Background: an optimization exercise with open tools, aiming at small area, a short achievable clock period and few clock cycles per item. Do not read the settings as production practice.
At most, simulation tests tie the RTL to the original design; equivalence was not proved.
Some runs may be left out. An edit can pass the tests and still lose a function that they never use.
No functional check of the RTL was part of runs 2 to 7.

--- flow/design.v ---
module add_sub
#(
	WIDTH = 24
)
(
input signed 	[WIDTH -1:0] 	a,b,
input				sign,		
output signed	[WIDTH -1:0] 	result
);
assign	result = sign? (a+b) :(a-b);
endmodule
module shift
#(
	parameter WIDTH= 24,
	parameter WIDTH_SHIFT_BIT= 4  
)
(
	input						[WIDTH_SHIFT_BIT-1:0]	shift_bit,  
	input 		signed	[WIDTH-1:0] 				data_in,
	output  					[WIDTH-1:0] 				data_out
);
	assign data_out = data_in >>> shift_bit;
endmodule
module mulk
#(
	parameter WIDTH=24
)
(
	input		signed	[WIDTH-1:0]		data_in,
	output 		 		[WIDTH-1:0]		data_out
);
  assign data_out = (data_in>>>1)+(data_in>>>4)+(data_in>>>5)+(data_in>>>7)+(data_in>>>8)+(data_in>>>10)+(data_in>>>11)+(data_in>>>12)
         +(data_in>>>14)+(data_in>>>17)+(data_in>>>18)+(data_in>>>19)+(data_in>>>21)+(data_in>>>22)+(data_in>>>24)+(data_in>>>25);
endmodule
module rotation90
#(
  parameter WIDTH = 24     
)
(
  input 								sign_rotation,
  input signed [WIDTH-1 : 0] x_in,
  input signed [WIDTH-1 : 0] y_in,
  output       [WIDTH-1 : 0] x_out,
  output       [WIDTH-1 : 0 ] y_out
);
  assign x_out = (sign_rotation)? (-y_in) : y_in  ;
  assign y_out = (sign_rotation)? (x_in) : (-x_in);
endmodule
module mux
#(
	parameter WIDTH =24
)
(
	input 	clk,
	input		rst,
	input	[WIDTH-1:0]	in0,
	input	[WIDTH-1:0]	in1,
	input					sel,
	input                    ce,	
	output reg [WIDTH-1:0]	out,
	output				msb
);
assign msb= out[WIDTH-1];
always @(posedge clk or negedge rst) begin
	if(!rst) begin
		out<=0;
	end
	else begin 
		if(ce) begin
			if(sel) begin	
				out<= in1;
			end	
			else begin
				out<=in0;
			end
		end
	end
end
endmodule
module mux4x1
(
	input 	clk,
	input		rst,
	input		in0,
	input		in1,
	input		in2,
	input		in3,
	input	 	[1:0]		sel,
	input             ce,	
	output 	 			out
);
assign out=	(sel[1])?((sel[0])?in3:in2):((sel[0])?in1:in0);
endmodule
module control
#(
	parameter 	WIDTH=24,
	parameter	WIDTH_SHIFT_BIT= 4
)
(
	input 		rst_n,
	input 		clk,
	input			start,	 
	output 		sel,
	output reg	[WIDTH_SHIFT_BIT-1:0]	shift_bit,count
);
always @(posedge clk) begin
	if(!rst_n) begin
		count	<=	4'b0000;
		shift_bit<=4'b0000;
	end
	else begin
		if(start) begin
			count<=count+4'b1;
			shift_bit<=count;
		end
	end
end
assign sel=(count==4'b0000)?1'b0:1'b1;
endmodule
module process
#(
	parameter WIDTH=24,
	parameter WIDTH_SHIFT_BIT= 4  
)
(
	input										sign_rotation,
	input 									clk,
	input										rst_n,
	input 	[WIDTH-1:0] 				x_in,
	input 	[WIDTH-1:0] 				y_in,
	input		[WIDTH_SHIFT_BIT-1:0]	shift_bit,
	input 									sign_in,
	input										sel,
	input										ce,
	output 									sign_out,
	output 	[WIDTH-1:0]					x_out,
	output	[WIDTH-1:0]					y_out,
	output 	[WIDTH-1:0]		wir_mux_x,wir_mux_y,
	output 	[WIDTH-1:0]		wir_shift_x,wir_shift_y,
	output	[WIDTH-1:0]		wir_add_sub_x,wir_add_sub_y,
	output 	[WIDTH-1:0] 	wir_rot_x,wir_rot_y
);
rotation90
#(
  .WIDTH (WIDTH)     
)
rotation90_process
(
	.sign_rotation(sign_rotation),
	.x_in  (x_in),
	.y_in  (y_in),
	.x_out (wir_rot_x),
	.y_out (wir_rot_y)
);
mux
#(
	.WIDTH (WIDTH)
)
mux_x
(
	.clk(clk),
	.rst(rst_n),
	.in0(wir_rot_x),
	.in1(wir_add_sub_x),
	.ce(ce),
	.sel(sel),
	.out(wir_mux_x), 
	.msb()
);
mux
#(
	.WIDTH (WIDTH)
)
mux_y
(
	.clk(clk),
	.rst(rst_n),
	.in0(wir_rot_y),
	.in1(wir_add_sub_y),
	.ce(ce),
	.sel(sel),
	.out(wir_mux_y),
	.msb(sign_out)
);
shift
#(
	.WIDTH				(WIDTH),
	.WIDTH_SHIFT_BIT	(WIDTH_SHIFT_BIT)
)
shift_x
(
	.shift_bit	(shift_bit),  
	.data_in		(wir_mux_y),
	.data_out	(wir_shift_x)
);
shift
#(
	.WIDTH				(WIDTH),
	.WIDTH_SHIFT_BIT	(WIDTH_SHIFT_BIT)
)
shift_y
(
	.shift_bit	(shift_bit),  
	.data_in		(wir_mux_x),
	.data_out	(wir_shift_y)
);
add_sub
#(
	.WIDTH	(WIDTH)
)
add_sub_x
(
	.b			(wir_shift_x)	,
	.a			(wir_mux_x)	,
	.sign		(!sign_in)	,		
	.result	(wir_add_sub_x)	
);
add_sub
#(
	.WIDTH	(WIDTH)
)
add_sub_y
(
	.b			(wir_shift_y)	,
	.a			(wir_mux_y)	,
	.sign		(sign_in)	,		
	.result	(wir_add_sub_y)	
);
mulk
#(
	.WIDTH		(WIDTH)
)
mulk_x
(
	.data_in		(wir_add_sub_x),
	.data_out	(x_out)
);
mulk
#(
	.WIDTH	(WIDTH)
)
mulk_y
(
	.data_in		(wir_add_sub_y),
	.data_out	(y_out)
);
endmodule
module process2x4
#(
	parameter 	WIDTH=24,
	parameter	WIDTH_SHIFT_BIT=4,
	parameter	WIDTH_INDEX=2
)
(
	input									clk,
	input									rst_n,
	input		[WIDTH-1:0]				x_in0,
	input		[WIDTH-1:0]				y_in0,
	input		[WIDTH-1:0]				x_in1,
	input		[WIDTH-1:0]				y_in1,
	input		[WIDTH-1:0]				x_in2,
	input		[WIDTH-1:0]				y_in2,
	input		[WIDTH-1:0]				x_in3,
	input		[WIDTH-1:0]				y_in3,
	input		[1:0]						index,		 
	input									ce,	 
	input									sel,  
	input									sign_in,
	input	[WIDTH_SHIFT_BIT-1:0]	shift,
	input	[WIDTH_SHIFT_BIT-1:0]	count,	
	output								sign_out,
	output 		[WIDTH-1:0]				x_out0,
	output		[WIDTH-1:0]				y_out0,
	output 		[WIDTH-1:0]				x_out1,
	output		[WIDTH-1:0]				y_out1,
	output 		[WIDTH-1:0]				x_out2,
	output		[WIDTH-1:0]				y_out2,
	output 		[WIDTH-1:0]				x_out3,
	output		[WIDTH-1:0]				y_out3,
	input									sign_rotation,
	output	[WIDTH-1:0]wir_mux_x,
	output	[WIDTH-1:0]wir_mux_y,
	output	[WIDTH-1:0]wir_shift_x,
	output	[WIDTH-1:0]wir_shift_y,
	output	[WIDTH-1:0]wir_add_sub_x,
	output	[WIDTH-1:0]wir_add_sub_y,
	output	[WIDTH-1:0]wir_rot_x,
	output	[WIDTH-1:0]wir_rot_y
);
wire									msb0,msb1,msb2,msb3;
process
#(
	.WIDTH				(WIDTH				),
	.WIDTH_SHIFT_BIT	(WIDTH_SHIFT_BIT	) 
)
process0
(
	.clk(clk),
	.rst_n(rst_n),
	.x_in(x_in0),
	.y_in(y_in0),
	.shift_bit(shift),
	.sign_in(sign_in),
	.sign_rotation(sign_rotation),
	.sel(sel),
	.ce(ce),
	.sign_out(msb0),
	.x_out(x_out0),
	.y_out(y_out0)
);
process
#(
	.WIDTH				(WIDTH				),
	.WIDTH_SHIFT_BIT	(WIDTH_SHIFT_BIT	) 
)
process1
(
	.clk(clk),
	.rst_n(rst_n),
	.x_in(x_in1),
	.y_in(y_in1),
	.shift_bit(shift),
	.sign_in(sign_in),
	.sign_rotation(sign_rotation),
	.sel(sel),
	.ce(ce),
	.sign_out(msb1),
	.x_out(x_out1),
	.y_out(y_out1)
);
process
#(
	.WIDTH				(WIDTH				),
	.WIDTH_SHIFT_BIT	(WIDTH_SHIFT_BIT	) 
)
process2
(
	.clk(clk),
	.rst_n(rst_n),
	.x_in(x_in2),
	.y_in(y_in2),
	.shift_bit(shift),
	.sign_in(sign_in),
	.sign_rotation(sign_rotation),
	.sel(sel),
	.ce(ce),
	.sign_out(msb2),
	.x_out(x_out2),
	.y_out(y_out2)
);
process
#(
	.WIDTH				(WIDTH				),
	.WIDTH_SHIFT_BIT	(WIDTH_SHIFT_BIT	) 
)
process3
(
	.clk(clk),
	.rst_n(rst_n),
	.x_in(x_in3),
	.y_in(y_in3),
	.shift_bit(shift),
	.sign_in(sign_in),
	.sign_rotation(sign_rotation),
	.sel(sel),
	.ce(ce),
	.sign_out(msb3),
	.x_out(x_out3),
	.y_out(y_out3),
	.wir_mux_x(				wir_mux_x),
	.wir_mux_y(             wir_mux_y),
	.wir_shift_x(           wir_shift_x),
	.wir_shift_y(           wir_shift_y),
	.wir_add_sub_x(         wir_add_sub_x),
	.wir_add_sub_y(         wir_add_sub_y),
	.wir_rot_x(             wir_rot_x),
	.wir_rot_y(             wir_rot_y)
);
mux4x1 mux4x1
(
	.clk(clk)	,
	.rst(rst_n)	,
	.in0(msb0)	,
	.in1(msb1)	,
	.in2(msb2)	,
	.in3(msb3)	,
	.sel(index),
	.ce (ce)	,	
	.out(sign_out)
);
endmodule
module cordic2x8_A
#(
	parameter	WIDTH=24,
	parameter 	WIDTH_SHIFT_BIT=4,
	parameter	WIDTH_INDEX=3
)
(
	input 								clk,
	input 								rst_n,
	input			[383:0]	data_in,
	input									ce1,ce0,
	input		[WIDTH_INDEX-1:0]		index,
	output	[WIDTH_SHIFT_BIT-1:0]	shift,count,
	output								sign_out,
	output 								sign_out0,sign_out1,
	output			[383:0]	data_out,
	output					sel,
	output					sign_rotation,
	output	[WIDTH-1:0]wir_mux_x,
	output	[WIDTH-1:0]wir_mux_y,
	output	[WIDTH-1:0]wir_shift_x,
	output	[WIDTH-1:0]wir_shift_y,
	output	[WIDTH-1:0]wir_add_sub_x,
	output	[WIDTH-1:0]wir_add_sub_y,
	output	[WIDTH-1:0]wir_rot_x,
	output	[WIDTH-1:0]wir_rot_y
);
	wire	[WIDTH-1:0]				x_out0,x_out1,x_out2,x_out3,x_out4,x_out5,x_out6,x_out7;
	wire	[WIDTH-1:0]				y_out0,y_out1,y_out2,y_out3,y_out4,y_out5,y_out6,y_out7;
	wire 	[WIDTH-1:0]				x_in0,x_in1,x_in2,x_in3,x_in4,x_in5,x_in6,x_in7;		
	wire 	[WIDTH-1:0]				y_in0,y_in1,y_in2,y_in3,y_in4,y_in5,y_in6,y_in7;
	assign {y_in7,y_in6,y_in5,y_in4,y_in3,y_in2,y_in1,y_in0,x_in7,x_in6,x_in5,x_in4,x_in3,x_in2,x_in1,x_in0} = data_in;
	assign data_out = {y_out7,y_out6,y_out5,y_out4,y_out3,y_out2,y_out1,y_out0,x_out7,x_out6,x_out5,x_out4,x_out3,x_out2,x_out1,x_out0};
process2x4
#(
	.WIDTH					(WIDTH),
	.WIDTH_SHIFT_BIT		(WIDTH_SHIFT_BIT),
	.WIDTH_INDEX			(WIDTH_INDEX)
)
process2x4_0
(
	.clk		(clk),
	.rst_n	(rst_n),
	.x_in0	(x_in0),
	.y_in0	(y_in0),
	.x_in1	(x_in1),
	.y_in1	(y_in1),
	.x_in2	(x_in2),
	.y_in2	(y_in2),
	.x_in3	(x_in3),
	.y_in3	(y_in3),
	.index	(index[1:0]),
	.ce		(ce0),
	.sel		(sel),
	.shift	(shift),
	.sign_rotation(sign_rotation),
	.sign_in(sign_out),
	.sign_out(sign_out0),
	.x_out0	(wire_x_out0),
	.y_out0	(wire_y_out0),
	.x_out1	(wire_x_out1),
	.y_out1	(wire_y_out1),
	.x_out2	(wire_x_out2),
	.y_out2	(wire_y_out2),
	.x_out3	(wire_x_out3),
	.y_out3	(wire_y_out3),
	.count(count),
	.wir_mux_x(				wir_mux_x),
	.wir_mux_y(             wir_mux_y),
	.wir_shift_x(           wir_shift_x),
	.wir_shift_y(           wir_shift_y),
	.wir_add_sub_x(         wir_add_sub_x),
	.wir_add_sub_y(         wir_add_sub_y),
	.wir_rot_x(             wir_rot_x),
	.wir_rot_y(             wir_rot_y)
);
process2x4
#(
	.WIDTH					(WIDTH),
	.WIDTH_SHIFT_BIT		(WIDTH_SHIFT_BIT),
	.WIDTH_INDEX			(WIDTH_INDEX)
)
process2x4_1
(
	.clk		(clk),
	.rst_n	(rst_n),
	.x_in0	(x_in4),
	.y_in0	(y_in4),
	.x_in1	(x_in5),
	.y_in1	(y_in5),
	.x_in2	(x_in6),
	.y_in2	(y_in6),
	.x_in3	(x_in7),
	.y_in3	(y_in7),
	.index	(index[1:0]),
	.ce		(ce1),
	.sel		(sel),
	.shift	(shift),
	.sign_rotation(sign_rotation),
	.count(count),
	.sign_in(sign_out),
	.sign_out(sign_out1),
	.x_out0	(wire_x_out4),
	.y_out0	(wire_y_out4),
	.x_out1	(wire_x_out5),
	.y_out1	(wire_y_out5),
	.x_out2	(wire_x_out6),
	.y_out2	(wire_y_out6),
	.x_out3	(wire_x_out7),
	.y_out3	(wire_y_out7)
);
control
#(
	.WIDTH				(WIDTH),
	.WIDTH_SHIFT_BIT	(WIDTH_SHIFT_BIT)
)
control
(
	.rst_n	(rst_n),
	.clk		(clk),
	.sel		(sel),
	.shift_bit(shift),
	.count(count),
	.start(ce0||ce1)
);
assign	sign_out= (index[2])?sign_out1:sign_out0;
assign sign_rotation= (index==3'b000)?y_in0[WIDTH-1]:((index==3'b001)?y_in1[WIDTH-1]:((index==3'b010)?y_in2[WIDTH-1]:((index==3'b011)?y_in3[WIDTH-1]:((index==3'b100)?y_in4[WIDTH-1]:((index==3'b101)?y_in5[WIDTH-1]:((index==3'b110)?y_in6[WIDTH-1]:((index==3'b111)?y_in7[WIDTH-1]:1'b0)))))));
wire  	[WIDTH-1:0]				wire_x_out0;
wire 		[WIDTH-1:0]				wire_y_out0;
wire 		[WIDTH-1:0]				wire_x_out1;
wire 		[WIDTH-1:0]				wire_y_out1;
wire 		[WIDTH-1:0]				wire_x_out2;
wire 		[WIDTH-1:0]				wire_y_out2;
wire 		[WIDTH-1:0]				wire_x_out3;
wire 		[WIDTH-1:0]				wire_y_out3;
wire  		[WIDTH-1:0]				wire_x_out4;
wire 		[WIDTH-1:0]				wire_y_out4;
wire 		[WIDTH-1:0]				wire_x_out5;
wire 		[WIDTH-1:0]				wire_y_out5;
wire 		[WIDTH-1:0]				wire_x_out6;
wire 		[WIDTH-1:0]				wire_y_out6;
wire 		[WIDTH-1:0]				wire_x_out7;
wire 		[WIDTH-1:0]				wire_y_out7;
assign x_out0 =wire_x_out0;
assign x_out1 =wire_x_out1;
assign x_out2 =wire_x_out2;
assign x_out3 =wire_x_out3;
assign x_out4 =wire_x_out4;
assign x_out5 =wire_x_out5;
assign x_out6 =wire_x_out6;
assign x_out7 =wire_x_out7;
assign y_out0 =wire_y_out0;
assign y_out1 =wire_y_out1;
assign y_out2 =wire_y_out2;
assign y_out3 =wire_y_out3;
assign y_out4 =wire_y_out4;
assign y_out5 =wire_y_out5;
assign y_out6 =wire_y_out6;
assign y_out7 =wire_y_out7;
endmodule
module givens8_cordic
(
	input						clk,
	input						rst_n,
	input						start,
	input		[2:0]			index,
	input		[383:0]		data_in,
	output	[383:0]		data_out,
	output					done
);
	reg		[383:0]		din_r;
	reg		[2:0]			idx_r;
	reg						run;
	reg		[3:0]			cnt;
	reg						done_r;
	wire go = start & ~run;
	assign done = done_r;
	always @(posedge clk or negedge rst_n) begin
		if (!rst_n) begin
			run    <= 1'b0;
			cnt    <= 4'd0;
			done_r <= 1'b0;
		end
		else if (go) begin
			run    <= 1'b1;
			cnt    <= 4'd0;
			done_r <= 1'b0;
		end
		else if (run) begin
			cnt <= cnt + 4'd1;
			if (cnt == 4'd15) begin
				run    <= 1'b0;
				done_r <= 1'b1;
			end
		end
	end
	always @(posedge clk) begin
		if (go) begin
			din_r <= data_in;
			idx_r <= index;
		end
	end
	cordic2x8_A #(
		.WIDTH				(24),
		.WIDTH_SHIFT_BIT	(4),
		.WIDTH_INDEX		(3)
	)
	cordic_2x8_A (
		.clk				(clk),
		.rst_n			(rst_n),
		.data_in			(din_r),
		.ce0				(run),
		.ce1				(run),
		.index			(idx_r),
		.shift			(),
		.count			(),
		.sign_out		(),
		.sign_out0		(),
		.sign_out1		(),
		.data_out		(data_out),
		.sel				(),
		.sign_rotation	(),
		.wir_mux_x		(),
		.wir_mux_y		(),
		.wir_shift_x	(),
		.wir_shift_y	(),
		.wir_add_sub_x	(),
		.wir_add_sub_y	(),
		.wir_rot_x		(),
		.wir_rot_y		()
	);
endmodule
--- flow/run.sh ---
#!/bin/bash
# synth_recipe.tcl (not shown) runs the flow's synth.tcl, then flattens the netlist and writes it again
# the make line also repeats each setting of config.mk as NAME=value (left out here)
make -C /OpenROAD-flow-scripts/flow DESIGN_CONFIG=/design/flow/config.mk WORK_HOME=/design/flow/orfs CLKGATE_MAP_FILE= SYNTH_SCRIPT=/design/flow/synth_recipe.tcl finish
--- flow/config.mk ---
export PLATFORM = sky130hd
export DESIGN_NAME = givens8_cordic
export DESIGN_NICKNAME = givens8_cordic
export VERILOG_FILES = /design/flow/design.v
export SDC_FILE = /design/flow/constraint.sdc
export NUM_CORES = 4
export LEC_CHECK = 0
export CAP_MARGIN = 20
export CORE_MARGIN = 2
export CORE_UTILIZATION = 40
export SLEW_MARGIN = 20
--- flow/constraint.sdc ---
create_clock -name core_clock -period 20.0 [get_ports {clk}]
set_input_delay 4.0000 -clock core_clock [delete_from_list [all_inputs] [get_ports {clk}]]
set_output_delay 4.0000 -clock core_clock [all_outputs]
set_load 0.01 [all_outputs]
==> results.sh, run 1 <==
export IMPL_drive_gt1_share_pct=7.01
export IMPL_cts_buffers_inserted=119
export IMPL_hold_buffers=0
export IMPL_cts_repair_resized=0
export IMPL_die_area_sq_um=377000
export IMPL_count_of_cells_along_the_worst_hold_path=1
export IMPL_clkLatencyLatePin_ns=0.91
export IMPL_synth_top_cell_by_area="sky130_fd_sc_hd__fa_1"
export IMPL_slowest_delay_ns=0.95
export IMPL_route_detailed_wl_per_inst_um=23.3
export IMPL_route_vias_total=123000
export IMPL_final_setup_viols=0
export IMPL_mostFrequentLayoutCells="sky130_fd_sc_hd__inv_1 (2302), sky130_fd_sc_hd__ha_1 (1813), sky130_fd_sc_hd__fa_1 (1344)"
export IMPL_maximum_operating_frequency_mhz=53.3
export IMPL_area_growth_synth_to_final_pct=12.0
export IMPL_cp_slowest_cell="sky130_fd_sc_hd__a2111oi_0"
export IMPL_viasPerCell=5.58
export IMPL_ioPinCount=775
export IMPL_synth_cell_type_count=111
export IMPL_worst_slew_pin_slew_ns=1.30
export IMPL_core_region_area_sq_um=371000
export IMPL_dp_cells=21800
export IMPL_most_common_cell_after_layout_fill_and_taps_aside="sky130_fd_sc_hd__inv_1"
export IMPL_mappedNetlistArea_sq_um=149000
export IMPL_r2r_start="cordic_2x8_A.control.shift_bit[1]"
export IMPL_synth_ff_type="sky130_fd_sc_hd__dfrtp_1"
export IMPL_chipWidth_um=614
export IMPL_critPathRequiredTime_ns=16.00
export IMPL_synth_enable_flop_cells=387
export IMPL_netlist_top_cells_area="sky130_fd_sc_hd__fa_1 (18%), sky130_fd_sc_hd__ha_1 (15%), sky130_fd_sc_hd__edfxtp_1 (7.8%), sky130_fd_sc_hd__dfrtp_1 (6.6%), sky130_fd_sc_hd__xnor2_1 (6.2%)"
export IMPL_cp_arrival_ns=14.77
export IMPL_finalClockSkew_ns=0.0646
export IMPL_max_clock_path_buffers=4
export IMPL_buffer_ports_inserted=774
export IMPL_synth_seq_cells=785
export IMPL_via_count_of_the_first_global_routing_pass=120000
export IMPL_synthesis_nets=19900
export IMPL_synth_async_reset_ratio_pct=49.7
export IMPL_floorplan_die_height_um=614
export IMPL_hold_path_startpoint="cnt[0]"
export IMPL_crit_path_start="cordic_2x8_A.control.shift_bit[1]"
export IMPL_crit_path_end_kind="output pin"
export IMPL_final_period_utilization_pct=93.8
export IMPL_initial_utilization_pct=40.1
export IMPL_initialDrtViolationCount=11300
export IMPL_detail_route_antenna_nets=0
export IMPL_syn_inst=16300
export IMPL_largest_register="din_r"
export IMPL_grt_start_max_net_pins=182
export IMPL_clockRootBuffer="sky130_fd_sc_hd__clkbuf_16"
export IMPL_global_route_wire_length_before_repair_mm=768
export IMPL_grt_antenna_before_repair=33
export IMPL_crit_path_max_fanout=66
export IMPL_synth_top_cell_area_share_pct=18.1
export IMPL_nNetsFinal=20500
export IMPL_number_of_cell_instances_on_the_worst_register_to_register_path=21
export IMPL_setup_tns_ns=0
export IMPL_ys_top_cells_by_count="sky130_fd_sc_hd__inv_1 (2304), sky130_fd_sc_hd__ha_1 (1813), sky130_fd_sc_hd__fa_1 (1344)"
export IMPL_criticalPathCategory="reg -> out"
export IMPL_max_cap_violations=0
export IMPL_clock_net_sink_count=785
export IMPL_cts_tree="done"
export IMPL_worst_setup_path_start_kind="register"
export IMPL_yosysMostFrequentCell="sky130_fd_sc_hd__inv_1"
export IMPL_largest_reg_flops=384
export IMPL_clock_period_minus_final_worst_setup_slack_ns=18.77
export IMPL_detail_route_first_pass_iterations=6
export IMPL_grt_setup_unrepaired="false"
export IMPL_worstHoldPathType="reg -> reg"
export IMPL_final_hold_violation_count=0
export IMPL_synth_yosys_seq_area_share_pct=14.5
export IMPL_synth_area_per_cell_sq_um=9.11
export IMPL_final_hold_worst_slack_ns=0.519
export IMPL_clkSlewWorstSetupHoldPaths_ns=0.06
export IMPL_post_cts_setup_buffer_count=0
export IMPL_htree_num_levels=3
export IMPL_gpl_final_weighted_congestion=0.976
export IMPL_status="finished clean"
export IMPL_grtUsageTotal_pct=26.6
export IMPL_total_congestion_overflow=0
export IMPL_dp_final_hpwl_mm=419
export IMPL_drcViolationCount=0
export IMPL_timing_max_transition_violations_final=0
export IMPL_synth_warnings=3
export IMPL_slew_limit_headroom_pct=12.4
Testbench counts for the RTL of run 1, summed over its fixed seeds: cycles 54,408, items 3,200.
==> run 1: critical path, delay by kind of cell, from the launching register on <==
family | cells | cell delay, ns
XOR/XNOR | 3 | 0.55
adder cells (fa/ha/maj) | 8 | 3.21
AND/OR/NAND/NOR | 6 | 1.47
AO/OA/AOI/OAI | 17 | 4.49
multiplexers | 2 | 0.90
buffers and inverters | 7 | 2.09
flip-flops | 1 | 0.93
==> run 1: layer usage <==
metal / GRT usage, % / up-vias / wire (um)
met3: 4.63 / 646 / 41700
met2: 40.5 / 4523 / 222000
met1: 37.6 / 60300 / 227000
li1: - / 57400 / -
met5: 0 / - / 132
met4: 9.89 / 20 / 21700
==> run 1: cell type report <==
class                      instances  area, sq um  share of cell area (%)
antenna                           15         37.5                  0.0225
timing repair buffer            1053        10000                    6.01
clock inverter                    81          887                   0.532
tap                             4972         6220                    3.73
multi-input combinational      12600       116000                    69.7
sequential                       785        21600                    12.9
clock buffer                     140         3110                    1.86
inverter                        2316         8720                    5.22
==> run 1: logic make-up (layout without fill, tap and decap cells) <==
family                     count (synthesis)  count (layout)  synth area share, %
AOI/OAI and AO/OA                       3625            3625                 15.2
buffers and inverters                   2919            3590                 7.63
other                                      0              15                    0
muxes                                    828             828                 8.74
xor gates and xnor gates                1755            1755                 10.4
and+or+nand+nor                         3234            3234                 10.0
adders and majority gates               3199            3199                 33.6
DFF                                      785             785                 14.5
==> run 1: final timing paths <==
kind	end	slack, ns
max in group asynchronous	run	14.23
hold / removal	cnt[0]	0.52
min in group asynchronous	cordic_2x8_A.process2x4_1.process2.mux_y.out[2]	3.03
setup / recovery	data_out[190]	1.23
hold reg to reg	cnt[0]	0.52
setup reg to reg	cordic_2x8_A.process2x4_1.process3.mux_x.out[21]	12.04
==> run 1: per-stage QoR <==
stage	setup WS, ns	cell area [sq um]
floorplan	3.87	149000
global placement	2.64	163000
detailed placement	2.48	163000
CTS	1.36	167000
global route	0.269	167000
finish	1.23	167000
==> run_1/m2.png <==
The bar under the picture is 200 um long.
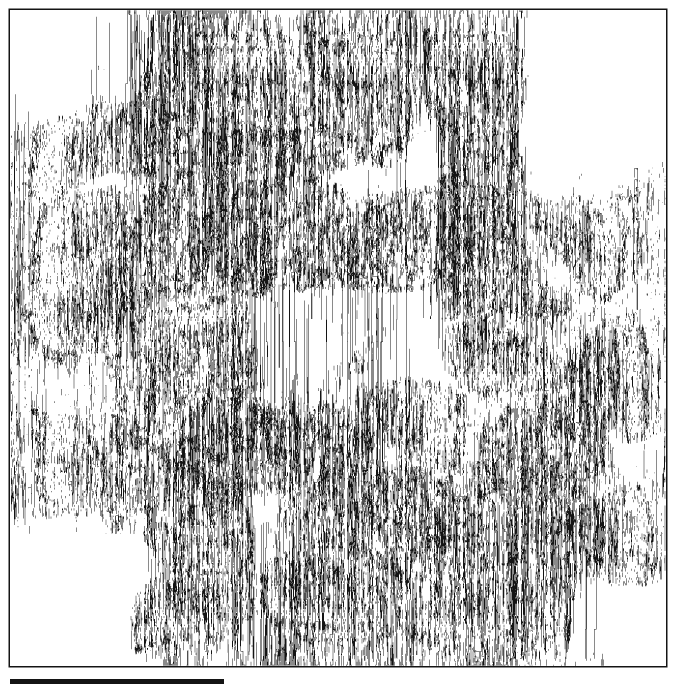
nets with wire on the layer: 16797
main direction: vertical
longest straight run: 180 um
share of all routed wire: 43%
wire length on this layer: 222 mm
total routed wirelength: 512 mm
global-route met2 utilization: 40.5%

==> run_1/placed.png <==
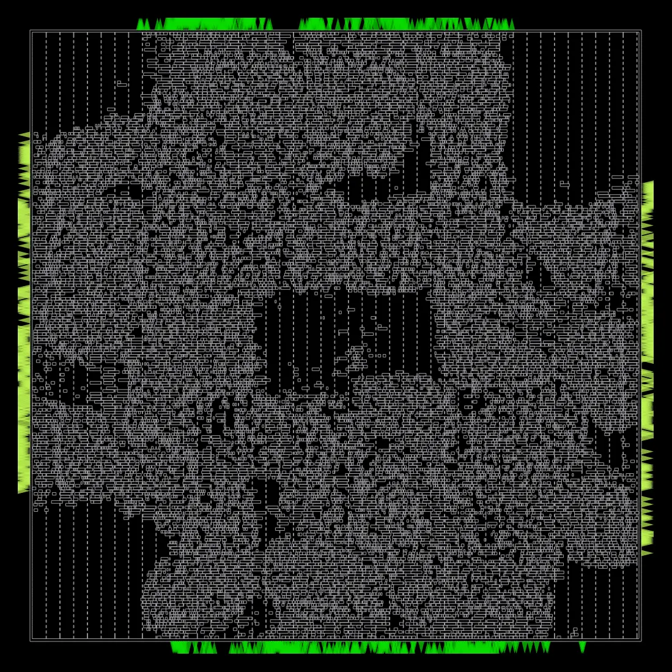
proportion of cell area occupied by registers: 12.9%
cell row count: 224
utilization after layout: 44.9%
final non-filler cell total: 22.0k
number of filler cells placed in the layout: 36.0k

==> run_1/closeup.png <==
The bar under the picture is 10 um long. Window x 295 to 320, y 417 to 442 um. Cells in gray, sequential cells in the stronger gray; small squares are vias.
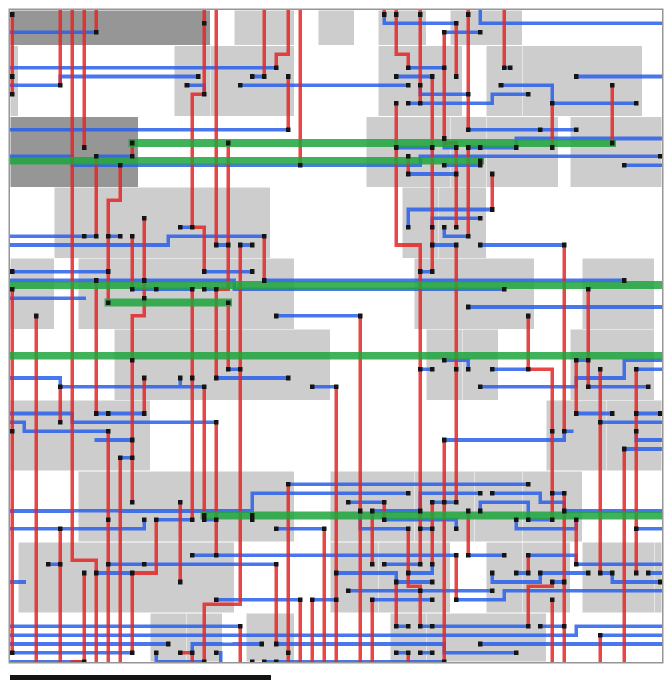
| layer | color |
|---|---|
| M3 | green |
| M2 | red |
| M1 | blue |
cells with their middle in the window: 39
sequential cells in the window: 1
most frequent: mux4_2 (6), nor2_1 (5), ha_1 (4)
netlist names of flops here include: `cordic_2x8_A.process2x4_1.process3.mux_x.out` (1)

==> run_1/class_map.png <==
The bar under the picture is 200 um long.
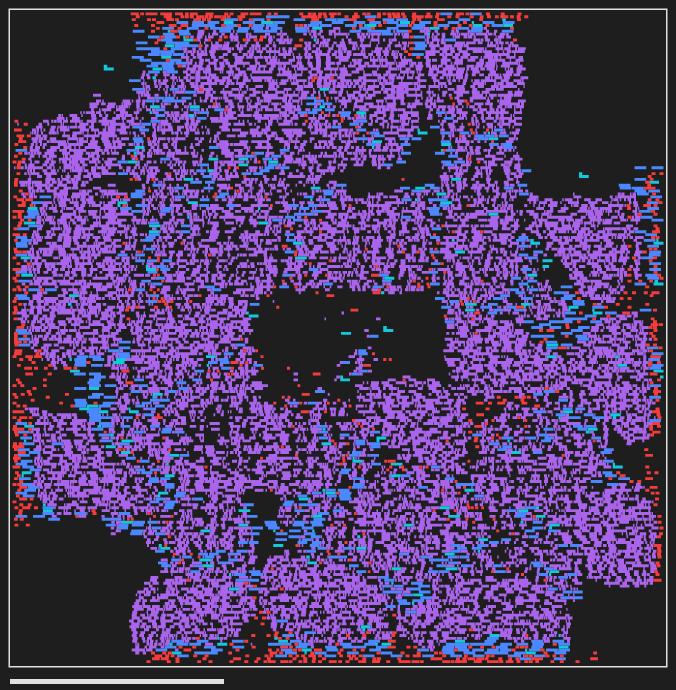

## Run 2: what changed since run 1
==> flow/design.v (replaced) <==
module givens8_cordic
(
	input						clk,
	input						rst_n,
	input						start,
	input		[2:0]			index,
	input		[383:0]		data_in,
	output	[383:0]		data_out,
	output					done
);
	reg		[383:0]		r;			 
	reg		[2:0]			idx;
	reg						busy;
	reg						done_r;
	reg						pre;		 
	reg						scl;		 
	reg		[4:0]			cnt;
	reg		[3:0]			k;
	reg						s;			 
	wire go = start & ~busy;
	assign done = done_r;
	assign data_out = r;
	wire [7:0] ymsb;
	genvar i;
	generate for (i = 0; i < 8; i = i + 1) begin : g_msb
		assign ymsb[i] = r[192 + 24*i + 23];
	end endgenerate
	wire sgn = pre ? ymsb[idx] : s;
	wire [383:0] lane;
	generate for (i = 0; i < 8; i = i + 1) begin : g_lane
		wire signed [23:0] xv = r[24*i +: 24];
		wire signed [23:0] yv = r[192 + 24*i +: 24];
		wire [23:0] ax = pre ? 24'd0 : xv;
		wire [23:0] ay = pre ? 24'd0 : yv;
		wire [23:0] ysh = yv >>> k;
		wire [23:0] xsh = xv >>> k;
		wire [24:0] sx = {ax, 1'b1} + {ysh ^ {24{sgn}}, sgn};
		wire [24:0] sy = {ay, 1'b1} + {xsh ^ {24{~sgn}}, ~sgn};
		assign lane[24*i +: 24]       = sx[24:1];
		assign lane[192 + 24*i +: 24] = sy[24:1];
	end endgenerate
	wire [7:0] lmsb;
	generate for (i = 0; i < 8; i = i + 1) begin : g_lmsb
		assign lmsb[i] = lane[192 + 24*i + 23];
	end endgenerate
	wire [383:0] ring;
	generate for (i = 0; i < 4; i = i + 1) begin : g_ring
		wire [23:0] e0 = r[24*(2*i)       +: 24];
		wire [23:0] e1 = r[192 + 24*(2*i) +: 24];
		wire [23:0] e2 = r[24*(2*i+1)     +: 24];
		wire signed [23:0] e3 = r[192 + 24*(2*i+1) +: 24];
		wire [23:0] m = (e3>>>1)+(e3>>>4)+(e3>>>5)+(e3>>>7)+(e3>>>8)+(e3>>>10)+(e3>>>11)+(e3>>>12)
			+(e3>>>14)+(e3>>>17)+(e3>>>18)+(e3>>>19)+(e3>>>21)+(e3>>>22)+(e3>>>24)+(e3>>>25);
		assign ring[24*(2*i)       +: 24] = m;
		assign ring[192 + 24*(2*i) +: 24] = e0;
		assign ring[24*(2*i+1)     +: 24] = e1;
		assign ring[192 + 24*(2*i+1) +: 24] = e2;
	end endgenerate
	always @(posedge clk) begin
		if (go) begin
			r   <= data_in;
			idx <= index;
		end
		else if (busy) begin
			r <= scl ? ring : lane;
		end
	end
	always @(posedge clk or negedge rst_n) begin
		if (!rst_n) begin
			busy   <= 1'b0;
			done_r <= 1'b0;
			pre    <= 1'b0;
			scl    <= 1'b0;
			cnt    <= 5'd0;
			k      <= 4'd0;
			s      <= 1'b0;
		end
		else if (go) begin
			busy   <= 1'b1;
			done_r <= 1'b0;
			pre    <= 1'b1;
			scl    <= 1'b0;
			cnt    <= 5'd0;
			k      <= 4'd0;
		end
		else if (busy) begin
			cnt <= cnt + 5'd1;
			pre <= 1'b0;
			s   <= lmsb[idx];
			if (!pre) k <= k + 4'd1;
			if (cnt == 5'd16) scl <= 1'b1;
			if (cnt == 5'd20) begin
				busy   <= 1'b0;
				done_r <= 1'b1;
				scl    <= 1'b0;
			end
		end
	end
endmodule
==> run_2/class_map.png <==
The bar under the picture is 100 um long.
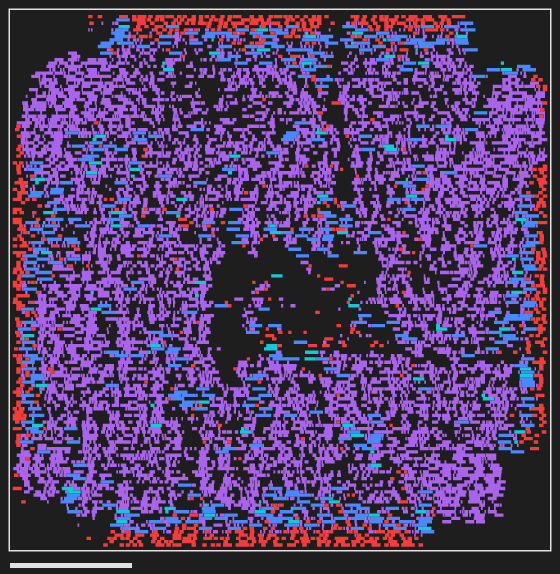
| class | color | cells | share of their area |
|---|---|---|---|
| remaining buffers and delay cells | red | 891 | 10% |
| clock drivers and dummy loads | cyan | 114 | 2.5% |
| remaining logic cells | purple | 8486 | 73% |
| registers | blue | 401 | 14% |
area of the core: 190000 sq um
cell row count: 160
design area: 88700 sq um
proportion of cell area occupied by registers: 13.5%
utilization after layout: 46.6%

==> run_2/placed.png <==
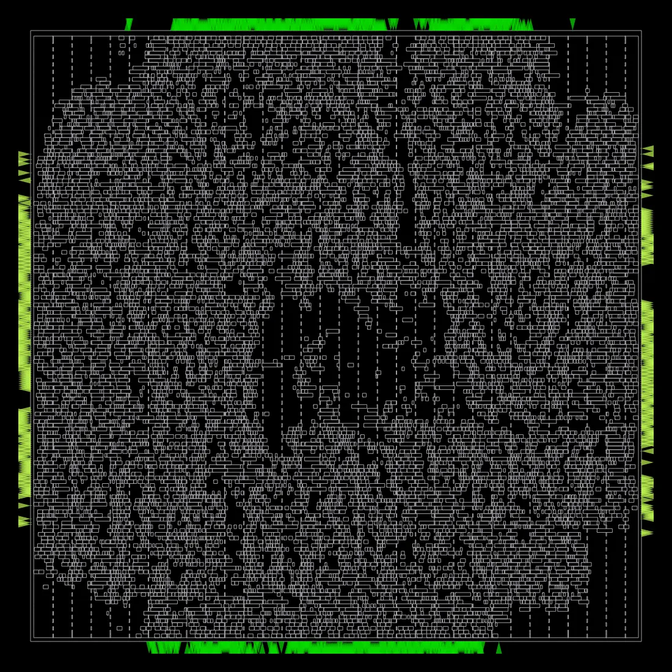
count of flip-flops and latches: 401
final non-filler cell total: 12.4k

==> run_2/closeup.png <==
The bar under the picture is 10 um long. Window x 208 to 233, y 297 to 322 um. Cells in gray, sequential cells in the stronger gray; small squares are vias.
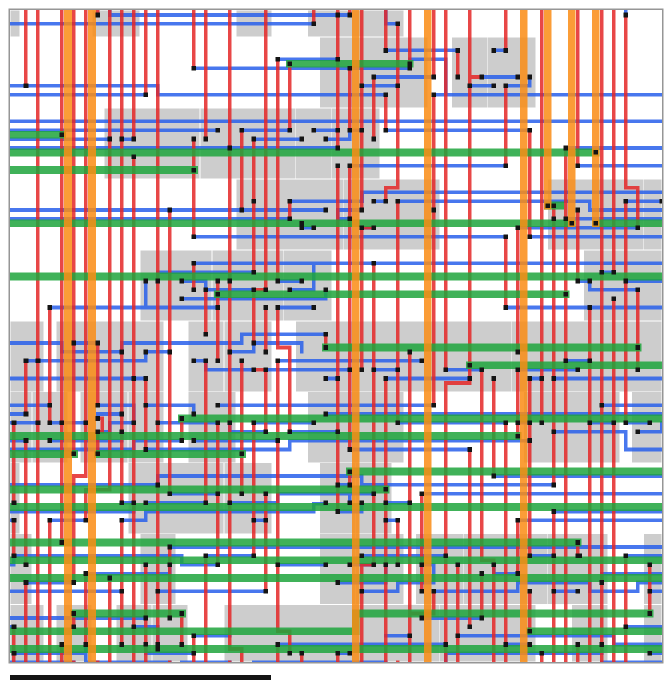
| layer | color |
|---|---|
| M3 | green |
| M1 | blue |
| M2 | red |
| M4 | orange |
most frequent: nand2_1 (10), mux2i_1 (9)
sequential cells in the window: 0
cells with their middle in the window: 43

==> run_2/m2.png <==
The bar under the picture is 100 um long.
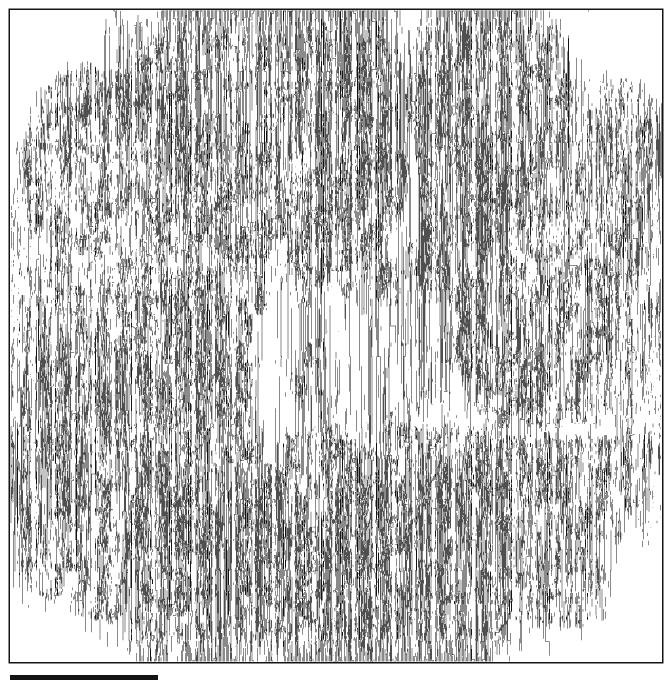
nets with wire on the layer: 9407
longest straight run: 108 um
share of all routed wire: 45%
main direction: vertical
total routed wirelength: 345 mm
global-route met2 utilization: 53.5%
total vias in the final route: 75.1k

==> results.sh, run 2 <==
export IMPL_status="finished clean"
export IMPL_total_congestion_overflow=0
export IMPL_hold_path_startpoint="cnt[0]"
export IMPL_viasPerCell=6.05
export IMPL_critPathRequiredTime_ns=20.47
export IMPL_htree_num_levels=2
export IMPL_count_of_cells_along_the_worst_hold_path=1
export IMPL_slew_limit_headroom_pct=19.2
export IMPL_synth_cell_type_count=92
export IMPL_syn_inst=9433
export IMPL_grt_met1_usage_pct=44.2
export IMPL_area_growth_synth_to_final_pct=15.7
export IMPL_worst_slew_pin_slew_ns=1.21
export IMPL_ioPinCount=775
export IMPL_synth_async_reset_ratio_pct=3.49
export IMPL_r2r_start="r[383]"
export IMPL_synth_yosys_seq_area_share_pct=15.6
export IMPL_drive_gt1_share_pct=5.39
export IMPL_final_hold_violation_count=0
export IMPL_worst_setup_slack_final_ns=12.11
export IMPL_cts_buffers_inserted=60
export IMPL_initialDrtViolationCount=7976
export IMPL_mappedNetlistArea_sq_um=76700
export IMPL_finalClockSkew_ns=0.0383
export IMPL_met2WireLength_mm=155
export IMPL_grt_start_max_net_pins=153
export IMPL_synth_top_cell_area_share_pct=15.1
export IMPL_netlist_top_cells_area="sky130_fd_sc_hd__edfxtp_1 (15%), sky130_fd_sc_hd__fa_1 (11%), sky130_fd_sc_hd__ha_1 (11%), sky130_fd_sc_hd__xnor2_1 (7.4%), sky130_fd_sc_hd__a21oi_1 (5.9%)"
export IMPL_synth_warnings=1
export IMPL_worstReg2RegEnd="r[214]"
export IMPL_detail_route_antenna_nets=0
export IMPL_clkLatencyLatePin_ns=0.76
export IMPL_worst_setup_path_start_kind="register"
export IMPL_final_period_utilization_pct=39.5
export IMPL_synthesis_nets=10900
export IMPL_route_detailed_wl_per_inst_um=27.8
export IMPL_globalRouteMet3Util_pct=5.54
export IMPL_final_hold_worst_slack_ns=0.579
export IMPL_chipWidth_um=442
export IMPL_yosysMostFrequentCell="sky130_fd_sc_hd__a21oi_1"
export IMPL_floorplan_die_height_um=442
export IMPL_initial_utilization_pct=40.3
export IMPL_hold_buffers=0
export IMPL_largest_reg_flops=384
export IMPL_die_area_sq_um=195000
export IMPL_via_count_of_the_first_global_routing_pass=72800
export IMPL_synth_enable_flop_cells=387
export IMPL_setup_tns_ns=0
export IMPL_ys_top_cells_by_count="sky130_fd_sc_hd__a21oi_1 (905), sky130_fd_sc_hd__nand2_1 (822), sky130_fd_sc_hd__nor2_1 (820)"
export IMPL_clock_net_sink_count=401
export IMPL_post_cts_setup_buffer_count=0
export IMPL_ff2ff_setup_slack_ns=12.11
export IMPL_number_of_cell_instances_on_the_worst_register_to_register_path=20
export IMPL_buffer_ports_inserted=774
export IMPL_synth_top_cell_by_area="sky130_fd_sc_hd__edfxtp_1"
export IMPL_grtUsageTotal_pct=33.9
export IMPL_detail_route_first_pass_iterations=6
export IMPL_filler_cell_count=18900
export IMPL_maximum_operating_frequency_mhz=127
export IMPL_drt_met1_wl_mm=140
export IMPL_largest_register="r"
export IMPL_mostFrequentLayoutCells="sky130_fd_sc_hd__a21oi_1 (905), sky130_fd_sc_hd__nand2_1 (820), sky130_fd_sc_hd__nor2_1 (815)"
export IMPL_cts_tree="done"
export IMPL_maxUsedRoutingLayer="met5"
export IMPL_cts_repair_resized=0
export IMPL_synth_ff_type="sky130_fd_sc_hd__edfxtp_1"
export IMPL_max_cap_violations=0
export IMPL_gpl_final_weighted_congestion=0.997
export IMPL_crit_path_end_kind="register"
export IMPL_clockRootBuffer="sky130_fd_sc_hd__clkbuf_16"
export IMPL_synth_area_per_cell_sq_um=8.13
export IMPL_dp_final_hpwl_mm=265
export IMPL_most_common_cell_after_layout_fill_and_taps_aside="sky130_fd_sc_hd__a21oi_1"
export IMPL_min_delay_worst_endpoint="cnt[0]"
export IMPL_nNetsFinal=11300
export IMPL_clock_period_minus_final_worst_setup_slack_ns=7.89
export IMPL_global_route_wire_length_before_repair_mm=497
export IMPL_synth_seq_cells=401
export IMPL_timing_max_transition_violations_final=0
export IMPL_worstHoldPathType="reg -> reg"
export IMPL_final_setup_viols=0
export IMPL_grt_setup_unrepaired="false"
export IMPL_criticalPathCategory="reg -> reg"
export IMPL_max_clock_path_buffers=3
export IMPL_clkSlewWorstSetupHoldPaths_ns=0.07
export IMPL_place_ws_ns=11.64
export IMPL_cp_arrival_ns=8.36
run 2: cells by family after synthesis:
| family | Yosys count | share of synthesized area (%) |
|---|---|---|
| xor+xnor | 784 | 8.97 |
| mux | 686 | 11.2 |
| simple gates | 2614 | 15.7 |
| compound gates | 2583 | 20.3 |
| fa+ha+maj | 1079 | 21.8 |
| flops | 401 | 15.6 |
| buf+inv | 1286 | 6.42 |
run 2: final cells by class:
cell class                      count  area [sq um]  share of cell area [%]
Antenna cell                       18          45.0                  0.0508
Clock buffer                       71          1570                    1.77
Clock inverter                     43           529                   0.596
Inverter                          740          2820                    3.18
Multi-Input combinational cell   7746         59900                    67.5
Sequential cell                   401         12000                    13.5
Tap cell                         2511          3140                    3.54
Timing Repair Buffer              891          8710                    9.82
run 2: worst max path at each step:
| stage | start | cells after the start | slack (ns) | end |
|---|---|---|---|---|
| after detailed placement | start | 6 | 11.64 | r[300] |
| final | r[383] | 20 | 12.11 | r[214] |
| after global routing | r[383] | 20 | 11.77 | r[214] |
| after global placement | start | 6 | 11.69 | r[300] |
| after CTS | r[383] | 20 | 12.12 | r[214] |
| after floorplan | start | 3 | 7.73 | cnt[1] |
run 2: worst max-delay path: stages (launching register included):
cell and delay, ns:
sky130_fd_sc_hd__edfxtp_1 0.63, sky130_fd_sc_hd__buf_4 0.31, sky130_fd_sc_hd__mux2i_1 0.28, sky130_fd_sc_hd__a22oi_2 0.16, sky130_fd_sc_hd__a31oi_4 0.73, sky130_fd_sc_hd__buf_4 0.89
sky130_fd_sc_hd__buf_4 0.71, sky130_fd_sc_hd__buf_4 0.72, sky130_fd_sc_hd__xnor2_1 0.16, sky130_fd_sc_hd__ha_1 0.40, sky130_fd_sc_hd__a21o_1 0.19, sky130_fd_sc_hd__a21oi_1 0.22
sky130_fd_sc_hd__nand2_1 0.09, sky130_fd_sc_hd__a21oi_1 0.16, sky130_fd_sc_hd__o21bai_1 0.10, sky130_fd_sc_hd__o31ai_1 0.50, sky130_fd_sc_hd__nor3_1 0.12, sky130_fd_sc_hd__o41ai_1 0.65
sky130_fd_sc_hd__nand2b_1 0.22, sky130_fd_sc_hd__mux2i_1 0.18, sky130_fd_sc_hd__a31oi_1 0.09
run 2: metrics by stage:
stage,util (%),area (sq um)
after detailed placement,45.5,86600
after global routing,46.6,88700
after floorplan,-,76700
final,46.6,88700
after global placement,45.5,86600
after CTS,46.6,88700
## Run 3: what changed since run 2
--- a/flow/design.v
+++ b/flow/design.v
@@ -20,12 +20,12 @@
 	wire go = start & ~busy;
 	assign done = done_r;
 	assign data_out = r;
-	wire [7:0] ymsb;
+	wire [7:0] imsb;
 	genvar i;
 	generate for (i = 0; i < 8; i = i + 1) begin : g_msb
-		assign ymsb[i] = r[192 + 24*i + 23];
+		assign imsb[i] = data_in[192 + 24*i + 23];
 	end endgenerate
-	wire sgn = pre ? ymsb[idx] : s;
+	wire sgn = s;
 	wire [383:0] lane;
 	generate for (i = 0; i < 8; i = i + 1) begin : g_lane
 		wire signed [23:0] xv = r[24*i +: 24];
@@ -82,6 +82,7 @@
 			scl    <= 1'b0;
 			cnt    <= 5'd0;
 			k      <= 4'd0;
+			s      <= imsb[index];
 		end
 		else if (busy) begin
 			cnt <= cnt + 5'd1;
==> run_3/placed.png <==
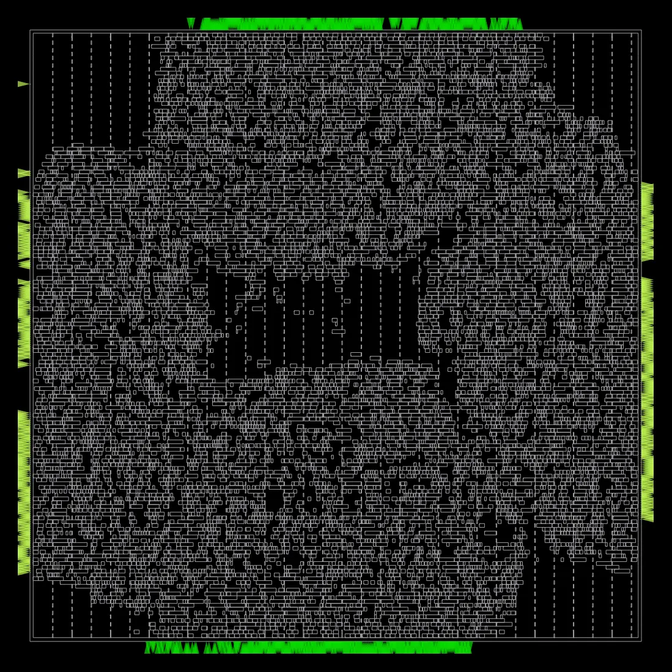
number of filler cells placed in the layout: 18.5k
tap cells: 2495
proportion of cell area occupied by registers: 13.8%
final non-filler cell total: 12.1k

==> run_3/class_map.png <==
The bar under the picture is 100 um long.
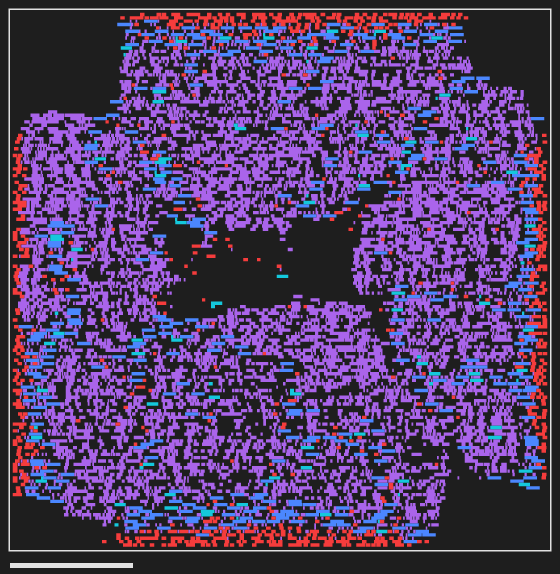
| class | color | cells | share of their area |
|---|---|---|---|
| registers | blue | 401 | 14% |
| clock drivers and dummy loads | cyan | 107 | 2.4% |
| remaining buffers and delay cells | red | 874 | 10% |
| remaining logic cells | purple | 8215 | 73% |

==> run_3/closeup.png <==
The bar under the picture is 10 um long. Window x 206 to 231, y 294 to 319 um. Cells in gray, sequential cells in the stronger gray; small squares are vias.
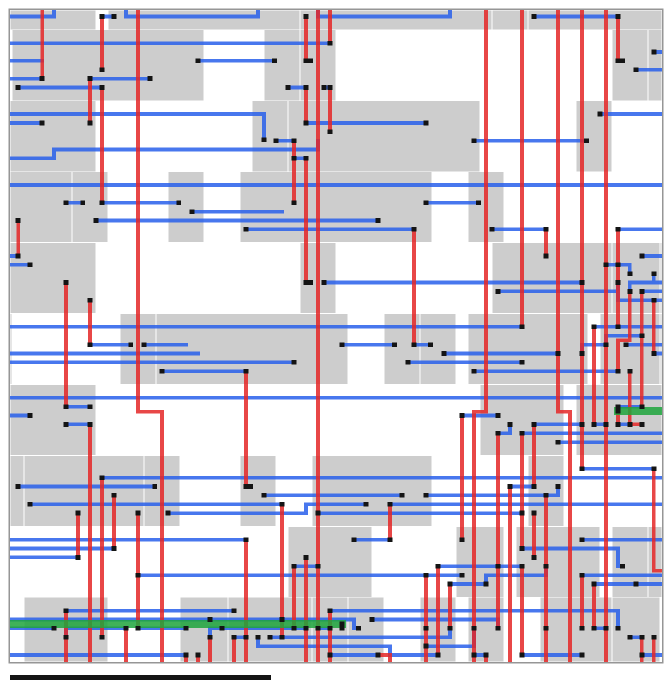
| layer | color |
|---|---|
| M2 | red |
| M1 | blue |
| M3 | green |
sequential cells in the window: 0
most frequent: inv_1 (16), ha_1 (6), fa_1 (4)
cells with their middle in the window: 42

==> run_3/m2.png <==
The bar under the picture is 100 um long.
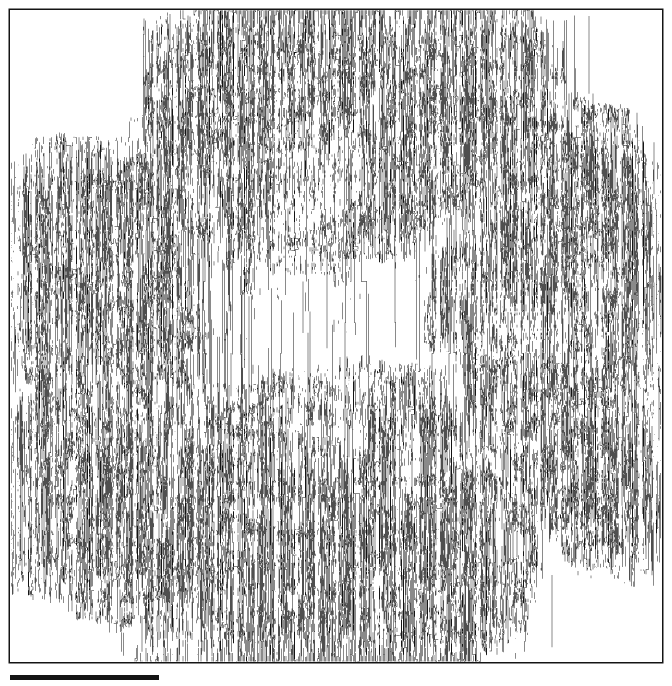
wire length on this layer: 152 mm
main direction: vertical

==> results.sh, run 3 <==
export IMPL_worst_setup_path_start_kind="register"
export IMPL_synth_seq_cells=401
export IMPL_timing_max_transition_violations_final=0
export IMPL_core_region_area_sq_um=187000
export IMPL_max_clock_path_buffers=3
export IMPL_ys_top_cells_by_count="sky130_fd_sc_hd__a21oi_1 (956), sky130_fd_sc_hd__nor2_1 (898), sky130_fd_sc_hd__nand2_1 (837)"
export IMPL_synth_warnings=1
export IMPL_synth_ff_type="sky130_fd_sc_hd__edfxtp_1"
export IMPL_synth_enable_flop_cells=387
export IMPL_finalClockSkew_ns=0.0587
export IMPL_detail_route_first_pass_iterations=8
export IMPL_total_congestion_overflow=0
export IMPL_clockRootBuffer="sky130_fd_sc_hd__clkbuf_16"
export IMPL_criticalPathCategory="reg -> reg"
export IMPL_mappedNetlistArea_sq_um=75200
export IMPL_placement_cell_area_sq_um=85000
export IMPL_cts_tree="done"
export IMPL_initial_utilization_pct=40.1
export IMPL_dp_final_hpwl_mm=254
export IMPL_postLayoutCoreUtil_pct=46.5
export IMPL_mostFrequentLayoutCells="sky130_fd_sc_hd__a21oi_1 (956), sky130_fd_sc_hd__nor2_1 (892), sky130_fd_sc_hd__nand2_1 (834)"
export IMPL_post_cts_setup_buffer_count=0
export IMPL_gpl_final_weighted_congestion=0.973
export IMPL_most_common_cell_after_layout_fill_and_taps_aside="sky130_fd_sc_hd__a21oi_1"
export IMPL_synth_async_reset_ratio_pct=3.49
export IMPL_initialDrtViolationCount=8132
export IMPL_dp_cells=12000
export IMPL_reg_largest_list="r: 384 flops, cnt: 5 flops, k: 4 flops"
export IMPL_area_growth_synth_to_final_pct=15.9
export IMPL_hold_buffers=0
export IMPL_synth_cell_type_count=98
export IMPL_chipWidth_um=437
export IMPL_grtUsageTotal_pct=33.4
export IMPL_route_vias_total=72600
export IMPL_clock_period_minus_final_worst_setup_slack_ns=7.86
export IMPL_synth_yosys_seq_area_share_pct=15.9
export IMPL_detail_route_antenna_nets=0
export IMPL_final_setup_viols=0
export IMPL_synth_area_per_cell_sq_um=8.23
export IMPL_final_period_utilization_pct=39.3
export IMPL_critPathRequiredTime_ns=20.58
export IMPL_design_area_sq_um=87100
export IMPL_worst_slew_pin_slew_ns=1.21
export IMPL_floorplan_die_height_um=437
export IMPL_maximum_operating_frequency_mhz=127
export IMPL_largest_register="r"
export IMPL_netlist_top_cells_area="sky130_fd_sc_hd__edfxtp_1 (15%), sky130_fd_sc_hd__fa_1 (12%), sky130_fd_sc_hd__ha_1 (11%), sky130_fd_sc_hd__xnor2_1 (7.6%), sky130_fd_sc_hd__a21oi_1 (6.4%)"
export IMPL_crit_path_end_kind="register"
export IMPL_largest_reg_flops=384
export IMPL_final_hold_violation_count=0
export IMPL_path_cells="inv_1 > fa_1 > fa_1 > inv_1 > fa_1 > fa_1 > inv_1 > fa_1 > inv_1 > ha_1 > fa_1 > a21o_1 > a21oi_1 > o21bai_1 > a2111oi_0 > o31ai_1 > a221o_1 > a21oi_1 > o21ai_0 > a21o_1 > a21oi_1 > xnor2_1 > nor2_1 > a311oi_1"
export IMPL_syn_inst=9131
export IMPL_most_common_cell_type_on_the_critical_path="sky130_fd_sc_hd__fa_1"
export IMPL_max_cap_violations=0
export IMPL_drive_gt1_share_pct=5.67
export IMPL_grt_antenna_before_repair=23
export IMPL_placement_rows=159
export IMPL_synthesis_nets=10600
export IMPL_cp_slowest_cell="sky130_fd_sc_hd__a2111oi_0"
export IMPL_die_area_sq_um=191000
export IMPL_yosysMostFrequentCell="sky130_fd_sc_hd__a21oi_1"
export IMPL_route_detailed_wl_per_inst_um=27.4
export IMPL_clkSlewWorstSetupHoldPaths_ns=0.07
export IMPL_viasPerCell=6.00
export IMPL_slew_limit_headroom_pct=19.3
export IMPL_cp_arrival_ns=8.44
export IMPL_crit_buf_inv=4
export IMPL_htree_num_levels=2
export IMPL_clock_net_sink_count=401
export IMPL_worstHoldPathType="reg -> reg"
export IMPL_drt_wl_total_mm=332
export IMPL_clkLatencyLatePin_ns=0.76
export IMPL_cts_repair_resized=0
export IMPL_cell_family_contributing_the_most_delay_on_the_critical_path="adder cells"
export IMPL_drcViolationCount=0
export IMPL_slowest_delay_ns=0.78
export IMPL_grt_start_max_net_pins=179
export IMPL_ioPinCount=775
export IMPL_global_route_wire_length_before_repair_mm=480
export IMPL_synth_top_cell_area_share_pct=15.5
export IMPL_status="finished clean"
export IMPL_nNetsFinal=11000
export IMPL_synth_top_cell_by_area="sky130_fd_sc_hd__edfxtp_1"
export IMPL_buffer_ports_inserted=774
export IMPL_cts_buffers_inserted=58
export IMPL_via_count_of_the_first_global_routing_pass=70400
export IMPL_grt_setup_unrepaired="false"
export IMPL_crit_path_max_fanout=8
export IMPL_setup_tns_ns=0
[run 3: layout make-up]
cell class | instances | area, sq um | share of cell area [%]
Inverter | 761 | 2910 | 3.34
Clock inverter | 42 | 532 | 0.611
Tap cell | 2495 | 3120 | 3.58
Multi-Input combinational cell | 7454 | 58400 | 67.0
Timing Repair Buffer | 874 | 8610 | 9.89
Antenna cell | 21 | 52.6 | 0.0603
Sequential cell | 401 | 12000 | 13.8
Clock buffer | 65 | 1480 | 1.70
[run 3: per-stage QoR]
stage / worst slack [ns] / hold WS [ns]
3_5_place_dp: 12.18 / 0.547
3_3_place_gp: 12.23 / 0.535
4_1_cts: 12.18 / 0.564
2_1_floorplan: 7.72 / 0.510
5_1_grt: 11.63 / 0.589
6_report: 12.14 / 0.567
[run 3: cell families after synthesis]
group / Yosys count / share of synthesized area (%)
flip-flops: 401 / 15.9
adder cells (fa/ha/maj): 1079 / 22.3
buffers and inverters: 1276 / 6.48
XOR/XNOR: 792 / 9.23
AO/OA/AOI/OAI: 2337 / 18.4
multiplexers: 669 / 12.2
AND/OR/NAND/NOR: 2577 / 15.5
[run 3: routing by layer]
metal / vias up / track usage (%) / part of all wire, %
li1: 32600 / - / -
met1: 35500 / 42.7 / 39
met4: 4 / 19.3 / 6.5
met3: 784 / 4.95 / 8.1
met2: 3731 / 53.8 / 46
met5: - / 0 / 0.0081
[run 3: final timing paths]
check                            start     end  slack [ns]  cells after the start
min in group asynchronous        rst_n       s        3.67                      1
worst min-delay path            cnt[4]  cnt[4]        0.57                      1
worst max-delay path            r[324]  r[118]       12.14                     24
worst max register to register  r[324]  r[118]       12.14                     24
max in group asynchronous        rst_n    k[2]       15.77                      1
worst min register to register  cnt[4]  cnt[4]        0.57                      1
## Run 4: what changed since run 3
--- a/flow/config.mk
+++ b/flow/config.mk
@@ -5,7 +5,7 @@
 export SDC_FILE = /design/flow/constraint.sdc
 export NUM_CORES = 4
 export LEC_CHECK = 0
-export CAP_MARGIN = 20
+export CAP_MARGIN = 50
 export CORE_MARGIN = 2
 export CORE_UTILIZATION = 40
-export SLEW_MARGIN = 20
+export SLEW_MARGIN = 70
==> run_4/placed.png <==
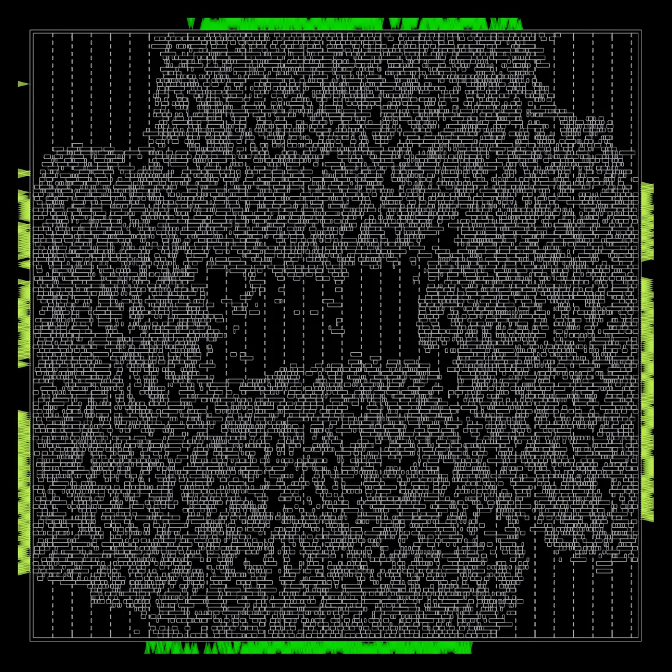
number of filler cells placed in the layout: 18.1k
utilization after layout: 48.4%
cell row count: 159
final non-filler cell total: 12.3k
area of the core: 187000 sq um

==> run_4/closeup.png <==
The bar under the picture is 10 um long. Window x 206 to 231, y 294 to 319 um. Cells in gray, sequential cells in the stronger gray; small squares are vias.
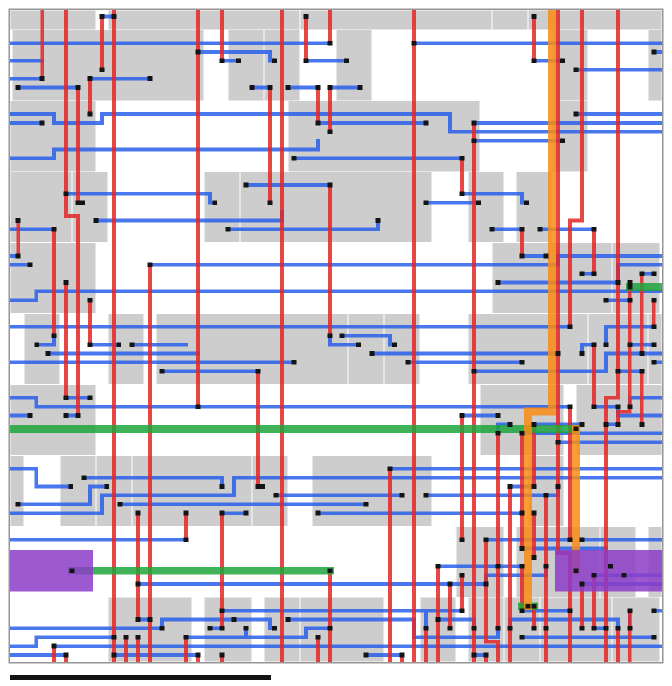
| layer | color |
|---|---|
| M1 | blue |
| M4 | orange |
| M3 | green |
| M2 | red |
| M5 | purple |
sequential cells in the window: 0
most frequent: inv_1 (18), ha_1 (6), fa_1 (4)
cells with their middle in the window: 43

==> results.sh, run 4 <==
export IMPL_place_ws_ns=12.54
export IMPL_mappedNetlistArea_sq_um=75200
export IMPL_slowest_delay_ns=0.59
export IMPL_clkSlewWorstSetupHoldPaths_ns=0.06
export IMPL_path_cells="inv_1 > fa_1 > fa_1 > inv_1 > fa_1 > fa_1 > inv_1 > fa_1 > inv_1 > ha_1 > fa_1 > a21o_1 > a21oi_1 > o21bai_1 > a2111oi_4 > o31ai_2 > a221o_1 > a21oi_1 > o21ai_0 > a21o_1 > a21oi_1 > xnor2_1 > nor2_1 > a311oi_1"
export IMPL_crit_path_end_kind="register"
export IMPL_initialDrtViolationCount=7751
export IMPL_synth_area_per_cell_sq_um=8.23
export IMPL_synth_warnings=1
export IMPL_grt_antenna_before_repair=29
export IMPL_placement_cell_area_sq_um=88100
export IMPL_final_setup_viols=0
export IMPL_floorplan_die_height_um=437
export IMPL_worst_slew_pin_slew_ns=0.489
export IMPL_viasPerCell=5.97
export IMPL_synth_async_reset_ratio_pct=3.49
export IMPL_slew_limit_headroom_pct=67.2
export IMPL_synth_yosys_seq_area_share_pct=15.9
export IMPL_post_cts_setup_buffer_count=0
export IMPL_hold_buffers=0
export IMPL_largest_register="r"
export IMPL_synth_ff_type="sky130_fd_sc_hd__edfxtp_1"
export IMPL_initial_utilization_pct=40.1
export IMPL_crit_path_max_fanout=8
export IMPL_buffer_ports_inserted=774
export IMPL_worst_setup_slack_final_ns=12.57
export IMPL_min_delay_worst_endpoint="cnt[4]"
export IMPL_grt_setup_unrepaired="false"
export IMPL_synth_enable_flop_cells=387
export IMPL_max_cap_violations=0
export IMPL_synth_cell_type_count=98
export IMPL_worst_setup_path_start_kind="register"
export IMPL_cp_slowest_cell="sky130_fd_sc_hd__edfxtp_1"
export IMPL_detail_route_first_pass_iterations=6
export IMPL_route_detailed_wl_per_inst_um=27.0
export IMPL_clock_net_sink_count=401
export IMPL_final_hold_violation_count=0
export IMPL_via_count_of_the_first_global_routing_pass=71700
export IMPL_clock_period_minus_final_worst_setup_slack_ns=7.43
export IMPL_status="finished clean"
export IMPL_grt_start_max_net_pins=84
export IMPL_number_of_cell_instances_on_the_worst_register_to_register_path=24
export IMPL_worstHoldPathType="reg -> reg"
export IMPL_most_common_cell_type_on_the_critical_path="sky130_fd_sc_hd__fa_1"
export IMPL_synth_top_cell_by_area="sky130_fd_sc_hd__edfxtp_1"
export IMPL_cts_buffers_inserted=60
export IMPL_reg_largest_list="r: 384 flops, cnt: 5 flops, k: 4 flops"
export IMPL_ys_top_cells_by_count="sky130_fd_sc_hd__a21oi_1 (956), sky130_fd_sc_hd__nor2_1 (898), sky130_fd_sc_hd__nand2_1 (837)"
export IMPL_synth_top_cell_area_share_pct=15.5
export IMPL_r2r_start="r[324]"
export IMPL_grtUsageTotal_pct=33.6
export IMPL_hold_path_startpoint="cnt[4]"
export IMPL_final_period_utilization_pct=37.1
export IMPL_largest_reg_flops=384
export IMPL_ff2ff_setup_slack_ns=12.57
export IMPL_ioPinCount=775
export IMPL_critPathRequiredTime_ns=20.55
export IMPL_dp_final_hpwl_mm=265
export IMPL_clkLatencyLatePin_ns=0.74
export IMPL_syn_inst=9131
export IMPL_maximum_operating_frequency_mhz=135
export IMPL_chipWidth_um=437
export IMPL_synth_seq_cells=401
export IMPL_max_clock_path_buffers=3
export IMPL_setup_tns_ns=0
export IMPL_mostFrequentLayoutCells="sky130_fd_sc_hd__a21oi_1 (952), sky130_fd_sc_hd__nor2_1 (888), sky130_fd_sc_hd__nand2_1 (832)"
export IMPL_timing_max_transition_violations_final=0
export IMPL_drive_gt1_share_pct=8.85
export IMPL_clockRootBuffer="sky130_fd_sc_hd__clkbuf_16"
export IMPL_detail_route_antenna_nets=0
export IMPL_nNetsFinal=11300
export IMPL_total_congestion_overflow=0
export IMPL_cp_arrival_ns=7.98
export IMPL_criticalPathCategory="reg -> reg"
export IMPL_htree_num_levels=2
export IMPL_area_growth_synth_to_final_pct=20.5
export IMPL_cts_tree="done"
export IMPL_drcViolationCount=0
export IMPL_die_area_sq_um=191000
export IMPL_finalClockSkew_ns=0.0457
export IMPL_design_area_sq_um=90600
export IMPL_global_route_wire_length_before_repair_mm=483
export IMPL_synthesis_nets=10600
export IMPL_gpl_final_weighted_congestion=0.973
export IMPL_worstReg2RegEnd="r[118]"
export IMPL_netlist_top_cells_area="sky130_fd_sc_hd__edfxtp_1 (15%), sky130_fd_sc_hd__fa_1 (12%), sky130_fd_sc_hd__ha_1 (11%), sky130_fd_sc_hd__xnor2_1 (7.6%), sky130_fd_sc_hd__a21oi_1 (6.4%)"
export IMPL_count_of_cells_along_the_worst_hold_path=1
export IMPL_cts_repair_resized=0
export IMPL_most_common_cell_after_layout_fill_and_taps_aside="sky130_fd_sc_hd__a21oi_1"
export IMPL_yosysMostFrequentCell="sky130_fd_sc_hd__a21oi_1"
==> run_4/class_map.png <==
The bar under the picture is 100 um long.
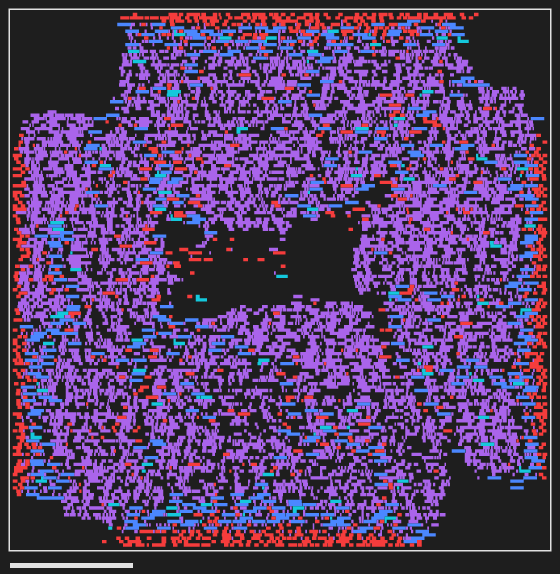
| class | color | cells | share of their area |
|---|---|---|---|
| remaining buffers and delay cells | red | 1104 | 13% |
| clock drivers and dummy loads | cyan | 112 | 2.3% |
| registers | blue | 401 | 14% |
| remaining logic cells | purple | 8215 | 71% |

==> run_4/m2.png <==
The bar under the picture is 100 um long.
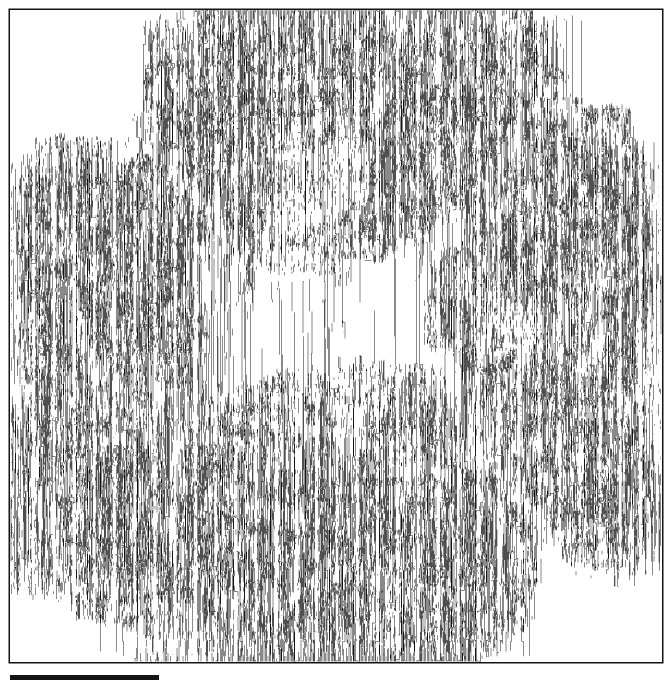
wire length on this layer: 153 mm
longest straight run: 176 um
global-route met2 utilization: 53.8%
total vias in the final route: 73.6k
total routed wirelength: 333 mm

-- run 4: cell counts after synthesis --
No cell type changed its count.
-- run 4: worst max-delay path, delay by kind of cell, from the launching register on --
kind | cells | cell delay [ns]
AOI/OAI and AO/OA | 11 | 2.70
adders and majority gates | 7 | 3.27
buffers and inverters | 4 | 0.44
DFF | 1 | 0.59
and+or+nand+nor | 1 | 0.08
xor gates and xnor gates | 1 | 0.16
-- run 4: logic make-up (layout without fill, tap and decap cells) --
group	count (synthesis)	after routing	share of synthesized area, %
compound gates	2337	2337	18.4
mux	669	669	12.2
buf+inv	1276	1977	6.48
other cells	0	15	0
flops	401	401	15.9
simple gates	2577	2577	15.5
fa+ha+maj	1079	1079	22.3
xor+xnor	792	792	9.23
-- run 4: worst max path at each step --
stage                     startpoint     end  slack [ns]  depth (start not counted)
after floorplan                start  cnt[1]        7.72                          3
after global placement          k[0]       s       12.23                         22
after detailed placement      r[324]  r[118]       12.54                         24
after CTS                     r[324]  r[118]       12.54                         24
after global routing          r[324]  r[118]       12.21                         24
final                         r[324]  r[118]       12.57                         24
-- run 4: per-layer routing --
layer  global-route usage [%]  vias up  part of all wire (%)
li1                         -    33100                     -
met1                     42.3    35900                    39
met2                     53.8     3777                    46
met4                     20.1       14                   6.7
met3                     5.75      825                   8.4
met5                        0        -                 0.024
-- run 4: cell type report --
cell class,count,area (sq um)
Inverter,761,2970
Tap cell,2495,3120
Clock inverter,42,452
Multi-Input combinational cell,7454,58900
Antenna cell,15,37.5
Clock buffer,70,1540
Fill cell,18100,96600
Sequential cell,401,12000
Timing Repair Buffer,1104,11500
-- run 4: stage by stage --
step                      cells  utilization, %  hold WS, ns
after detailed placement  12200            47.1        0.554
after global placement    12000            45.4        0.535
final                     12300            48.4        0.571
after floorplan            9131               -        0.510
after global routing      12300            48.4        0.594
after CTS                 12300            48.1        0.574
## Run 5: what changed since run 4
==> flow/flow/run.sh (new file) <==
#!/bin/bash
# Standard synthesis and layout; the only change is the cell used for the
# port buffers (buffer_ports -buffer_cell) instead of the default delay buffer.
set -euo pipefail
bash standard.sh synth > synth.log 2>&1
export BUFFER_PORTS_ARGS="-buffer_cell sky130_fd_sc_hd__buf_2"
bash standard.sh finish > layout.log 2>&1
==> flow/standard.sh (new file) <==
#!/bin/bash
# synth_recipe.tcl (not shown) runs the flow's synth.tcl, then flattens the netlist and writes it again
# the make line also repeats each setting of config.mk as NAME=value (left out here)
make -C /OpenROAD-flow-scripts/flow DESIGN_CONFIG=/design/flow/config.mk WORK_HOME=/design/flow/orfs CLKGATE_MAP_FILE= SYNTH_SCRIPT=/design/flow/synth_recipe.tcl "${@:-finish}"
--- a/flow/config.mk
+++ b/flow/config.mk
@@ -5,7 +5,7 @@
 export SDC_FILE = /design/flow/constraint.sdc
 export NUM_CORES = 4
 export LEC_CHECK = 0
-export CAP_MARGIN = 50
+export CAP_MARGIN = 20
 export CORE_MARGIN = 2
 export CORE_UTILIZATION = 40
-export SLEW_MARGIN = 70
+export SLEW_MARGIN = 20
removed: flow/run.sh
==> run_5/m2.png <==
The bar under the picture is 100 um long.
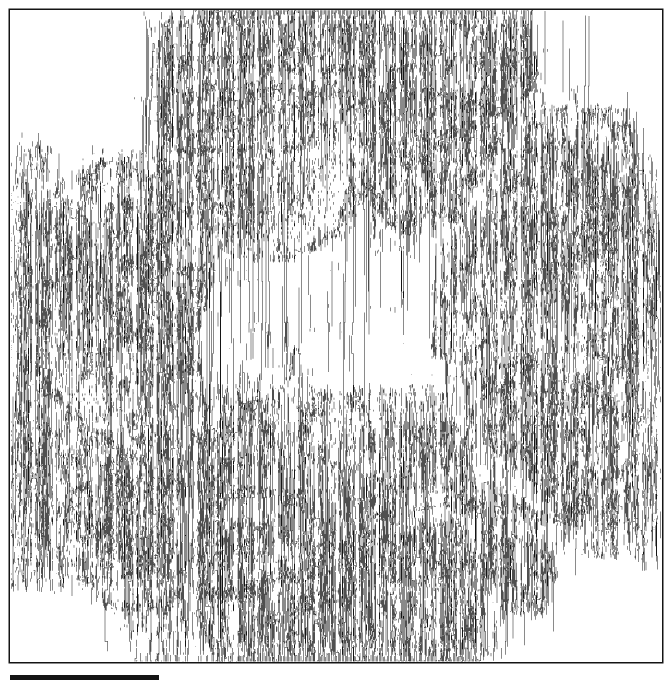
longest straight run: 133 um
wire length on this layer: 146 mm
nets with wire on the layer: 9320
main direction: vertical
share of all routed wire: 45%
total vias in the final route: 72.5k
total routed wirelength: 324 mm
global-route met2 utilization: 52.1%

==> run_5/class_map.png <==
The bar under the picture is 100 um long.
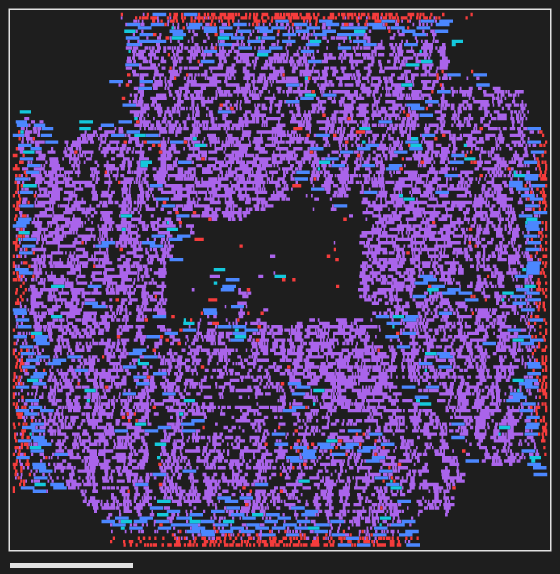
| class | color | cells | share of their area |
|---|---|---|---|
| remaining logic cells | purple | 8215 | 77% |
| clock drivers and dummy loads | cyan | 109 | 2.4% |
| registers | blue | 401 | 15% |
| remaining buffers and delay cells | red | 873 | 5.9% |

==> run_5/placed.png <==
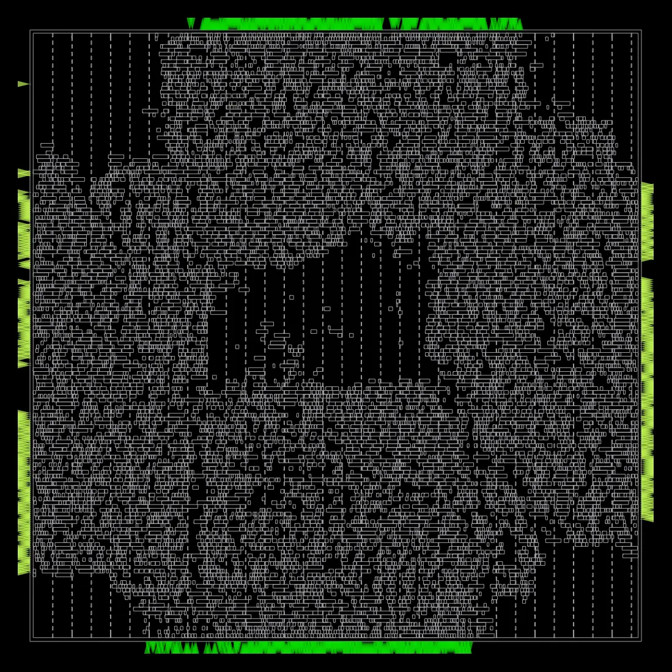
final non-filler cell total: 12.1k
number of filler cells placed in the layout: 18.9k

==> run_5/closeup.png <==
The bar under the picture is 10 um long. Window x 206 to 231, y 294 to 319 um. Cells in gray, sequential cells in the stronger gray; small squares are vias.
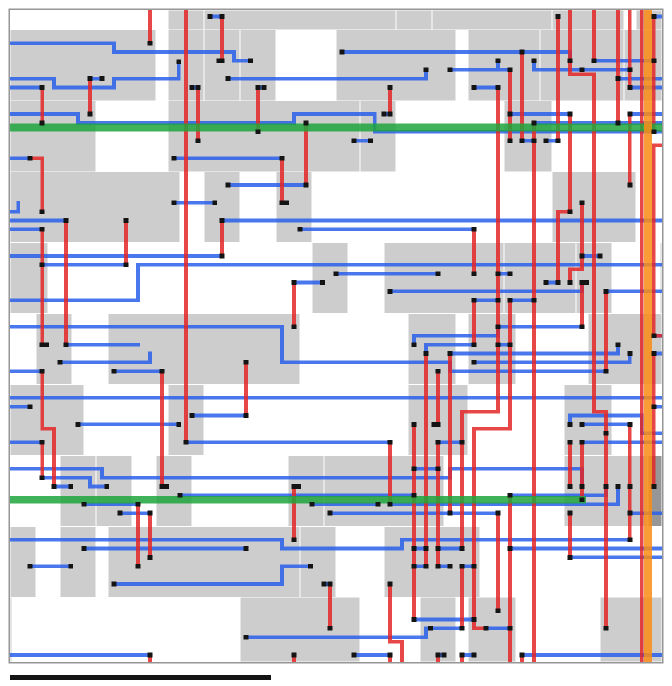
| layer | color |
|---|---|
| M3 | green |
| M2 | red |
| M4 | orange |
| M1 | blue |
most frequent: inv_1 (17), fa_1 (5), ha_1 (4)
sequential cells in the window: 0
cells with their middle in the window: 40

==> results.sh, run 5 <==
export IMPL_number_of_cell_instances_on_the_worst_register_to_register_path=21
export IMPL_cp_arrival_ns=8.55
export IMPL_synth_seq_cells=401
export IMPL_critPathRequiredTime_ns=20.50
export IMPL_synth_warnings=1
export IMPL_design_area_sq_um=83100
export IMPL_chipWidth_um=437
export IMPL_setup_tns_ns=0
export IMPL_syn_inst=9131
export IMPL_grt_antenna_before_repair=33
export IMPL_floorplan_die_height_um=437
export IMPL_area_growth_synth_to_final_pct=10.5
export IMPL_clock_net_sink_count=401
export IMPL_htree_num_levels=2
export IMPL_via_count_of_the_first_global_routing_pass=70100
export IMPL_most_common_cell_after_layout_fill_and_taps_aside="sky130_fd_sc_hd__a21oi_1"
export IMPL_synth_area_per_cell_sq_um=8.23
export IMPL_netlist_top_cells_area="sky130_fd_sc_hd__edfxtp_1 (15%), sky130_fd_sc_hd__fa_1 (12%), sky130_fd_sc_hd__ha_1 (11%), sky130_fd_sc_hd__xnor2_1 (7.6%), sky130_fd_sc_hd__a21oi_1 (6.4%)"
export IMPL_gpl_final_weighted_congestion=1.01
export IMPL_postLayoutCoreUtil_pct=44.4
export IMPL_timing_critical_path_depth=21
export IMPL_cts_tree="done"
export IMPL_drive_gt1_share_pct=13.7
export IMPL_final_setup_viols=0
export IMPL_die_area_sq_um=191000
export IMPL_cts_buffers_inserted=61
export IMPL_clkLatencyLatePin_ns=0.75
export IMPL_status="finished clean"
export IMPL_grt_start_max_net_pins=150
export IMPL_dp_final_hpwl_mm=250
export IMPL_detail_route_antenna_nets=0
export IMPL_synthesis_nets=10600
export IMPL_slew_limit_headroom_pct=26.6
export IMPL_worstHoldPathType="reg -> reg"
export IMPL_placement_rows=159
export IMPL_total_congestion_overflow=0
export IMPL_final_hold_violation_count=0
export IMPL_initial_utilization_pct=40.1
export IMPL_viasPerCell=5.99
export IMPL_count_of_cells_along_the_worst_hold_path=2
export IMPL_final_period_utilization_pct=40.2
export IMPL_synth_yosys_seq_area_share_pct=15.9
export IMPL_mostFrequentLayoutCells="sky130_fd_sc_hd__a21oi_1 (956), sky130_fd_sc_hd__nor2_1 (892), sky130_fd_sc_hd__nand2_1 (835)"
export IMPL_max_clock_path_buffers=3
export IMPL_criticalPathCategory="reg -> reg"
export IMPL_largest_register="r"
export IMPL_clkSlewWorstSetupHoldPaths_ns=0.06
export IMPL_finalClockSkew_ns=0.0235
export IMPL_global_route_wire_length_before_repair_mm=470
export IMPL_slowest_delay_ns=0.85
export IMPL_synth_top_cell_by_area="sky130_fd_sc_hd__edfxtp_1"
export IMPL_synth_ff_type="sky130_fd_sc_hd__edfxtp_1"
export IMPL_post_cts_setup_buffer_count=0
export IMPL_synth_async_reset_ratio_pct=3.49
export IMPL_drcViolationCount=0
export IMPL_ioPinCount=775
export IMPL_grtUsageTotal_pct=32.8
export IMPL_max_cap_violations=0
export IMPL_synth_enable_flop_cells=387
export IMPL_clock_period_minus_final_worst_setup_slack_ns=8.05
export IMPL_placement_cell_area_sq_um=81100
export IMPL_largest_reg_flops=384
export IMPL_synth_cell_type_count=98
export IMPL_buffer_ports_inserted=774
export IMPL_core_region_area_sq_um=187000
export IMPL_worst_slew_pin_slew_ns=1.10
export IMPL_clockRootBuffer="sky130_fd_sc_hd__clkbuf_16"
export IMPL_mappedNetlistArea_sq_um=75200
export IMPL_yosysMostFrequentCell="sky130_fd_sc_hd__a21oi_1"
export IMPL_route_detailed_wl_per_inst_um=26.7
export IMPL_ys_top_cells_by_count="sky130_fd_sc_hd__a21oi_1 (956), sky130_fd_sc_hd__nor2_1 (898), sky130_fd_sc_hd__nand2_1 (837)"
export IMPL_hold_buffers=0
export IMPL_multi_input_gate_area_in_the_final_layout_sq_um=58400
export IMPL_synth_top_cell_area_share_pct=15.5
export IMPL_grt_setup_unrepaired="false"
export IMPL_initialDrtViolationCount=7990
export IMPL_maximum_operating_frequency_mhz=124
export IMPL_path_cells="buf_4 > buf_4 > buf_4 > mux2i_1 > mux4_2 > mux2i_1 > xnor2_1 > ha_1 > nor2b_1 > o21ai_0 > a21boi_0 > o21ai_0 > nand2b_1 > a21oi_1 > o31ai_1 > o31ai_1 > a21oi_1 > a21oi_1 > o21bai_1 > or4_1 > and3_1"
export IMPL_crit_path_end_kind="register"
export IMPL_crit_path_max_fanout=69
export IMPL_cell_family_contributing_the_most_delay_on_the_critical_path="buffers and inverters"
export IMPL_nNetsFinal=11000
export IMPL_worst_setup_path_start_kind="register"
export IMPL_cp_slowest_cell="sky130_fd_sc_hd__buf_4"
export IMPL_cts_repair_resized=0
export IMPL_detail_route_first_pass_iterations=8
export IMPL_reg_largest_list="r: 384 flops, cnt: 5 flops, k: 4 flops"
export IMPL_crit_buf_inv=3
export IMPL_timing_max_transition_violations_final=0
export IMPL_seqCellArea_sq_um=12000
[run 5: cell counts after synthesis]
Identical to the previous run, type by type.
[run 5: area by class of cell]
cell class / instances / area share, %
diodes: 11 / 0.0331
clock buffers: 71 / 1.88
multi-input cells: 7454 / 70.3
flip-flops and latches: 401 / 14.4
clock inverters: 38 / 0.467
well taps: 2495 / 3.76
repair buffers: 873 / 5.63
inverters: 761 / 3.50
[run 5: worst paths after layout]
kind	end	start	slack (ns)
worst min register to register	done_r	done_r	0.52
worst max-delay path	r[330]	k[1]	11.95
max in group asynchronous	s	rst_n	16.41
worst max register to register	r[330]	k[1]	11.95
min in group asynchronous	cnt[4]	rst_n	3.21
worst min-delay path	done_r	done_r	0.52
[run 5: cells by family after synthesis]
family / Yosys count / share of synthesized area, %
and+or+nand+nor: 2577 / 15.5
xor gates and xnor gates: 792 / 9.23
buffers and inverters: 1276 / 6.48
AOI/OAI and AO/OA: 2337 / 18.4
DFF: 401 / 15.9
muxes: 669 / 12.2
adders and majority gates: 1079 / 22.3
[run 5: metal layers]
layer	share of wire [%]	vias to the layer above	GRT usage (%)
met5	0.011	-	0
met1	40	35500	42.0
li1	-	32600	-
met4	7.1	6	19.9
met2	45	3630	52.1
met3	8.2	796	5.06
[run 5: metrics by stage]
stage / setup WS, ns / cells / hold WS, ns
floorplan: 7.72 / 9131 / 0.510
global placement: 12.38 / 12000 / 0.488
detailed placement: 12.21 / 12000 / 0.496
CTS: 12.15 / 12100 / 0.514
global route: 11.59 / 12100 / 0.534
finish: 11.95 / 12100 / 0.518
--- run 6 (changed files replaced; the others as in run 5) ---
==> flow/design.v <==
module givens8_cordic
(
	input						clk,
	input						rst_n,
	input						start,
	input		[2:0]			index,
	input		[383:0]		data_in,
	output	[383:0]		data_out,
	output					done
);
	localparam [4:0] C_PRE  = 5'd31;	 
	localparam [4:0] C_LAST = 5'd19;	 
	localparam [4:0] C_IDLE = 5'd20;	 
	reg		[383:0]		r;			 
	reg		[2:0]			idx;
	reg						done_r;
	reg		[4:0]			c [0:7];	 
	reg		[7:0]			s;			 
	wire busy = (c[0] != C_IDLE);
	wire go   = start & ~busy;
	assign done = done_r;
	assign data_out = r;
	genvar i;
	wire [7:0] imsb;
	generate for (i = 0; i < 8; i = i + 1) begin : g_msb
		assign imsb[i] = data_in[192 + 24*i + 23];
	end endgenerate
	wire [383:0] lane;
	wire [7:0] pre_p, scl_p, busy_p;
	generate for (i = 0; i < 8; i = i + 1) begin : g_lane
		wire pre = (c[i] == C_PRE);
		wire [3:0] k = c[i][3:0] & {4{~pre}};
		wire sgn = s[i];
		assign pre_p[i]  = pre;
		assign scl_p[i]  = c[i][4] & ~c[i][3] & ~c[i][2];
		assign busy_p[i] = (c[i] != C_IDLE);
		wire signed [23:0] xv = r[24*i +: 24];
		wire signed [23:0] yv = r[192 + 24*i +: 24];
		wire [23:0] ax = pre ? 24'd0 : xv;
		wire [23:0] ay = pre ? 24'd0 : yv;
		wire [23:0] ysh = yv >>> k;
		wire [23:0] xsh = xv >>> k;
		wire [24:0] sx = {ax, 1'b1} + {ysh ^ {24{sgn}}, sgn};
		wire [24:0] sy = {ay, 1'b1} + {xsh ^ {24{~sgn}}, ~sgn};
		assign lane[24*i +: 24]       = sx[24:1];
		assign lane[192 + 24*i +: 24] = sy[24:1];
	end endgenerate
	wire [7:0] lmsb;
	generate for (i = 0; i < 8; i = i + 1) begin : g_lmsb
		assign lmsb[i] = lane[192 + 24*i + 23];
	end endgenerate
	wire snext = lmsb[idx];
	wire [383:0] ring;
	generate for (i = 0; i < 4; i = i + 1) begin : g_ring
		wire [23:0] e0 = r[24*(2*i)       +: 24];
		wire [23:0] e1 = r[192 + 24*(2*i) +: 24];
		wire [23:0] e2 = r[24*(2*i+1)     +: 24];
		wire signed [23:0] e3 = r[192 + 24*(2*i+1) +: 24];
		wire [23:0] m = (e3>>>1)+(e3>>>4)+(e3>>>5)+(e3>>>7)+(e3>>>8)+(e3>>>10)+(e3>>>11)+(e3>>>12)
			+(e3>>>14)+(e3>>>17)+(e3>>>18)+(e3>>>19)+(e3>>>21)+(e3>>>22)+(e3>>>24)+(e3>>>25);
		assign ring[24*(2*i)       +: 24] = m;
		assign ring[192 + 24*(2*i) +: 24] = e0;
		assign ring[24*(2*i+1)     +: 24] = e1;
		assign ring[192 + 24*(2*i+1) +: 24] = e2;
	end endgenerate
	generate for (i = 0; i < 8; i = i + 1) begin : g_reg
		always @(posedge clk) begin
			if (busy_p[i]) begin
				r[24*i +: 24]       <= scl_p[i] ? ring[24*i +: 24]       : lane[24*i +: 24];
				r[192 + 24*i +: 24] <= scl_p[i] ? ring[192 + 24*i +: 24] : lane[192 + 24*i +: 24];
			end
			else if (start) begin
				r[24*i +: 24]       <= data_in[24*i +: 24];
				r[192 + 24*i +: 24] <= data_in[192 + 24*i +: 24];
			end
		end
	end endgenerate
	always @(posedge clk) begin
		if (go) idx <= index;
	end
	generate for (i = 0; i < 8; i = i + 1) begin : g_ctl
		always @(posedge clk or negedge rst_n) begin
			if (!rst_n) begin
				c[i] <= C_IDLE;
				s[i] <= 1'b0;
			end
			else if (go) begin
				c[i] <= C_PRE;
				s[i] <= imsb[index];
			end
			else if (busy_p[i]) begin
				c[i] <= c[i] + 5'd1;
				s[i] <= snext;
			end
		end
	end endgenerate
	always @(posedge clk or negedge rst_n) begin
		if (!rst_n)
			done_r <= 1'b0;
		else if (go)
			done_r <= 1'b0;
		else if (c[0] == C_LAST)
			done_r <= 1'b1;
	end
endmodule
==> flow/flow/run.sh <==
#!/bin/bash
# Standard synthesis (standard.sh synth, unchanged) and the standard ORFS
# layout, with changes only to the cells the layout steps may insert:
# - port buffers are buf_2 (buffer_ports -buffer_cell) instead of the
#   default delay buffer;
# - each layout step marks the delay buffers clkdlybuf4s* don't-use, so the
#   resizer's buffers are ordinary buffers.
set -euo pipefail
bash standard.sh synth > synth.log 2>&1
export BUFFER_PORTS_ARGS="-buffer_cell sky130_fd_sc_hd__buf_2"
H="$PWD/flow/dont_use.tcl"
for step in FLOORPLAN GLOBAL_PLACE RESIZE DETAIL_PLACE REPAIR_TIMING_POST_PLACE CTS GLOBAL_ROUTE DETAIL_ROUTE; do
  export PRE_${step}_TCL="$H"
done
bash standard.sh finish > layout.log 2>&1
==> flow/flow/dont_use.tcl <==
# Sourced at the start of each layout step: keep the resizer from picking the
# slow delay buffers (clkdlybuf4s*) for the buffers it inserts.
set_dont_use [get_lib_cells sky130_fd_sc_hd__clkdlybuf4s*]
==> run_6/class_map.png <==
The bar under the picture is 100 um long.
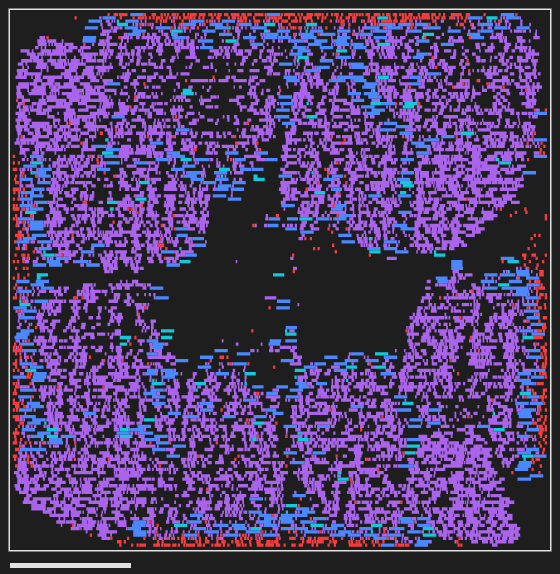
| class | color | cells | share of their area |
|---|---|---|---|
| remaining buffers and delay cells | red | 907 | 5.4% |
| clock drivers and dummy loads | cyan | 121 | 2.6% |
| remaining logic cells | purple | 8638 | 76% |
| registers | blue | 436 | 16% |

==> run_6/m2.png <==
The bar under the picture is 100 um long.
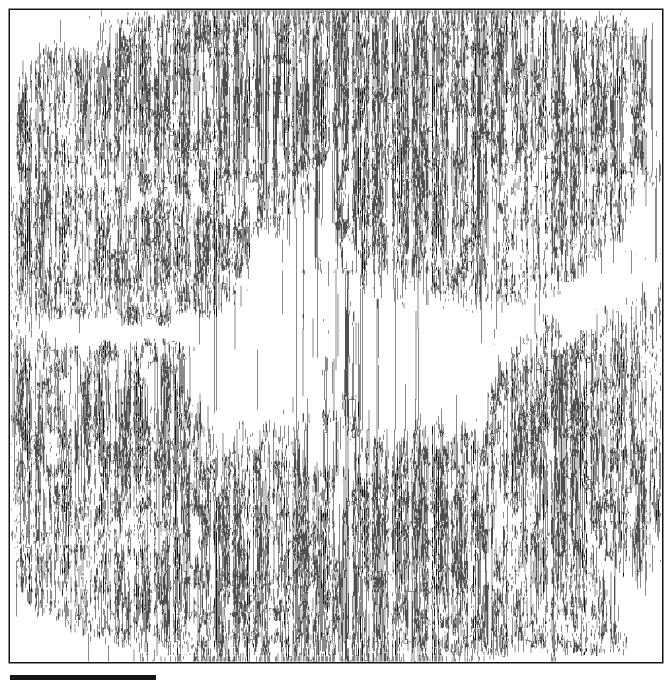
main direction: vertical
nets with wire on the layer: 9610
longest straight run: 188 um
wire length on this layer: 143 mm
share of all routed wire: 45%

==> run_6/placed.png <==
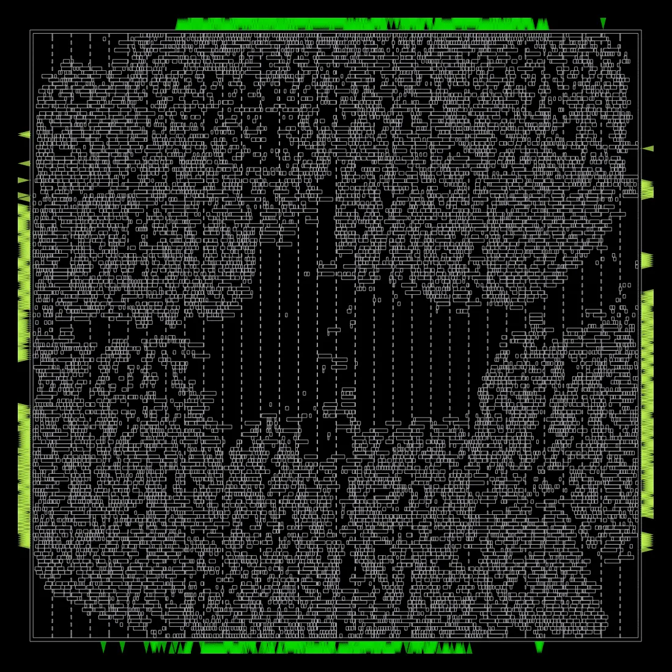
tap cells: 2542
utilization after layout: 44.2%
final non-filler cell total: 12.7k
area of the core: 194000 sq um
count of flip-flops and latches: 436

==> run_6/closeup.png <==
The bar under the picture is 10 um long. Window x 210 to 235, y 300 to 325 um. Cells in gray, sequential cells in the stronger gray; small squares are vias.
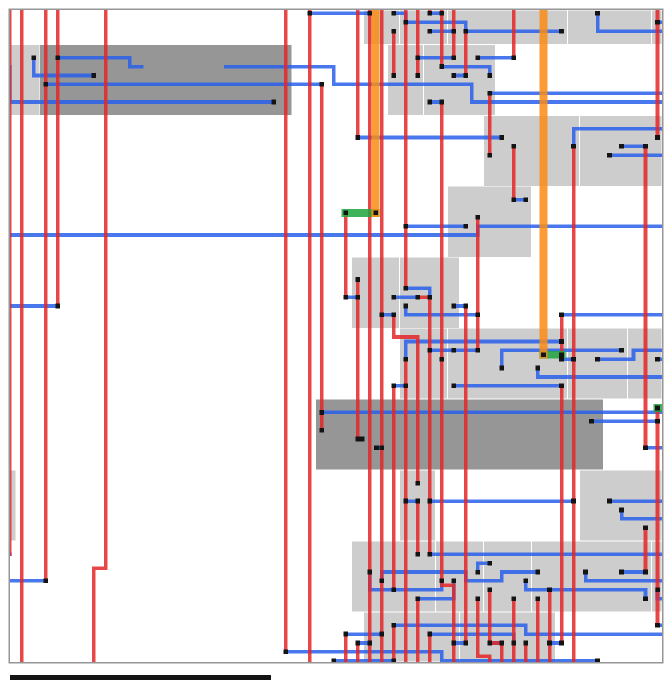
| layer | color |
|---|---|
| M1 | blue |
| M3 | green |
| M4 | orange |
| M2 | red |
sequential cells in the window: 2
cells with their middle in the window: 20
most frequent: xnor2_1 (4), a21oi_1 (3)
netlist names of flops here include: `c` (1), `r` (1)

==> results.sh, run 6 <==
export IMPL_die_area_sq_um=199000
export IMPL_synth_seq_cells=436
export IMPL_clkLatencyLatePin_ns=0.73
export IMPL_synth_area_per_cell_sq_um=8.13
export IMPL_crit_path_end_kind="register"
export IMPL_crit_path_max_fanout=36
export IMPL_reg_largest_list="r: 384 flops, c: 40 flops, s: 8 flops"
export IMPL_cts_tree="done"
export IMPL_final_period_utilization_pct=42.6
export IMPL_clkSlewWorstSetupHoldPaths_ns=0.06
export IMPL_area_growth_synth_to_final_pct=10.0
export IMPL_worst_setup_slack_final_ns=11.47
export IMPL_design_area_sq_um=85900
export IMPL_global_route_wire_length_before_repair_mm=464
export IMPL_largest_family_of_logic_cells_by_synthesized_area="adder cells"
export IMPL_max_cap_violations=0
export IMPL_floorplan_die_height_um=446
export IMPL_cts_repair_resized=0
export IMPL_setup_tns_ns=0
export IMPL_most_common_cell_after_layout_fill_and_taps_aside="sky130_fd_sc_hd__a21oi_1"
export IMPL_synth_yosys_seq_area_share_pct=16.5
export IMPL_yosys_area_share_xor_xnor_pct=8.87
export IMPL_htree_num_levels=3
export IMPL_mappedNetlistArea_sq_um=78100
export IMPL_crit_buf_inv=2
export IMPL_dp_cells=12500
export IMPL_final_setup_viols=0
export IMPL_netlist_top_cells_area="sky130_fd_sc_hd__edfxtp_1 (15%), sky130_fd_sc_hd__fa_1 (11%), sky130_fd_sc_hd__ha_1 (11%), sky130_fd_sc_hd__mux2i_1 (8.4%), sky130_fd_sc_hd__xnor2_1 (6.7%)"
export IMPL_chipWidth_um=446
export IMPL_dp_final_hpwl_mm=248
export IMPL_grtUsageTotal_pct=30.7
export IMPL_critPathRequiredTime_ns=20.54
export IMPL_cell_family_contributing_the_most_delay_on_the_critical_path="compound AO/OA/AOI/OAI gates"
export IMPL_cp_arrival_ns=9.07
export IMPL_detail_route_antenna_nets=0
export IMPL_ioPinCount=775
export IMPL_count_of_cells_along_the_worst_hold_path=2
export IMPL_slew_limit_headroom_pct=24.5
export IMPL_synth_compound_gate_area_share_pct=18.3
export IMPL_clockRootBuffer="sky130_fd_sc_hd__clkbuf_16"
export IMPL_worst_slew_pin_slew_ns=1.13
export IMPL_slowest_delay_ns=0.73
export IMPL_drcViolationCount=0
export IMPL_nNetsFinal=11500
export IMPL_synth_async_reset_ratio_pct=11.2
export IMPL_status="finished clean"
export IMPL_hold_buffers=0
export IMPL_grt_antenna_before_repair=36
export IMPL_route_detailed_wl_per_inst_um=24.9
export IMPL_grt_start_max_net_pins=76
export IMPL_yosysMostFrequentCell="sky130_fd_sc_hd__a21oi_1"
export IMPL_yosys_area_share_adder_pct=21.8
export IMPL_criticalPathCategory="reg -> reg"
export IMPL_maximum_operating_frequency_mhz=117
export IMPL_worstHoldPathType="reg -> reg"
export IMPL_drive_gt1_share_pct=11.7
export IMPL_synth_mux_area_share_pct=10.9
export IMPL_synth_enable_flop_cells=387
export IMPL_synth_cell_type_count=120
export IMPL_detail_route_first_pass_iterations=7
export IMPL_buffer_ports_inserted=774
export IMPL_timing_max_transition_violations_final=0
export IMPL_initial_utilization_pct=40.2
export IMPL_yosys_area_share_simple_pct=16.9
export IMPL_placement_cell_area_sq_um=83600
export IMPL_post_cts_setup_buffer_count=0
export IMPL_synth_top_cell_area_share_pct=14.9
export IMPL_max_clock_path_buffers=3
export IMPL_synth_warnings=2
export IMPL_timing_critical_path_depth=26
export IMPL_gpl_final_weighted_congestion=0.992
export IMPL_synth_ff_type="sky130_fd_sc_hd__edfxtp_1"
export IMPL_total_congestion_overflow=0
export IMPL_final_hold_violation_count=0
export IMPL_finalClockSkew_ns=0.0397
export IMPL_cts_buffers_inserted=67
export IMPL_syn_inst=9602
export IMPL_viasPerCell=5.86
export IMPL_clock_net_sink_count=436
export IMPL_ys_top_cells_by_count="sky130_fd_sc_hd__a21oi_1 (1022), sky130_fd_sc_hd__nor2_1 (895), sky130_fd_sc_hd__nand2_1 (874)"
-- run 6: changes by cell type after synthesis, moves of 66 or more --
cell,delta
sky130_fd_sc_hd__a21oi_1,+66
sky130_fd_sc_hd__o21ai_0,-139
sky130_fd_sc_hd__mux2_2,-68
sky130_fd_sc_hd__and3_1,+88
sky130_fd_sc_hd__mux2i_1,+272
sky130_fd_sc_hd__mux4_2,-117
-- run 6: final cells by class --
class	count	area [sq um]
Timing Repair Buffer	907	4470
Sequential cell	436	12900
Multi-Input combinational cell	7848	60200
Antenna cell	24	60.1
Clock buffer	81	1760
Fill cell	19600	108000
Inverter	790	2970
Clock inverter	40	413
Tap cell	2542	3180
-- run 6: path summary, 6_finish.rpt --
check	startpoint	end	slack [ns]
worst max-delay path	c[0][0]	s[7]	11.47
max in group asynchronous	rst_n	s[1]	15.87
worst min-delay path	c[5][3]	c[5][3]	0.66
worst max register to register	c[0][0]	s[7]	11.47
min in group asynchronous	rst_n	c[7][0]	3.38
worst min register to register	c[5][3]	c[5][3]	0.66
-- run 6: kinds of logic after synthesis --
group,Yosys count
simple gates,2840
compound gates,2364
buf+inv,1318
fa+ha+maj,1100
xor+xnor,789
mux,755
flops,436
-- run 6: worst min-delay path, cell delays in order, from the launching register on --
cell and delay [ns]:
sky130_fd_sc_hd__dfrtp_1 0.41, sky130_fd_sc_hd__xor2_1 0.08, sky130_fd_sc_hd__o21ai_0 0.13
-- run 6: metrics by stage --
step	hold slack (ns)
floorplan	0.529
finish	0.664
CTS	0.673
global route	0.700
global placement	0.644
detailed placement	0.661
-- run 6: per-layer routing --
| metal | vias up | wire length (um) | global-route usage (%) | part of all wire [%] |
|---|---|---|---|---|
| met5 | - | 51 | 0 | 0.016 |
| met3 | 577 | 21800 | 3.81 | 6.9 |
| met4 | 8 | 18100 | 16.6 | 5.7 |
| met2 | 3046 | 143000 | 48.4 | 45 |
| li1 | 34300 | - | - | - |
| met1 | 36200 | 133000 | 41.0 | 42 |
## Run 7: what changed since run 6
==> flow/design.v (replaced) <==
module givens8_cordic
(
	input						clk,
	input						rst_n,
	input						start,
	input		[2:0]			index,
	input		[383:0]		data_in,
	output	[383:0]		data_out,
	output					done
);
	localparam [3:0] K_LAST = 4'd3;	 
	reg		[383:0]		r;			 
	reg		[2:0]			idx;
	reg						done_r;
	reg		[3:0]			ka  [0:7];	 
	reg		[3:0]			kb  [0:7];	 
	reg		[7:0]			busy;		 
	reg		[7:0]			pre;		 
	reg		[7:0]			rot;		 
	reg		[7:0]			scl;		 
	reg		[7:0]			s;			 
	assign done = done_r;
	assign data_out = r;
	genvar i;
	wire [7:0] imsb;
	generate for (i = 0; i < 8; i = i + 1) begin : g_msb
		assign imsb[i] = data_in[192 + 24*i + 23];
	end endgenerate
	wire [383:0] lane;
	generate for (i = 0; i < 8; i = i + 1) begin : g_lane
		wire sgn = s[i];
		wire [3:0] kya = ka[i];
		wire [3:0] kxb = kb[i];
		wire signed [23:0] xv = r[24*i +: 24];
		wire signed [23:0] yv = r[192 + 24*i +: 24];
		wire [23:0] ax = pre[i] ? 24'd0 : xv;
		wire [23:0] ay = pre[i] ? 24'd0 : yv;
		wire [23:0] ysh = yv >>> kya;
		wire [23:0] xsh = xv >>> kxb;
		wire [24:0] sx = {ax, 1'b1} + {ysh ^ {24{sgn}}, sgn};
		wire [24:0] sy = {ay, 1'b1} + {xsh ^ {24{~sgn}}, ~sgn};
		assign lane[24*i +: 24]       = sx[24:1];
		assign lane[192 + 24*i +: 24] = sy[24:1];
	end endgenerate
	wire [7:0] lmsb;
	generate for (i = 0; i < 8; i = i + 1) begin : g_lmsb
		assign lmsb[i] = lane[192 + 24*i + 23];
	end endgenerate
	wire snext = lmsb[idx];
	wire [383:0] ring;
	generate for (i = 0; i < 4; i = i + 1) begin : g_ring
		wire [23:0] e0 = r[24*(2*i)       +: 24];
		wire [23:0] e1 = r[192 + 24*(2*i) +: 24];
		wire [23:0] e2 = r[24*(2*i+1)     +: 24];
		wire signed [23:0] e3 = r[192 + 24*(2*i+1) +: 24];
		wire [23:0] m = (e3>>>1)+(e3>>>4)+(e3>>>5)+(e3>>>7)+(e3>>>8)+(e3>>>10)+(e3>>>11)+(e3>>>12)
			+(e3>>>14)+(e3>>>17)+(e3>>>18)+(e3>>>19)+(e3>>>21)+(e3>>>22)+(e3>>>24)+(e3>>>25);
		assign ring[24*(2*i)       +: 24] = m;
		assign ring[192 + 24*(2*i) +: 24] = e0;
		assign ring[24*(2*i+1)     +: 24] = e1;
		assign ring[192 + 24*(2*i+1) +: 24] = e2;
	end endgenerate
	generate for (i = 0; i < 8; i = i + 1) begin : g_pair
		wire go = start & ~busy[i];
		always @(posedge clk) begin
			if (busy[i] | start) begin
				r[24*i +: 24]       <= rot[i] ? lane[24*i +: 24] :
				                       scl[i] ? ring[24*i +: 24] : data_in[24*i +: 24];
				r[192 + 24*i +: 24] <= rot[i] ? lane[192 + 24*i +: 24] :
				                       scl[i] ? ring[192 + 24*i +: 24] : data_in[192 + 24*i +: 24];
			end
		end
		always @(posedge clk or negedge rst_n) begin
			if (!rst_n) begin
				busy[i] <= 1'b0;
				pre[i]  <= 1'b0;
				rot[i]  <= 1'b0;
				scl[i]  <= 1'b0;
				ka[i]   <= 4'd0;
				kb[i]   <= 4'd0;
				s[i]    <= 1'b0;
			end
			else if (go) begin
				busy[i] <= 1'b1;
				pre[i]  <= 1'b1;
				rot[i]  <= 1'b1;
				scl[i]  <= 1'b0;
				ka[i]   <= 4'd0;
				kb[i]   <= 4'd0;
				s[i]    <= imsb[index];
			end
			else if (busy[i]) begin
				pre[i] <= 1'b0;
				s[i]   <= snext;
				if (!pre[i]) begin
					ka[i] <= ka[i] + 4'd1;
					kb[i] <= kb[i] + 4'd1;
				end
				if (rot[i] && !pre[i] && ka[i] == 4'd15) begin
					rot[i] <= 1'b0;
					scl[i] <= 1'b1;
				end
				if (scl[i] && ka[i] == K_LAST) begin
					busy[i] <= 1'b0;
					scl[i]  <= 1'b0;
				end
			end
		end
	end endgenerate
	always @(posedge clk) begin
		if (start & ~busy[0]) idx <= index;
	end
	always @(posedge clk or negedge rst_n) begin
		if (!rst_n)
			done_r <= 1'b0;
		else if (start & ~busy[0])
			done_r <= 1'b0;
		else if (scl[0] && ka[0] == K_LAST)
			done_r <= 1'b1;
	end
endmodule
==> run_7/placed.png <==
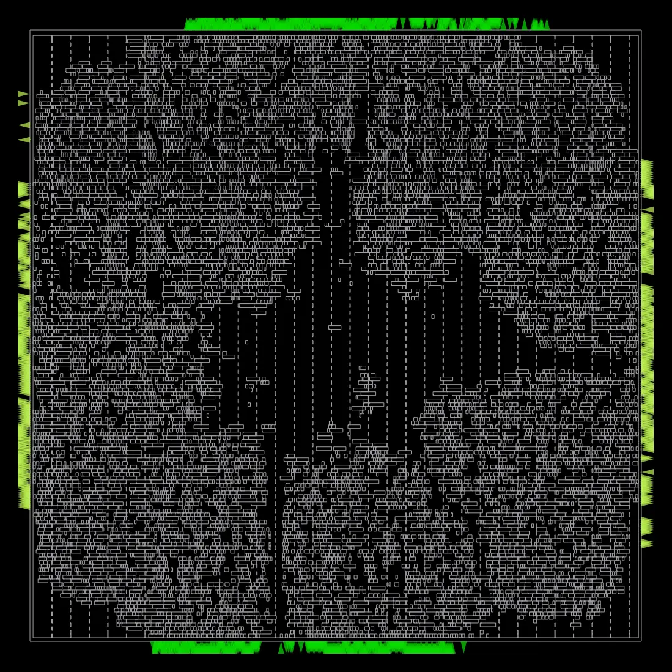
cell row count: 164
number of filler cells placed in the layout: 20.0k
area of the core: 200000 sq um

==> run_7/class_map.png <==
The bar under the picture is 100 um long.
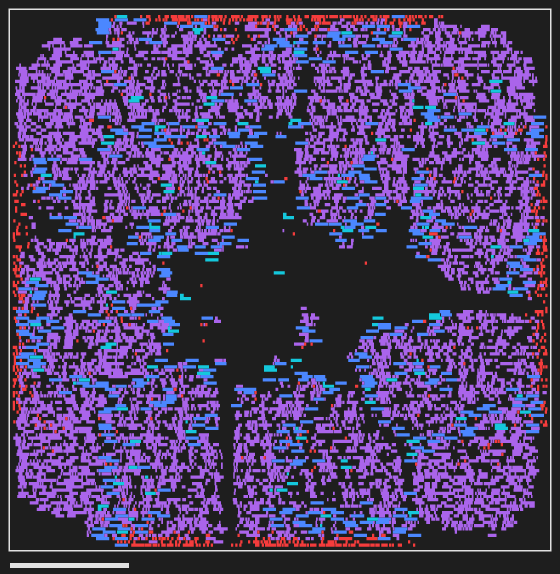
| class | color | cells | share of their area |
|---|---|---|---|
| clock drivers and dummy loads | cyan | 137 | 3.1% |
| registers | blue | 492 | 17% |
| remaining logic cells | purple | 8406 | 75% |
| remaining buffers and delay cells | red | 875 | 5.1% |

==> run_7/closeup.png <==
The bar under the picture is 10 um long. Window x 214 to 239, y 305 to 330 um. Cells in gray, sequential cells in the stronger gray; small squares are vias.
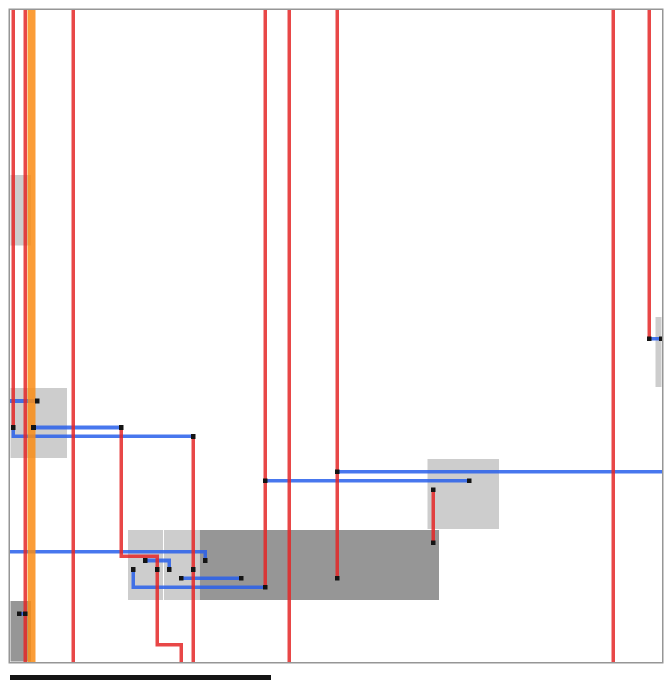
| layer | color |
|---|---|
| M4 | orange |
| M1 | blue |
| M2 | red |
netlist names of flops here include: `pre` (1)
cells with their middle in the window: 5
sequential cells in the window: 1
most frequent: nor2_1 (2)

==> run_7/m2.png <==
The bar under the picture is 100 um long.
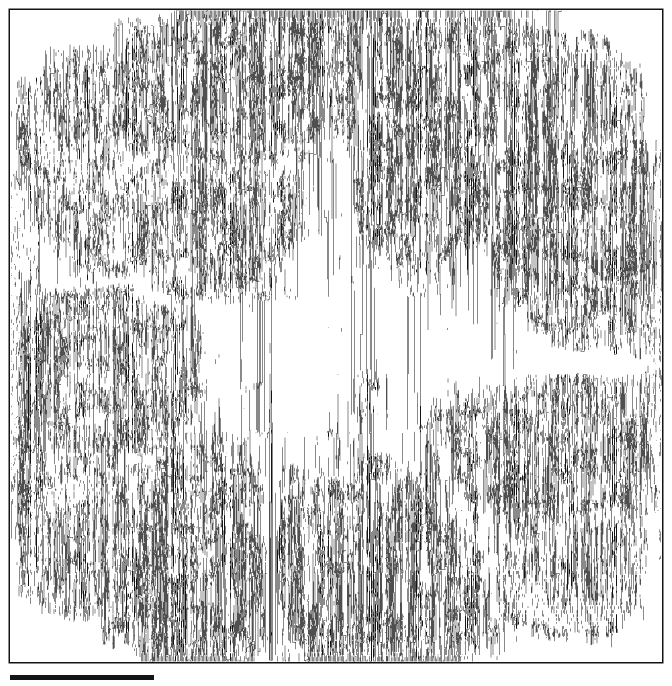
nets with wire on the layer: 9510
longest straight run: 187 um
main direction: vertical
wire length on this layer: 140 mm
share of all routed wire: 45%

==> results.sh, run 7 <==
export IMPL_clockRootBuffer="sky130_fd_sc_hd__clkbuf_16"
export IMPL_synth_ff_type="sky130_fd_sc_hd__edfxtp_1"
export IMPL_critPathRequiredTime_ns=20.41
export IMPL_reg_largest_list="r: 384 flops, ka: 32 flops, kb: 32 flops"
export IMPL_crit_buf_inv=4
export IMPL_largest_register="r"
export IMPL_cts_repair_resized=0
export IMPL_crit_path_max_fanout=15
export IMPL_clkLatencyLatePin_ns=0.74
export IMPL_grt_antenna_before_repair=31
export IMPL_detail_route_antenna_nets=0
export IMPL_mostFrequentLayoutCells="sky130_fd_sc_hd__nand2_1 (888), sky130_fd_sc_hd__o21ai_0 (809), sky130_fd_sc_hd__buf_2 (799)"
export IMPL_path_cells="fa_1 > inv_1 > fa_1 > fa_1 > inv_1 > fa_1 > inv_1 > fa_1 > inv_1 > ha_1 > a21o_1 > a21oi_1 > o21bai_1 > a2111oi_0 > o41a_1 > o21ai_0 > a21bo_2 > a311oi_1 > a21oi_1 > xnor2_1 > a2111oi_0 > o311ai_0"
export IMPL_synth_async_reset_ratio_pct=21.3
export IMPL_worst_slew_pin_slew_ns=1.06
export IMPL_most_common_cell_type_on_the_critical_path="sky130_fd_sc_hd__fa_1"
export IMPL_most_common_cell_after_layout_fill_and_taps_aside="sky130_fd_sc_hd__nand2_1"
export IMPL_die_area_sq_um=205000
export IMPL_timing_max_transition_violations_final=0
export IMPL_clock_period_minus_final_worst_setup_slack_ns=7.62
export IMPL_max_cap_violations=0
export IMPL_synth_area_per_cell_sq_um=8.57
export IMPL_setup_tns_ns=0
export IMPL_place_ws_ns=12.43
export IMPL_drcViolationCount=0
export IMPL_crit_path_end_kind="register"
export IMPL_grtUsageTotal_pct=29.1
export IMPL_final_instance_count_excl_fill=12600
export IMPL_synthesis_nets=10900
export IMPL_cp_slowest_cell="sky130_fd_sc_hd__a2111oi_0"
export IMPL_drive_gt1_share_pct=13.5
export IMPL_hold_buffers=0
export IMPL_dp_final_hpwl_mm=249
export IMPL_hold_path_startpoint="done_r"
export IMPL_detail_route_first_pass_iterations=6
export IMPL_cell_family_contributing_the_most_delay_on_the_critical_path="compound AO/OA/AOI/OAI gates"
export IMPL_synth_top_cell_by_area="sky130_fd_sc_hd__edfxtp_1"
export IMPL_ioPinCount=775
export IMPL_criticalPathCategory="reg -> reg"
export IMPL_gpl_final_weighted_congestion=1.01
export IMPL_syn_inst=9413
export IMPL_crit_path_start="r[334]"
export IMPL_cts_tree="done"
export IMPL_clock_net_sink_count=492
export IMPL_finalClockSkew_ns=0.0472
export IMPL_ys_top_cells_by_count="sky130_fd_sc_hd__nand2_1 (888), sky130_fd_sc_hd__o21ai_0 (809), sky130_fd_sc_hd__inv_1 (802)"
export IMPL_synth_cell_type_count=87
export IMPL_synth_top_cell_area_share_pct=14.4
export IMPL_max_clock_path_buffers=3
export IMPL_worst_setup_path_start_kind="register"
export IMPL_nNetsFinal=11300
export IMPL_grt_start_max_net_pins=86
export IMPL_cp_arrival_ns=8.04
export IMPL_chipWidth_um=453
export IMPL_mappedNetlistArea_sq_um=80600
export IMPL_drt_wl_total_mm=309
export IMPL_total_congestion_overflow=0
export IMPL_viasPerCell=5.79
export IMPL_route_detailed_wl_per_inst_um=24.6
export IMPL_htree_num_levels=3
export IMPL_dp_cells=12400
export IMPL_maximum_operating_frequency_mhz=131
export IMPL_r2r_start="r[334]"
export IMPL_cts_buffers_inserted=74
export IMPL_largest_reg_flops=384
export IMPL_final_hold_worst_slack_ns=0.506
export IMPL_synth_enable_flop_cells=387
export IMPL_synth_seq_cells=492
export IMPL_status="finished clean"
export IMPL_floorplan_die_height_um=453
export IMPL_final_setup_viols=0
export IMPL_slowest_delay_ns=0.95
export IMPL_slew_limit_headroom_pct=27.3
export IMPL_synth_warnings=3
export IMPL_worst_setup_slack_final_ns=12.38
export IMPL_route_vias_total=72900
export IMPL_synth_yosys_seq_area_share_pct=17.7
export IMPL_global_route_wire_length_before_repair_mm=454
export IMPL_initial_utilization_pct=40.3
export IMPL_final_period_utilization_pct=38.1
export IMPL_post_cts_setup_buffer_count=0
export IMPL_netlist_top_cells_area="sky130_fd_sc_hd__edfxtp_1 (14%), sky130_fd_sc_hd__fa_1 (11%), sky130_fd_sc_hd__ha_1 (10%), sky130_fd_sc_hd__mux2i_1 (8.9%), sky130_fd_sc_hd__xnor2_1 (6.4%)"
export IMPL_initialDrtViolationCount=6607
export IMPL_clkSlewWorstSetupHoldPaths_ns=0.05
export IMPL_final_hold_violation_count=0
export IMPL_buffer_ports_inserted=774
export IMPL_worstHoldPathType="reg -> reg"
export IMPL_via_count_of_the_first_global_routing_pass=70800
export IMPL_area_growth_synth_to_final_pct=10.5
==> run 7: changes by cell type after synthesis, moves of 39 or more <==
cell,change
sky130_fd_sc_hd__a21o_1,+39
sky130_fd_sc_hd__a21oi_1,-419
sky130_fd_sc_hd__a31oi_1,-52
sky130_fd_sc_hd__and3_1,-100
sky130_fd_sc_hd__dfrtp_1,+72
sky130_fd_sc_hd__mux2_2,+104
sky130_fd_sc_hd__mux2i_1,+62
sky130_fd_sc_hd__mux4_2,+99
sky130_fd_sc_hd__nor2_1,-348
sky130_fd_sc_hd__nor2b_1,+48
sky130_fd_sc_hd__o21ai_0,+325
==> run 7: final cells by class <==
type                       instances  area [sq um]
sequential                       492         14300
inverter                         818          3070
timing repair buffer             875          4360
antenna                           18          45.0
tap                             2656          3320
clock buffer                      92          2060
multi-input combinational       7588         61400
clock inverter                    45           627
fill                           20000        111000
==> run 7: worst paths after layout <==
kind | end | slack, ns | cells after the start
setup reg to reg | r[119] | 12.38 | 22
max in group asynchronous | rot[1] | 15.25 | 2
hold reg to reg | done_r | 0.51 | 2
hold / removal | done_r | 0.51 | 2
min in group asynchronous | ka[3][2] | 3.35 | 1
setup / recovery | r[119] | 12.38 | 22
==> run 7: cell families after synthesis <==
family | Yosys count | share of synthesized area [%]
AO/OA/AOI/OAI | 2241 | 16.8
XOR/XNOR | 786 | 8.54
adder cells (fa/ha/maj) | 1092 | 21.0
buffers and inverters | 1333 | 6.25
flip-flops | 492 | 17.7
multiplexers | 1021 | 15.5
AND/OR/NAND/NOR | 2448 | 14.3
==> run 7: stage by stage <==
step / utilization [%] / instance area (sq um)
6_report: 44.5 / 89100
5_1_grt: 44.5 / 89100
4_1_cts: 44.5 / 89100
3_5_place_dp: 43.2 / 86400
3_3_place_gp: 43.2 / 86300
2_1_floorplan: - / 80600
==> run 7: layer usage <==
layer  global-route usage (%)  wire length, um  vias up  part of all wire [%]
li1                         -                -    33900                     -
met1                     38.9           132000    35500                    43
met2                     46.1           140000     2864                    45
met3                     4.38            21700      541                   7.0
met4                     14.0            16000        8                   5.2
met5                        0               60        -                 0.019
==> run 7: worst register-to-register path, delay by kind of cell, from the launching register on <==
family	cells	cell delay (ns)
adder cells (fa/ha/maj)	6	2.77
AO/OA/AOI/OAI	11	3.37
buffers and inverters	4	0.25
XOR/XNOR	1	0.16
flip-flops	1	0.80

==> what the ideal ports hide <==
No port has a modelled driver above. Below, the same layouts with a new extraction and two added sets of constraints.
Step 1 assumes that a clkbuf_16 drives the clock port and a buf_2 every other input.
Step 2 moves the port delays by t, midway between the first and last clock arrival at a register: inputs arrive t later, outputs are due t later. That takes back most of the time a late clock gives input paths.
a / b / c = ideal ports / drivers / drivers and shift; a / b = the first two.
run	shift t [ns]	setup WS [ns]	latest minus earliest clock arrival (ns)
run 1	0.968	1.234 / 1.145 / 2.113	0.066 / 0.066
run 2	0.838	12.110 / 12.110 / 11.554	0.040 / 0.040
run 3	0.817	12.137 / 12.137 / 12.101	0.059 / 0.059
run 4	0.801	12.571 / 12.571 / 12.571	0.046 / 0.045
run 5	0.818	11.954 / 11.954 / 11.954	0.023 / 0.023
run 6	0.795	11.471 / 11.471 / 11.471	0.046 / 0.046
run 7	0.796	12.379 / 12.379 / 12.379	0.050 / 0.050
After both steps setup and hold are still met in every run listed. For run 2, which loses most, drivers alone change the setup slack by 0.000 ns; drivers and shift together by -0.556 ns.
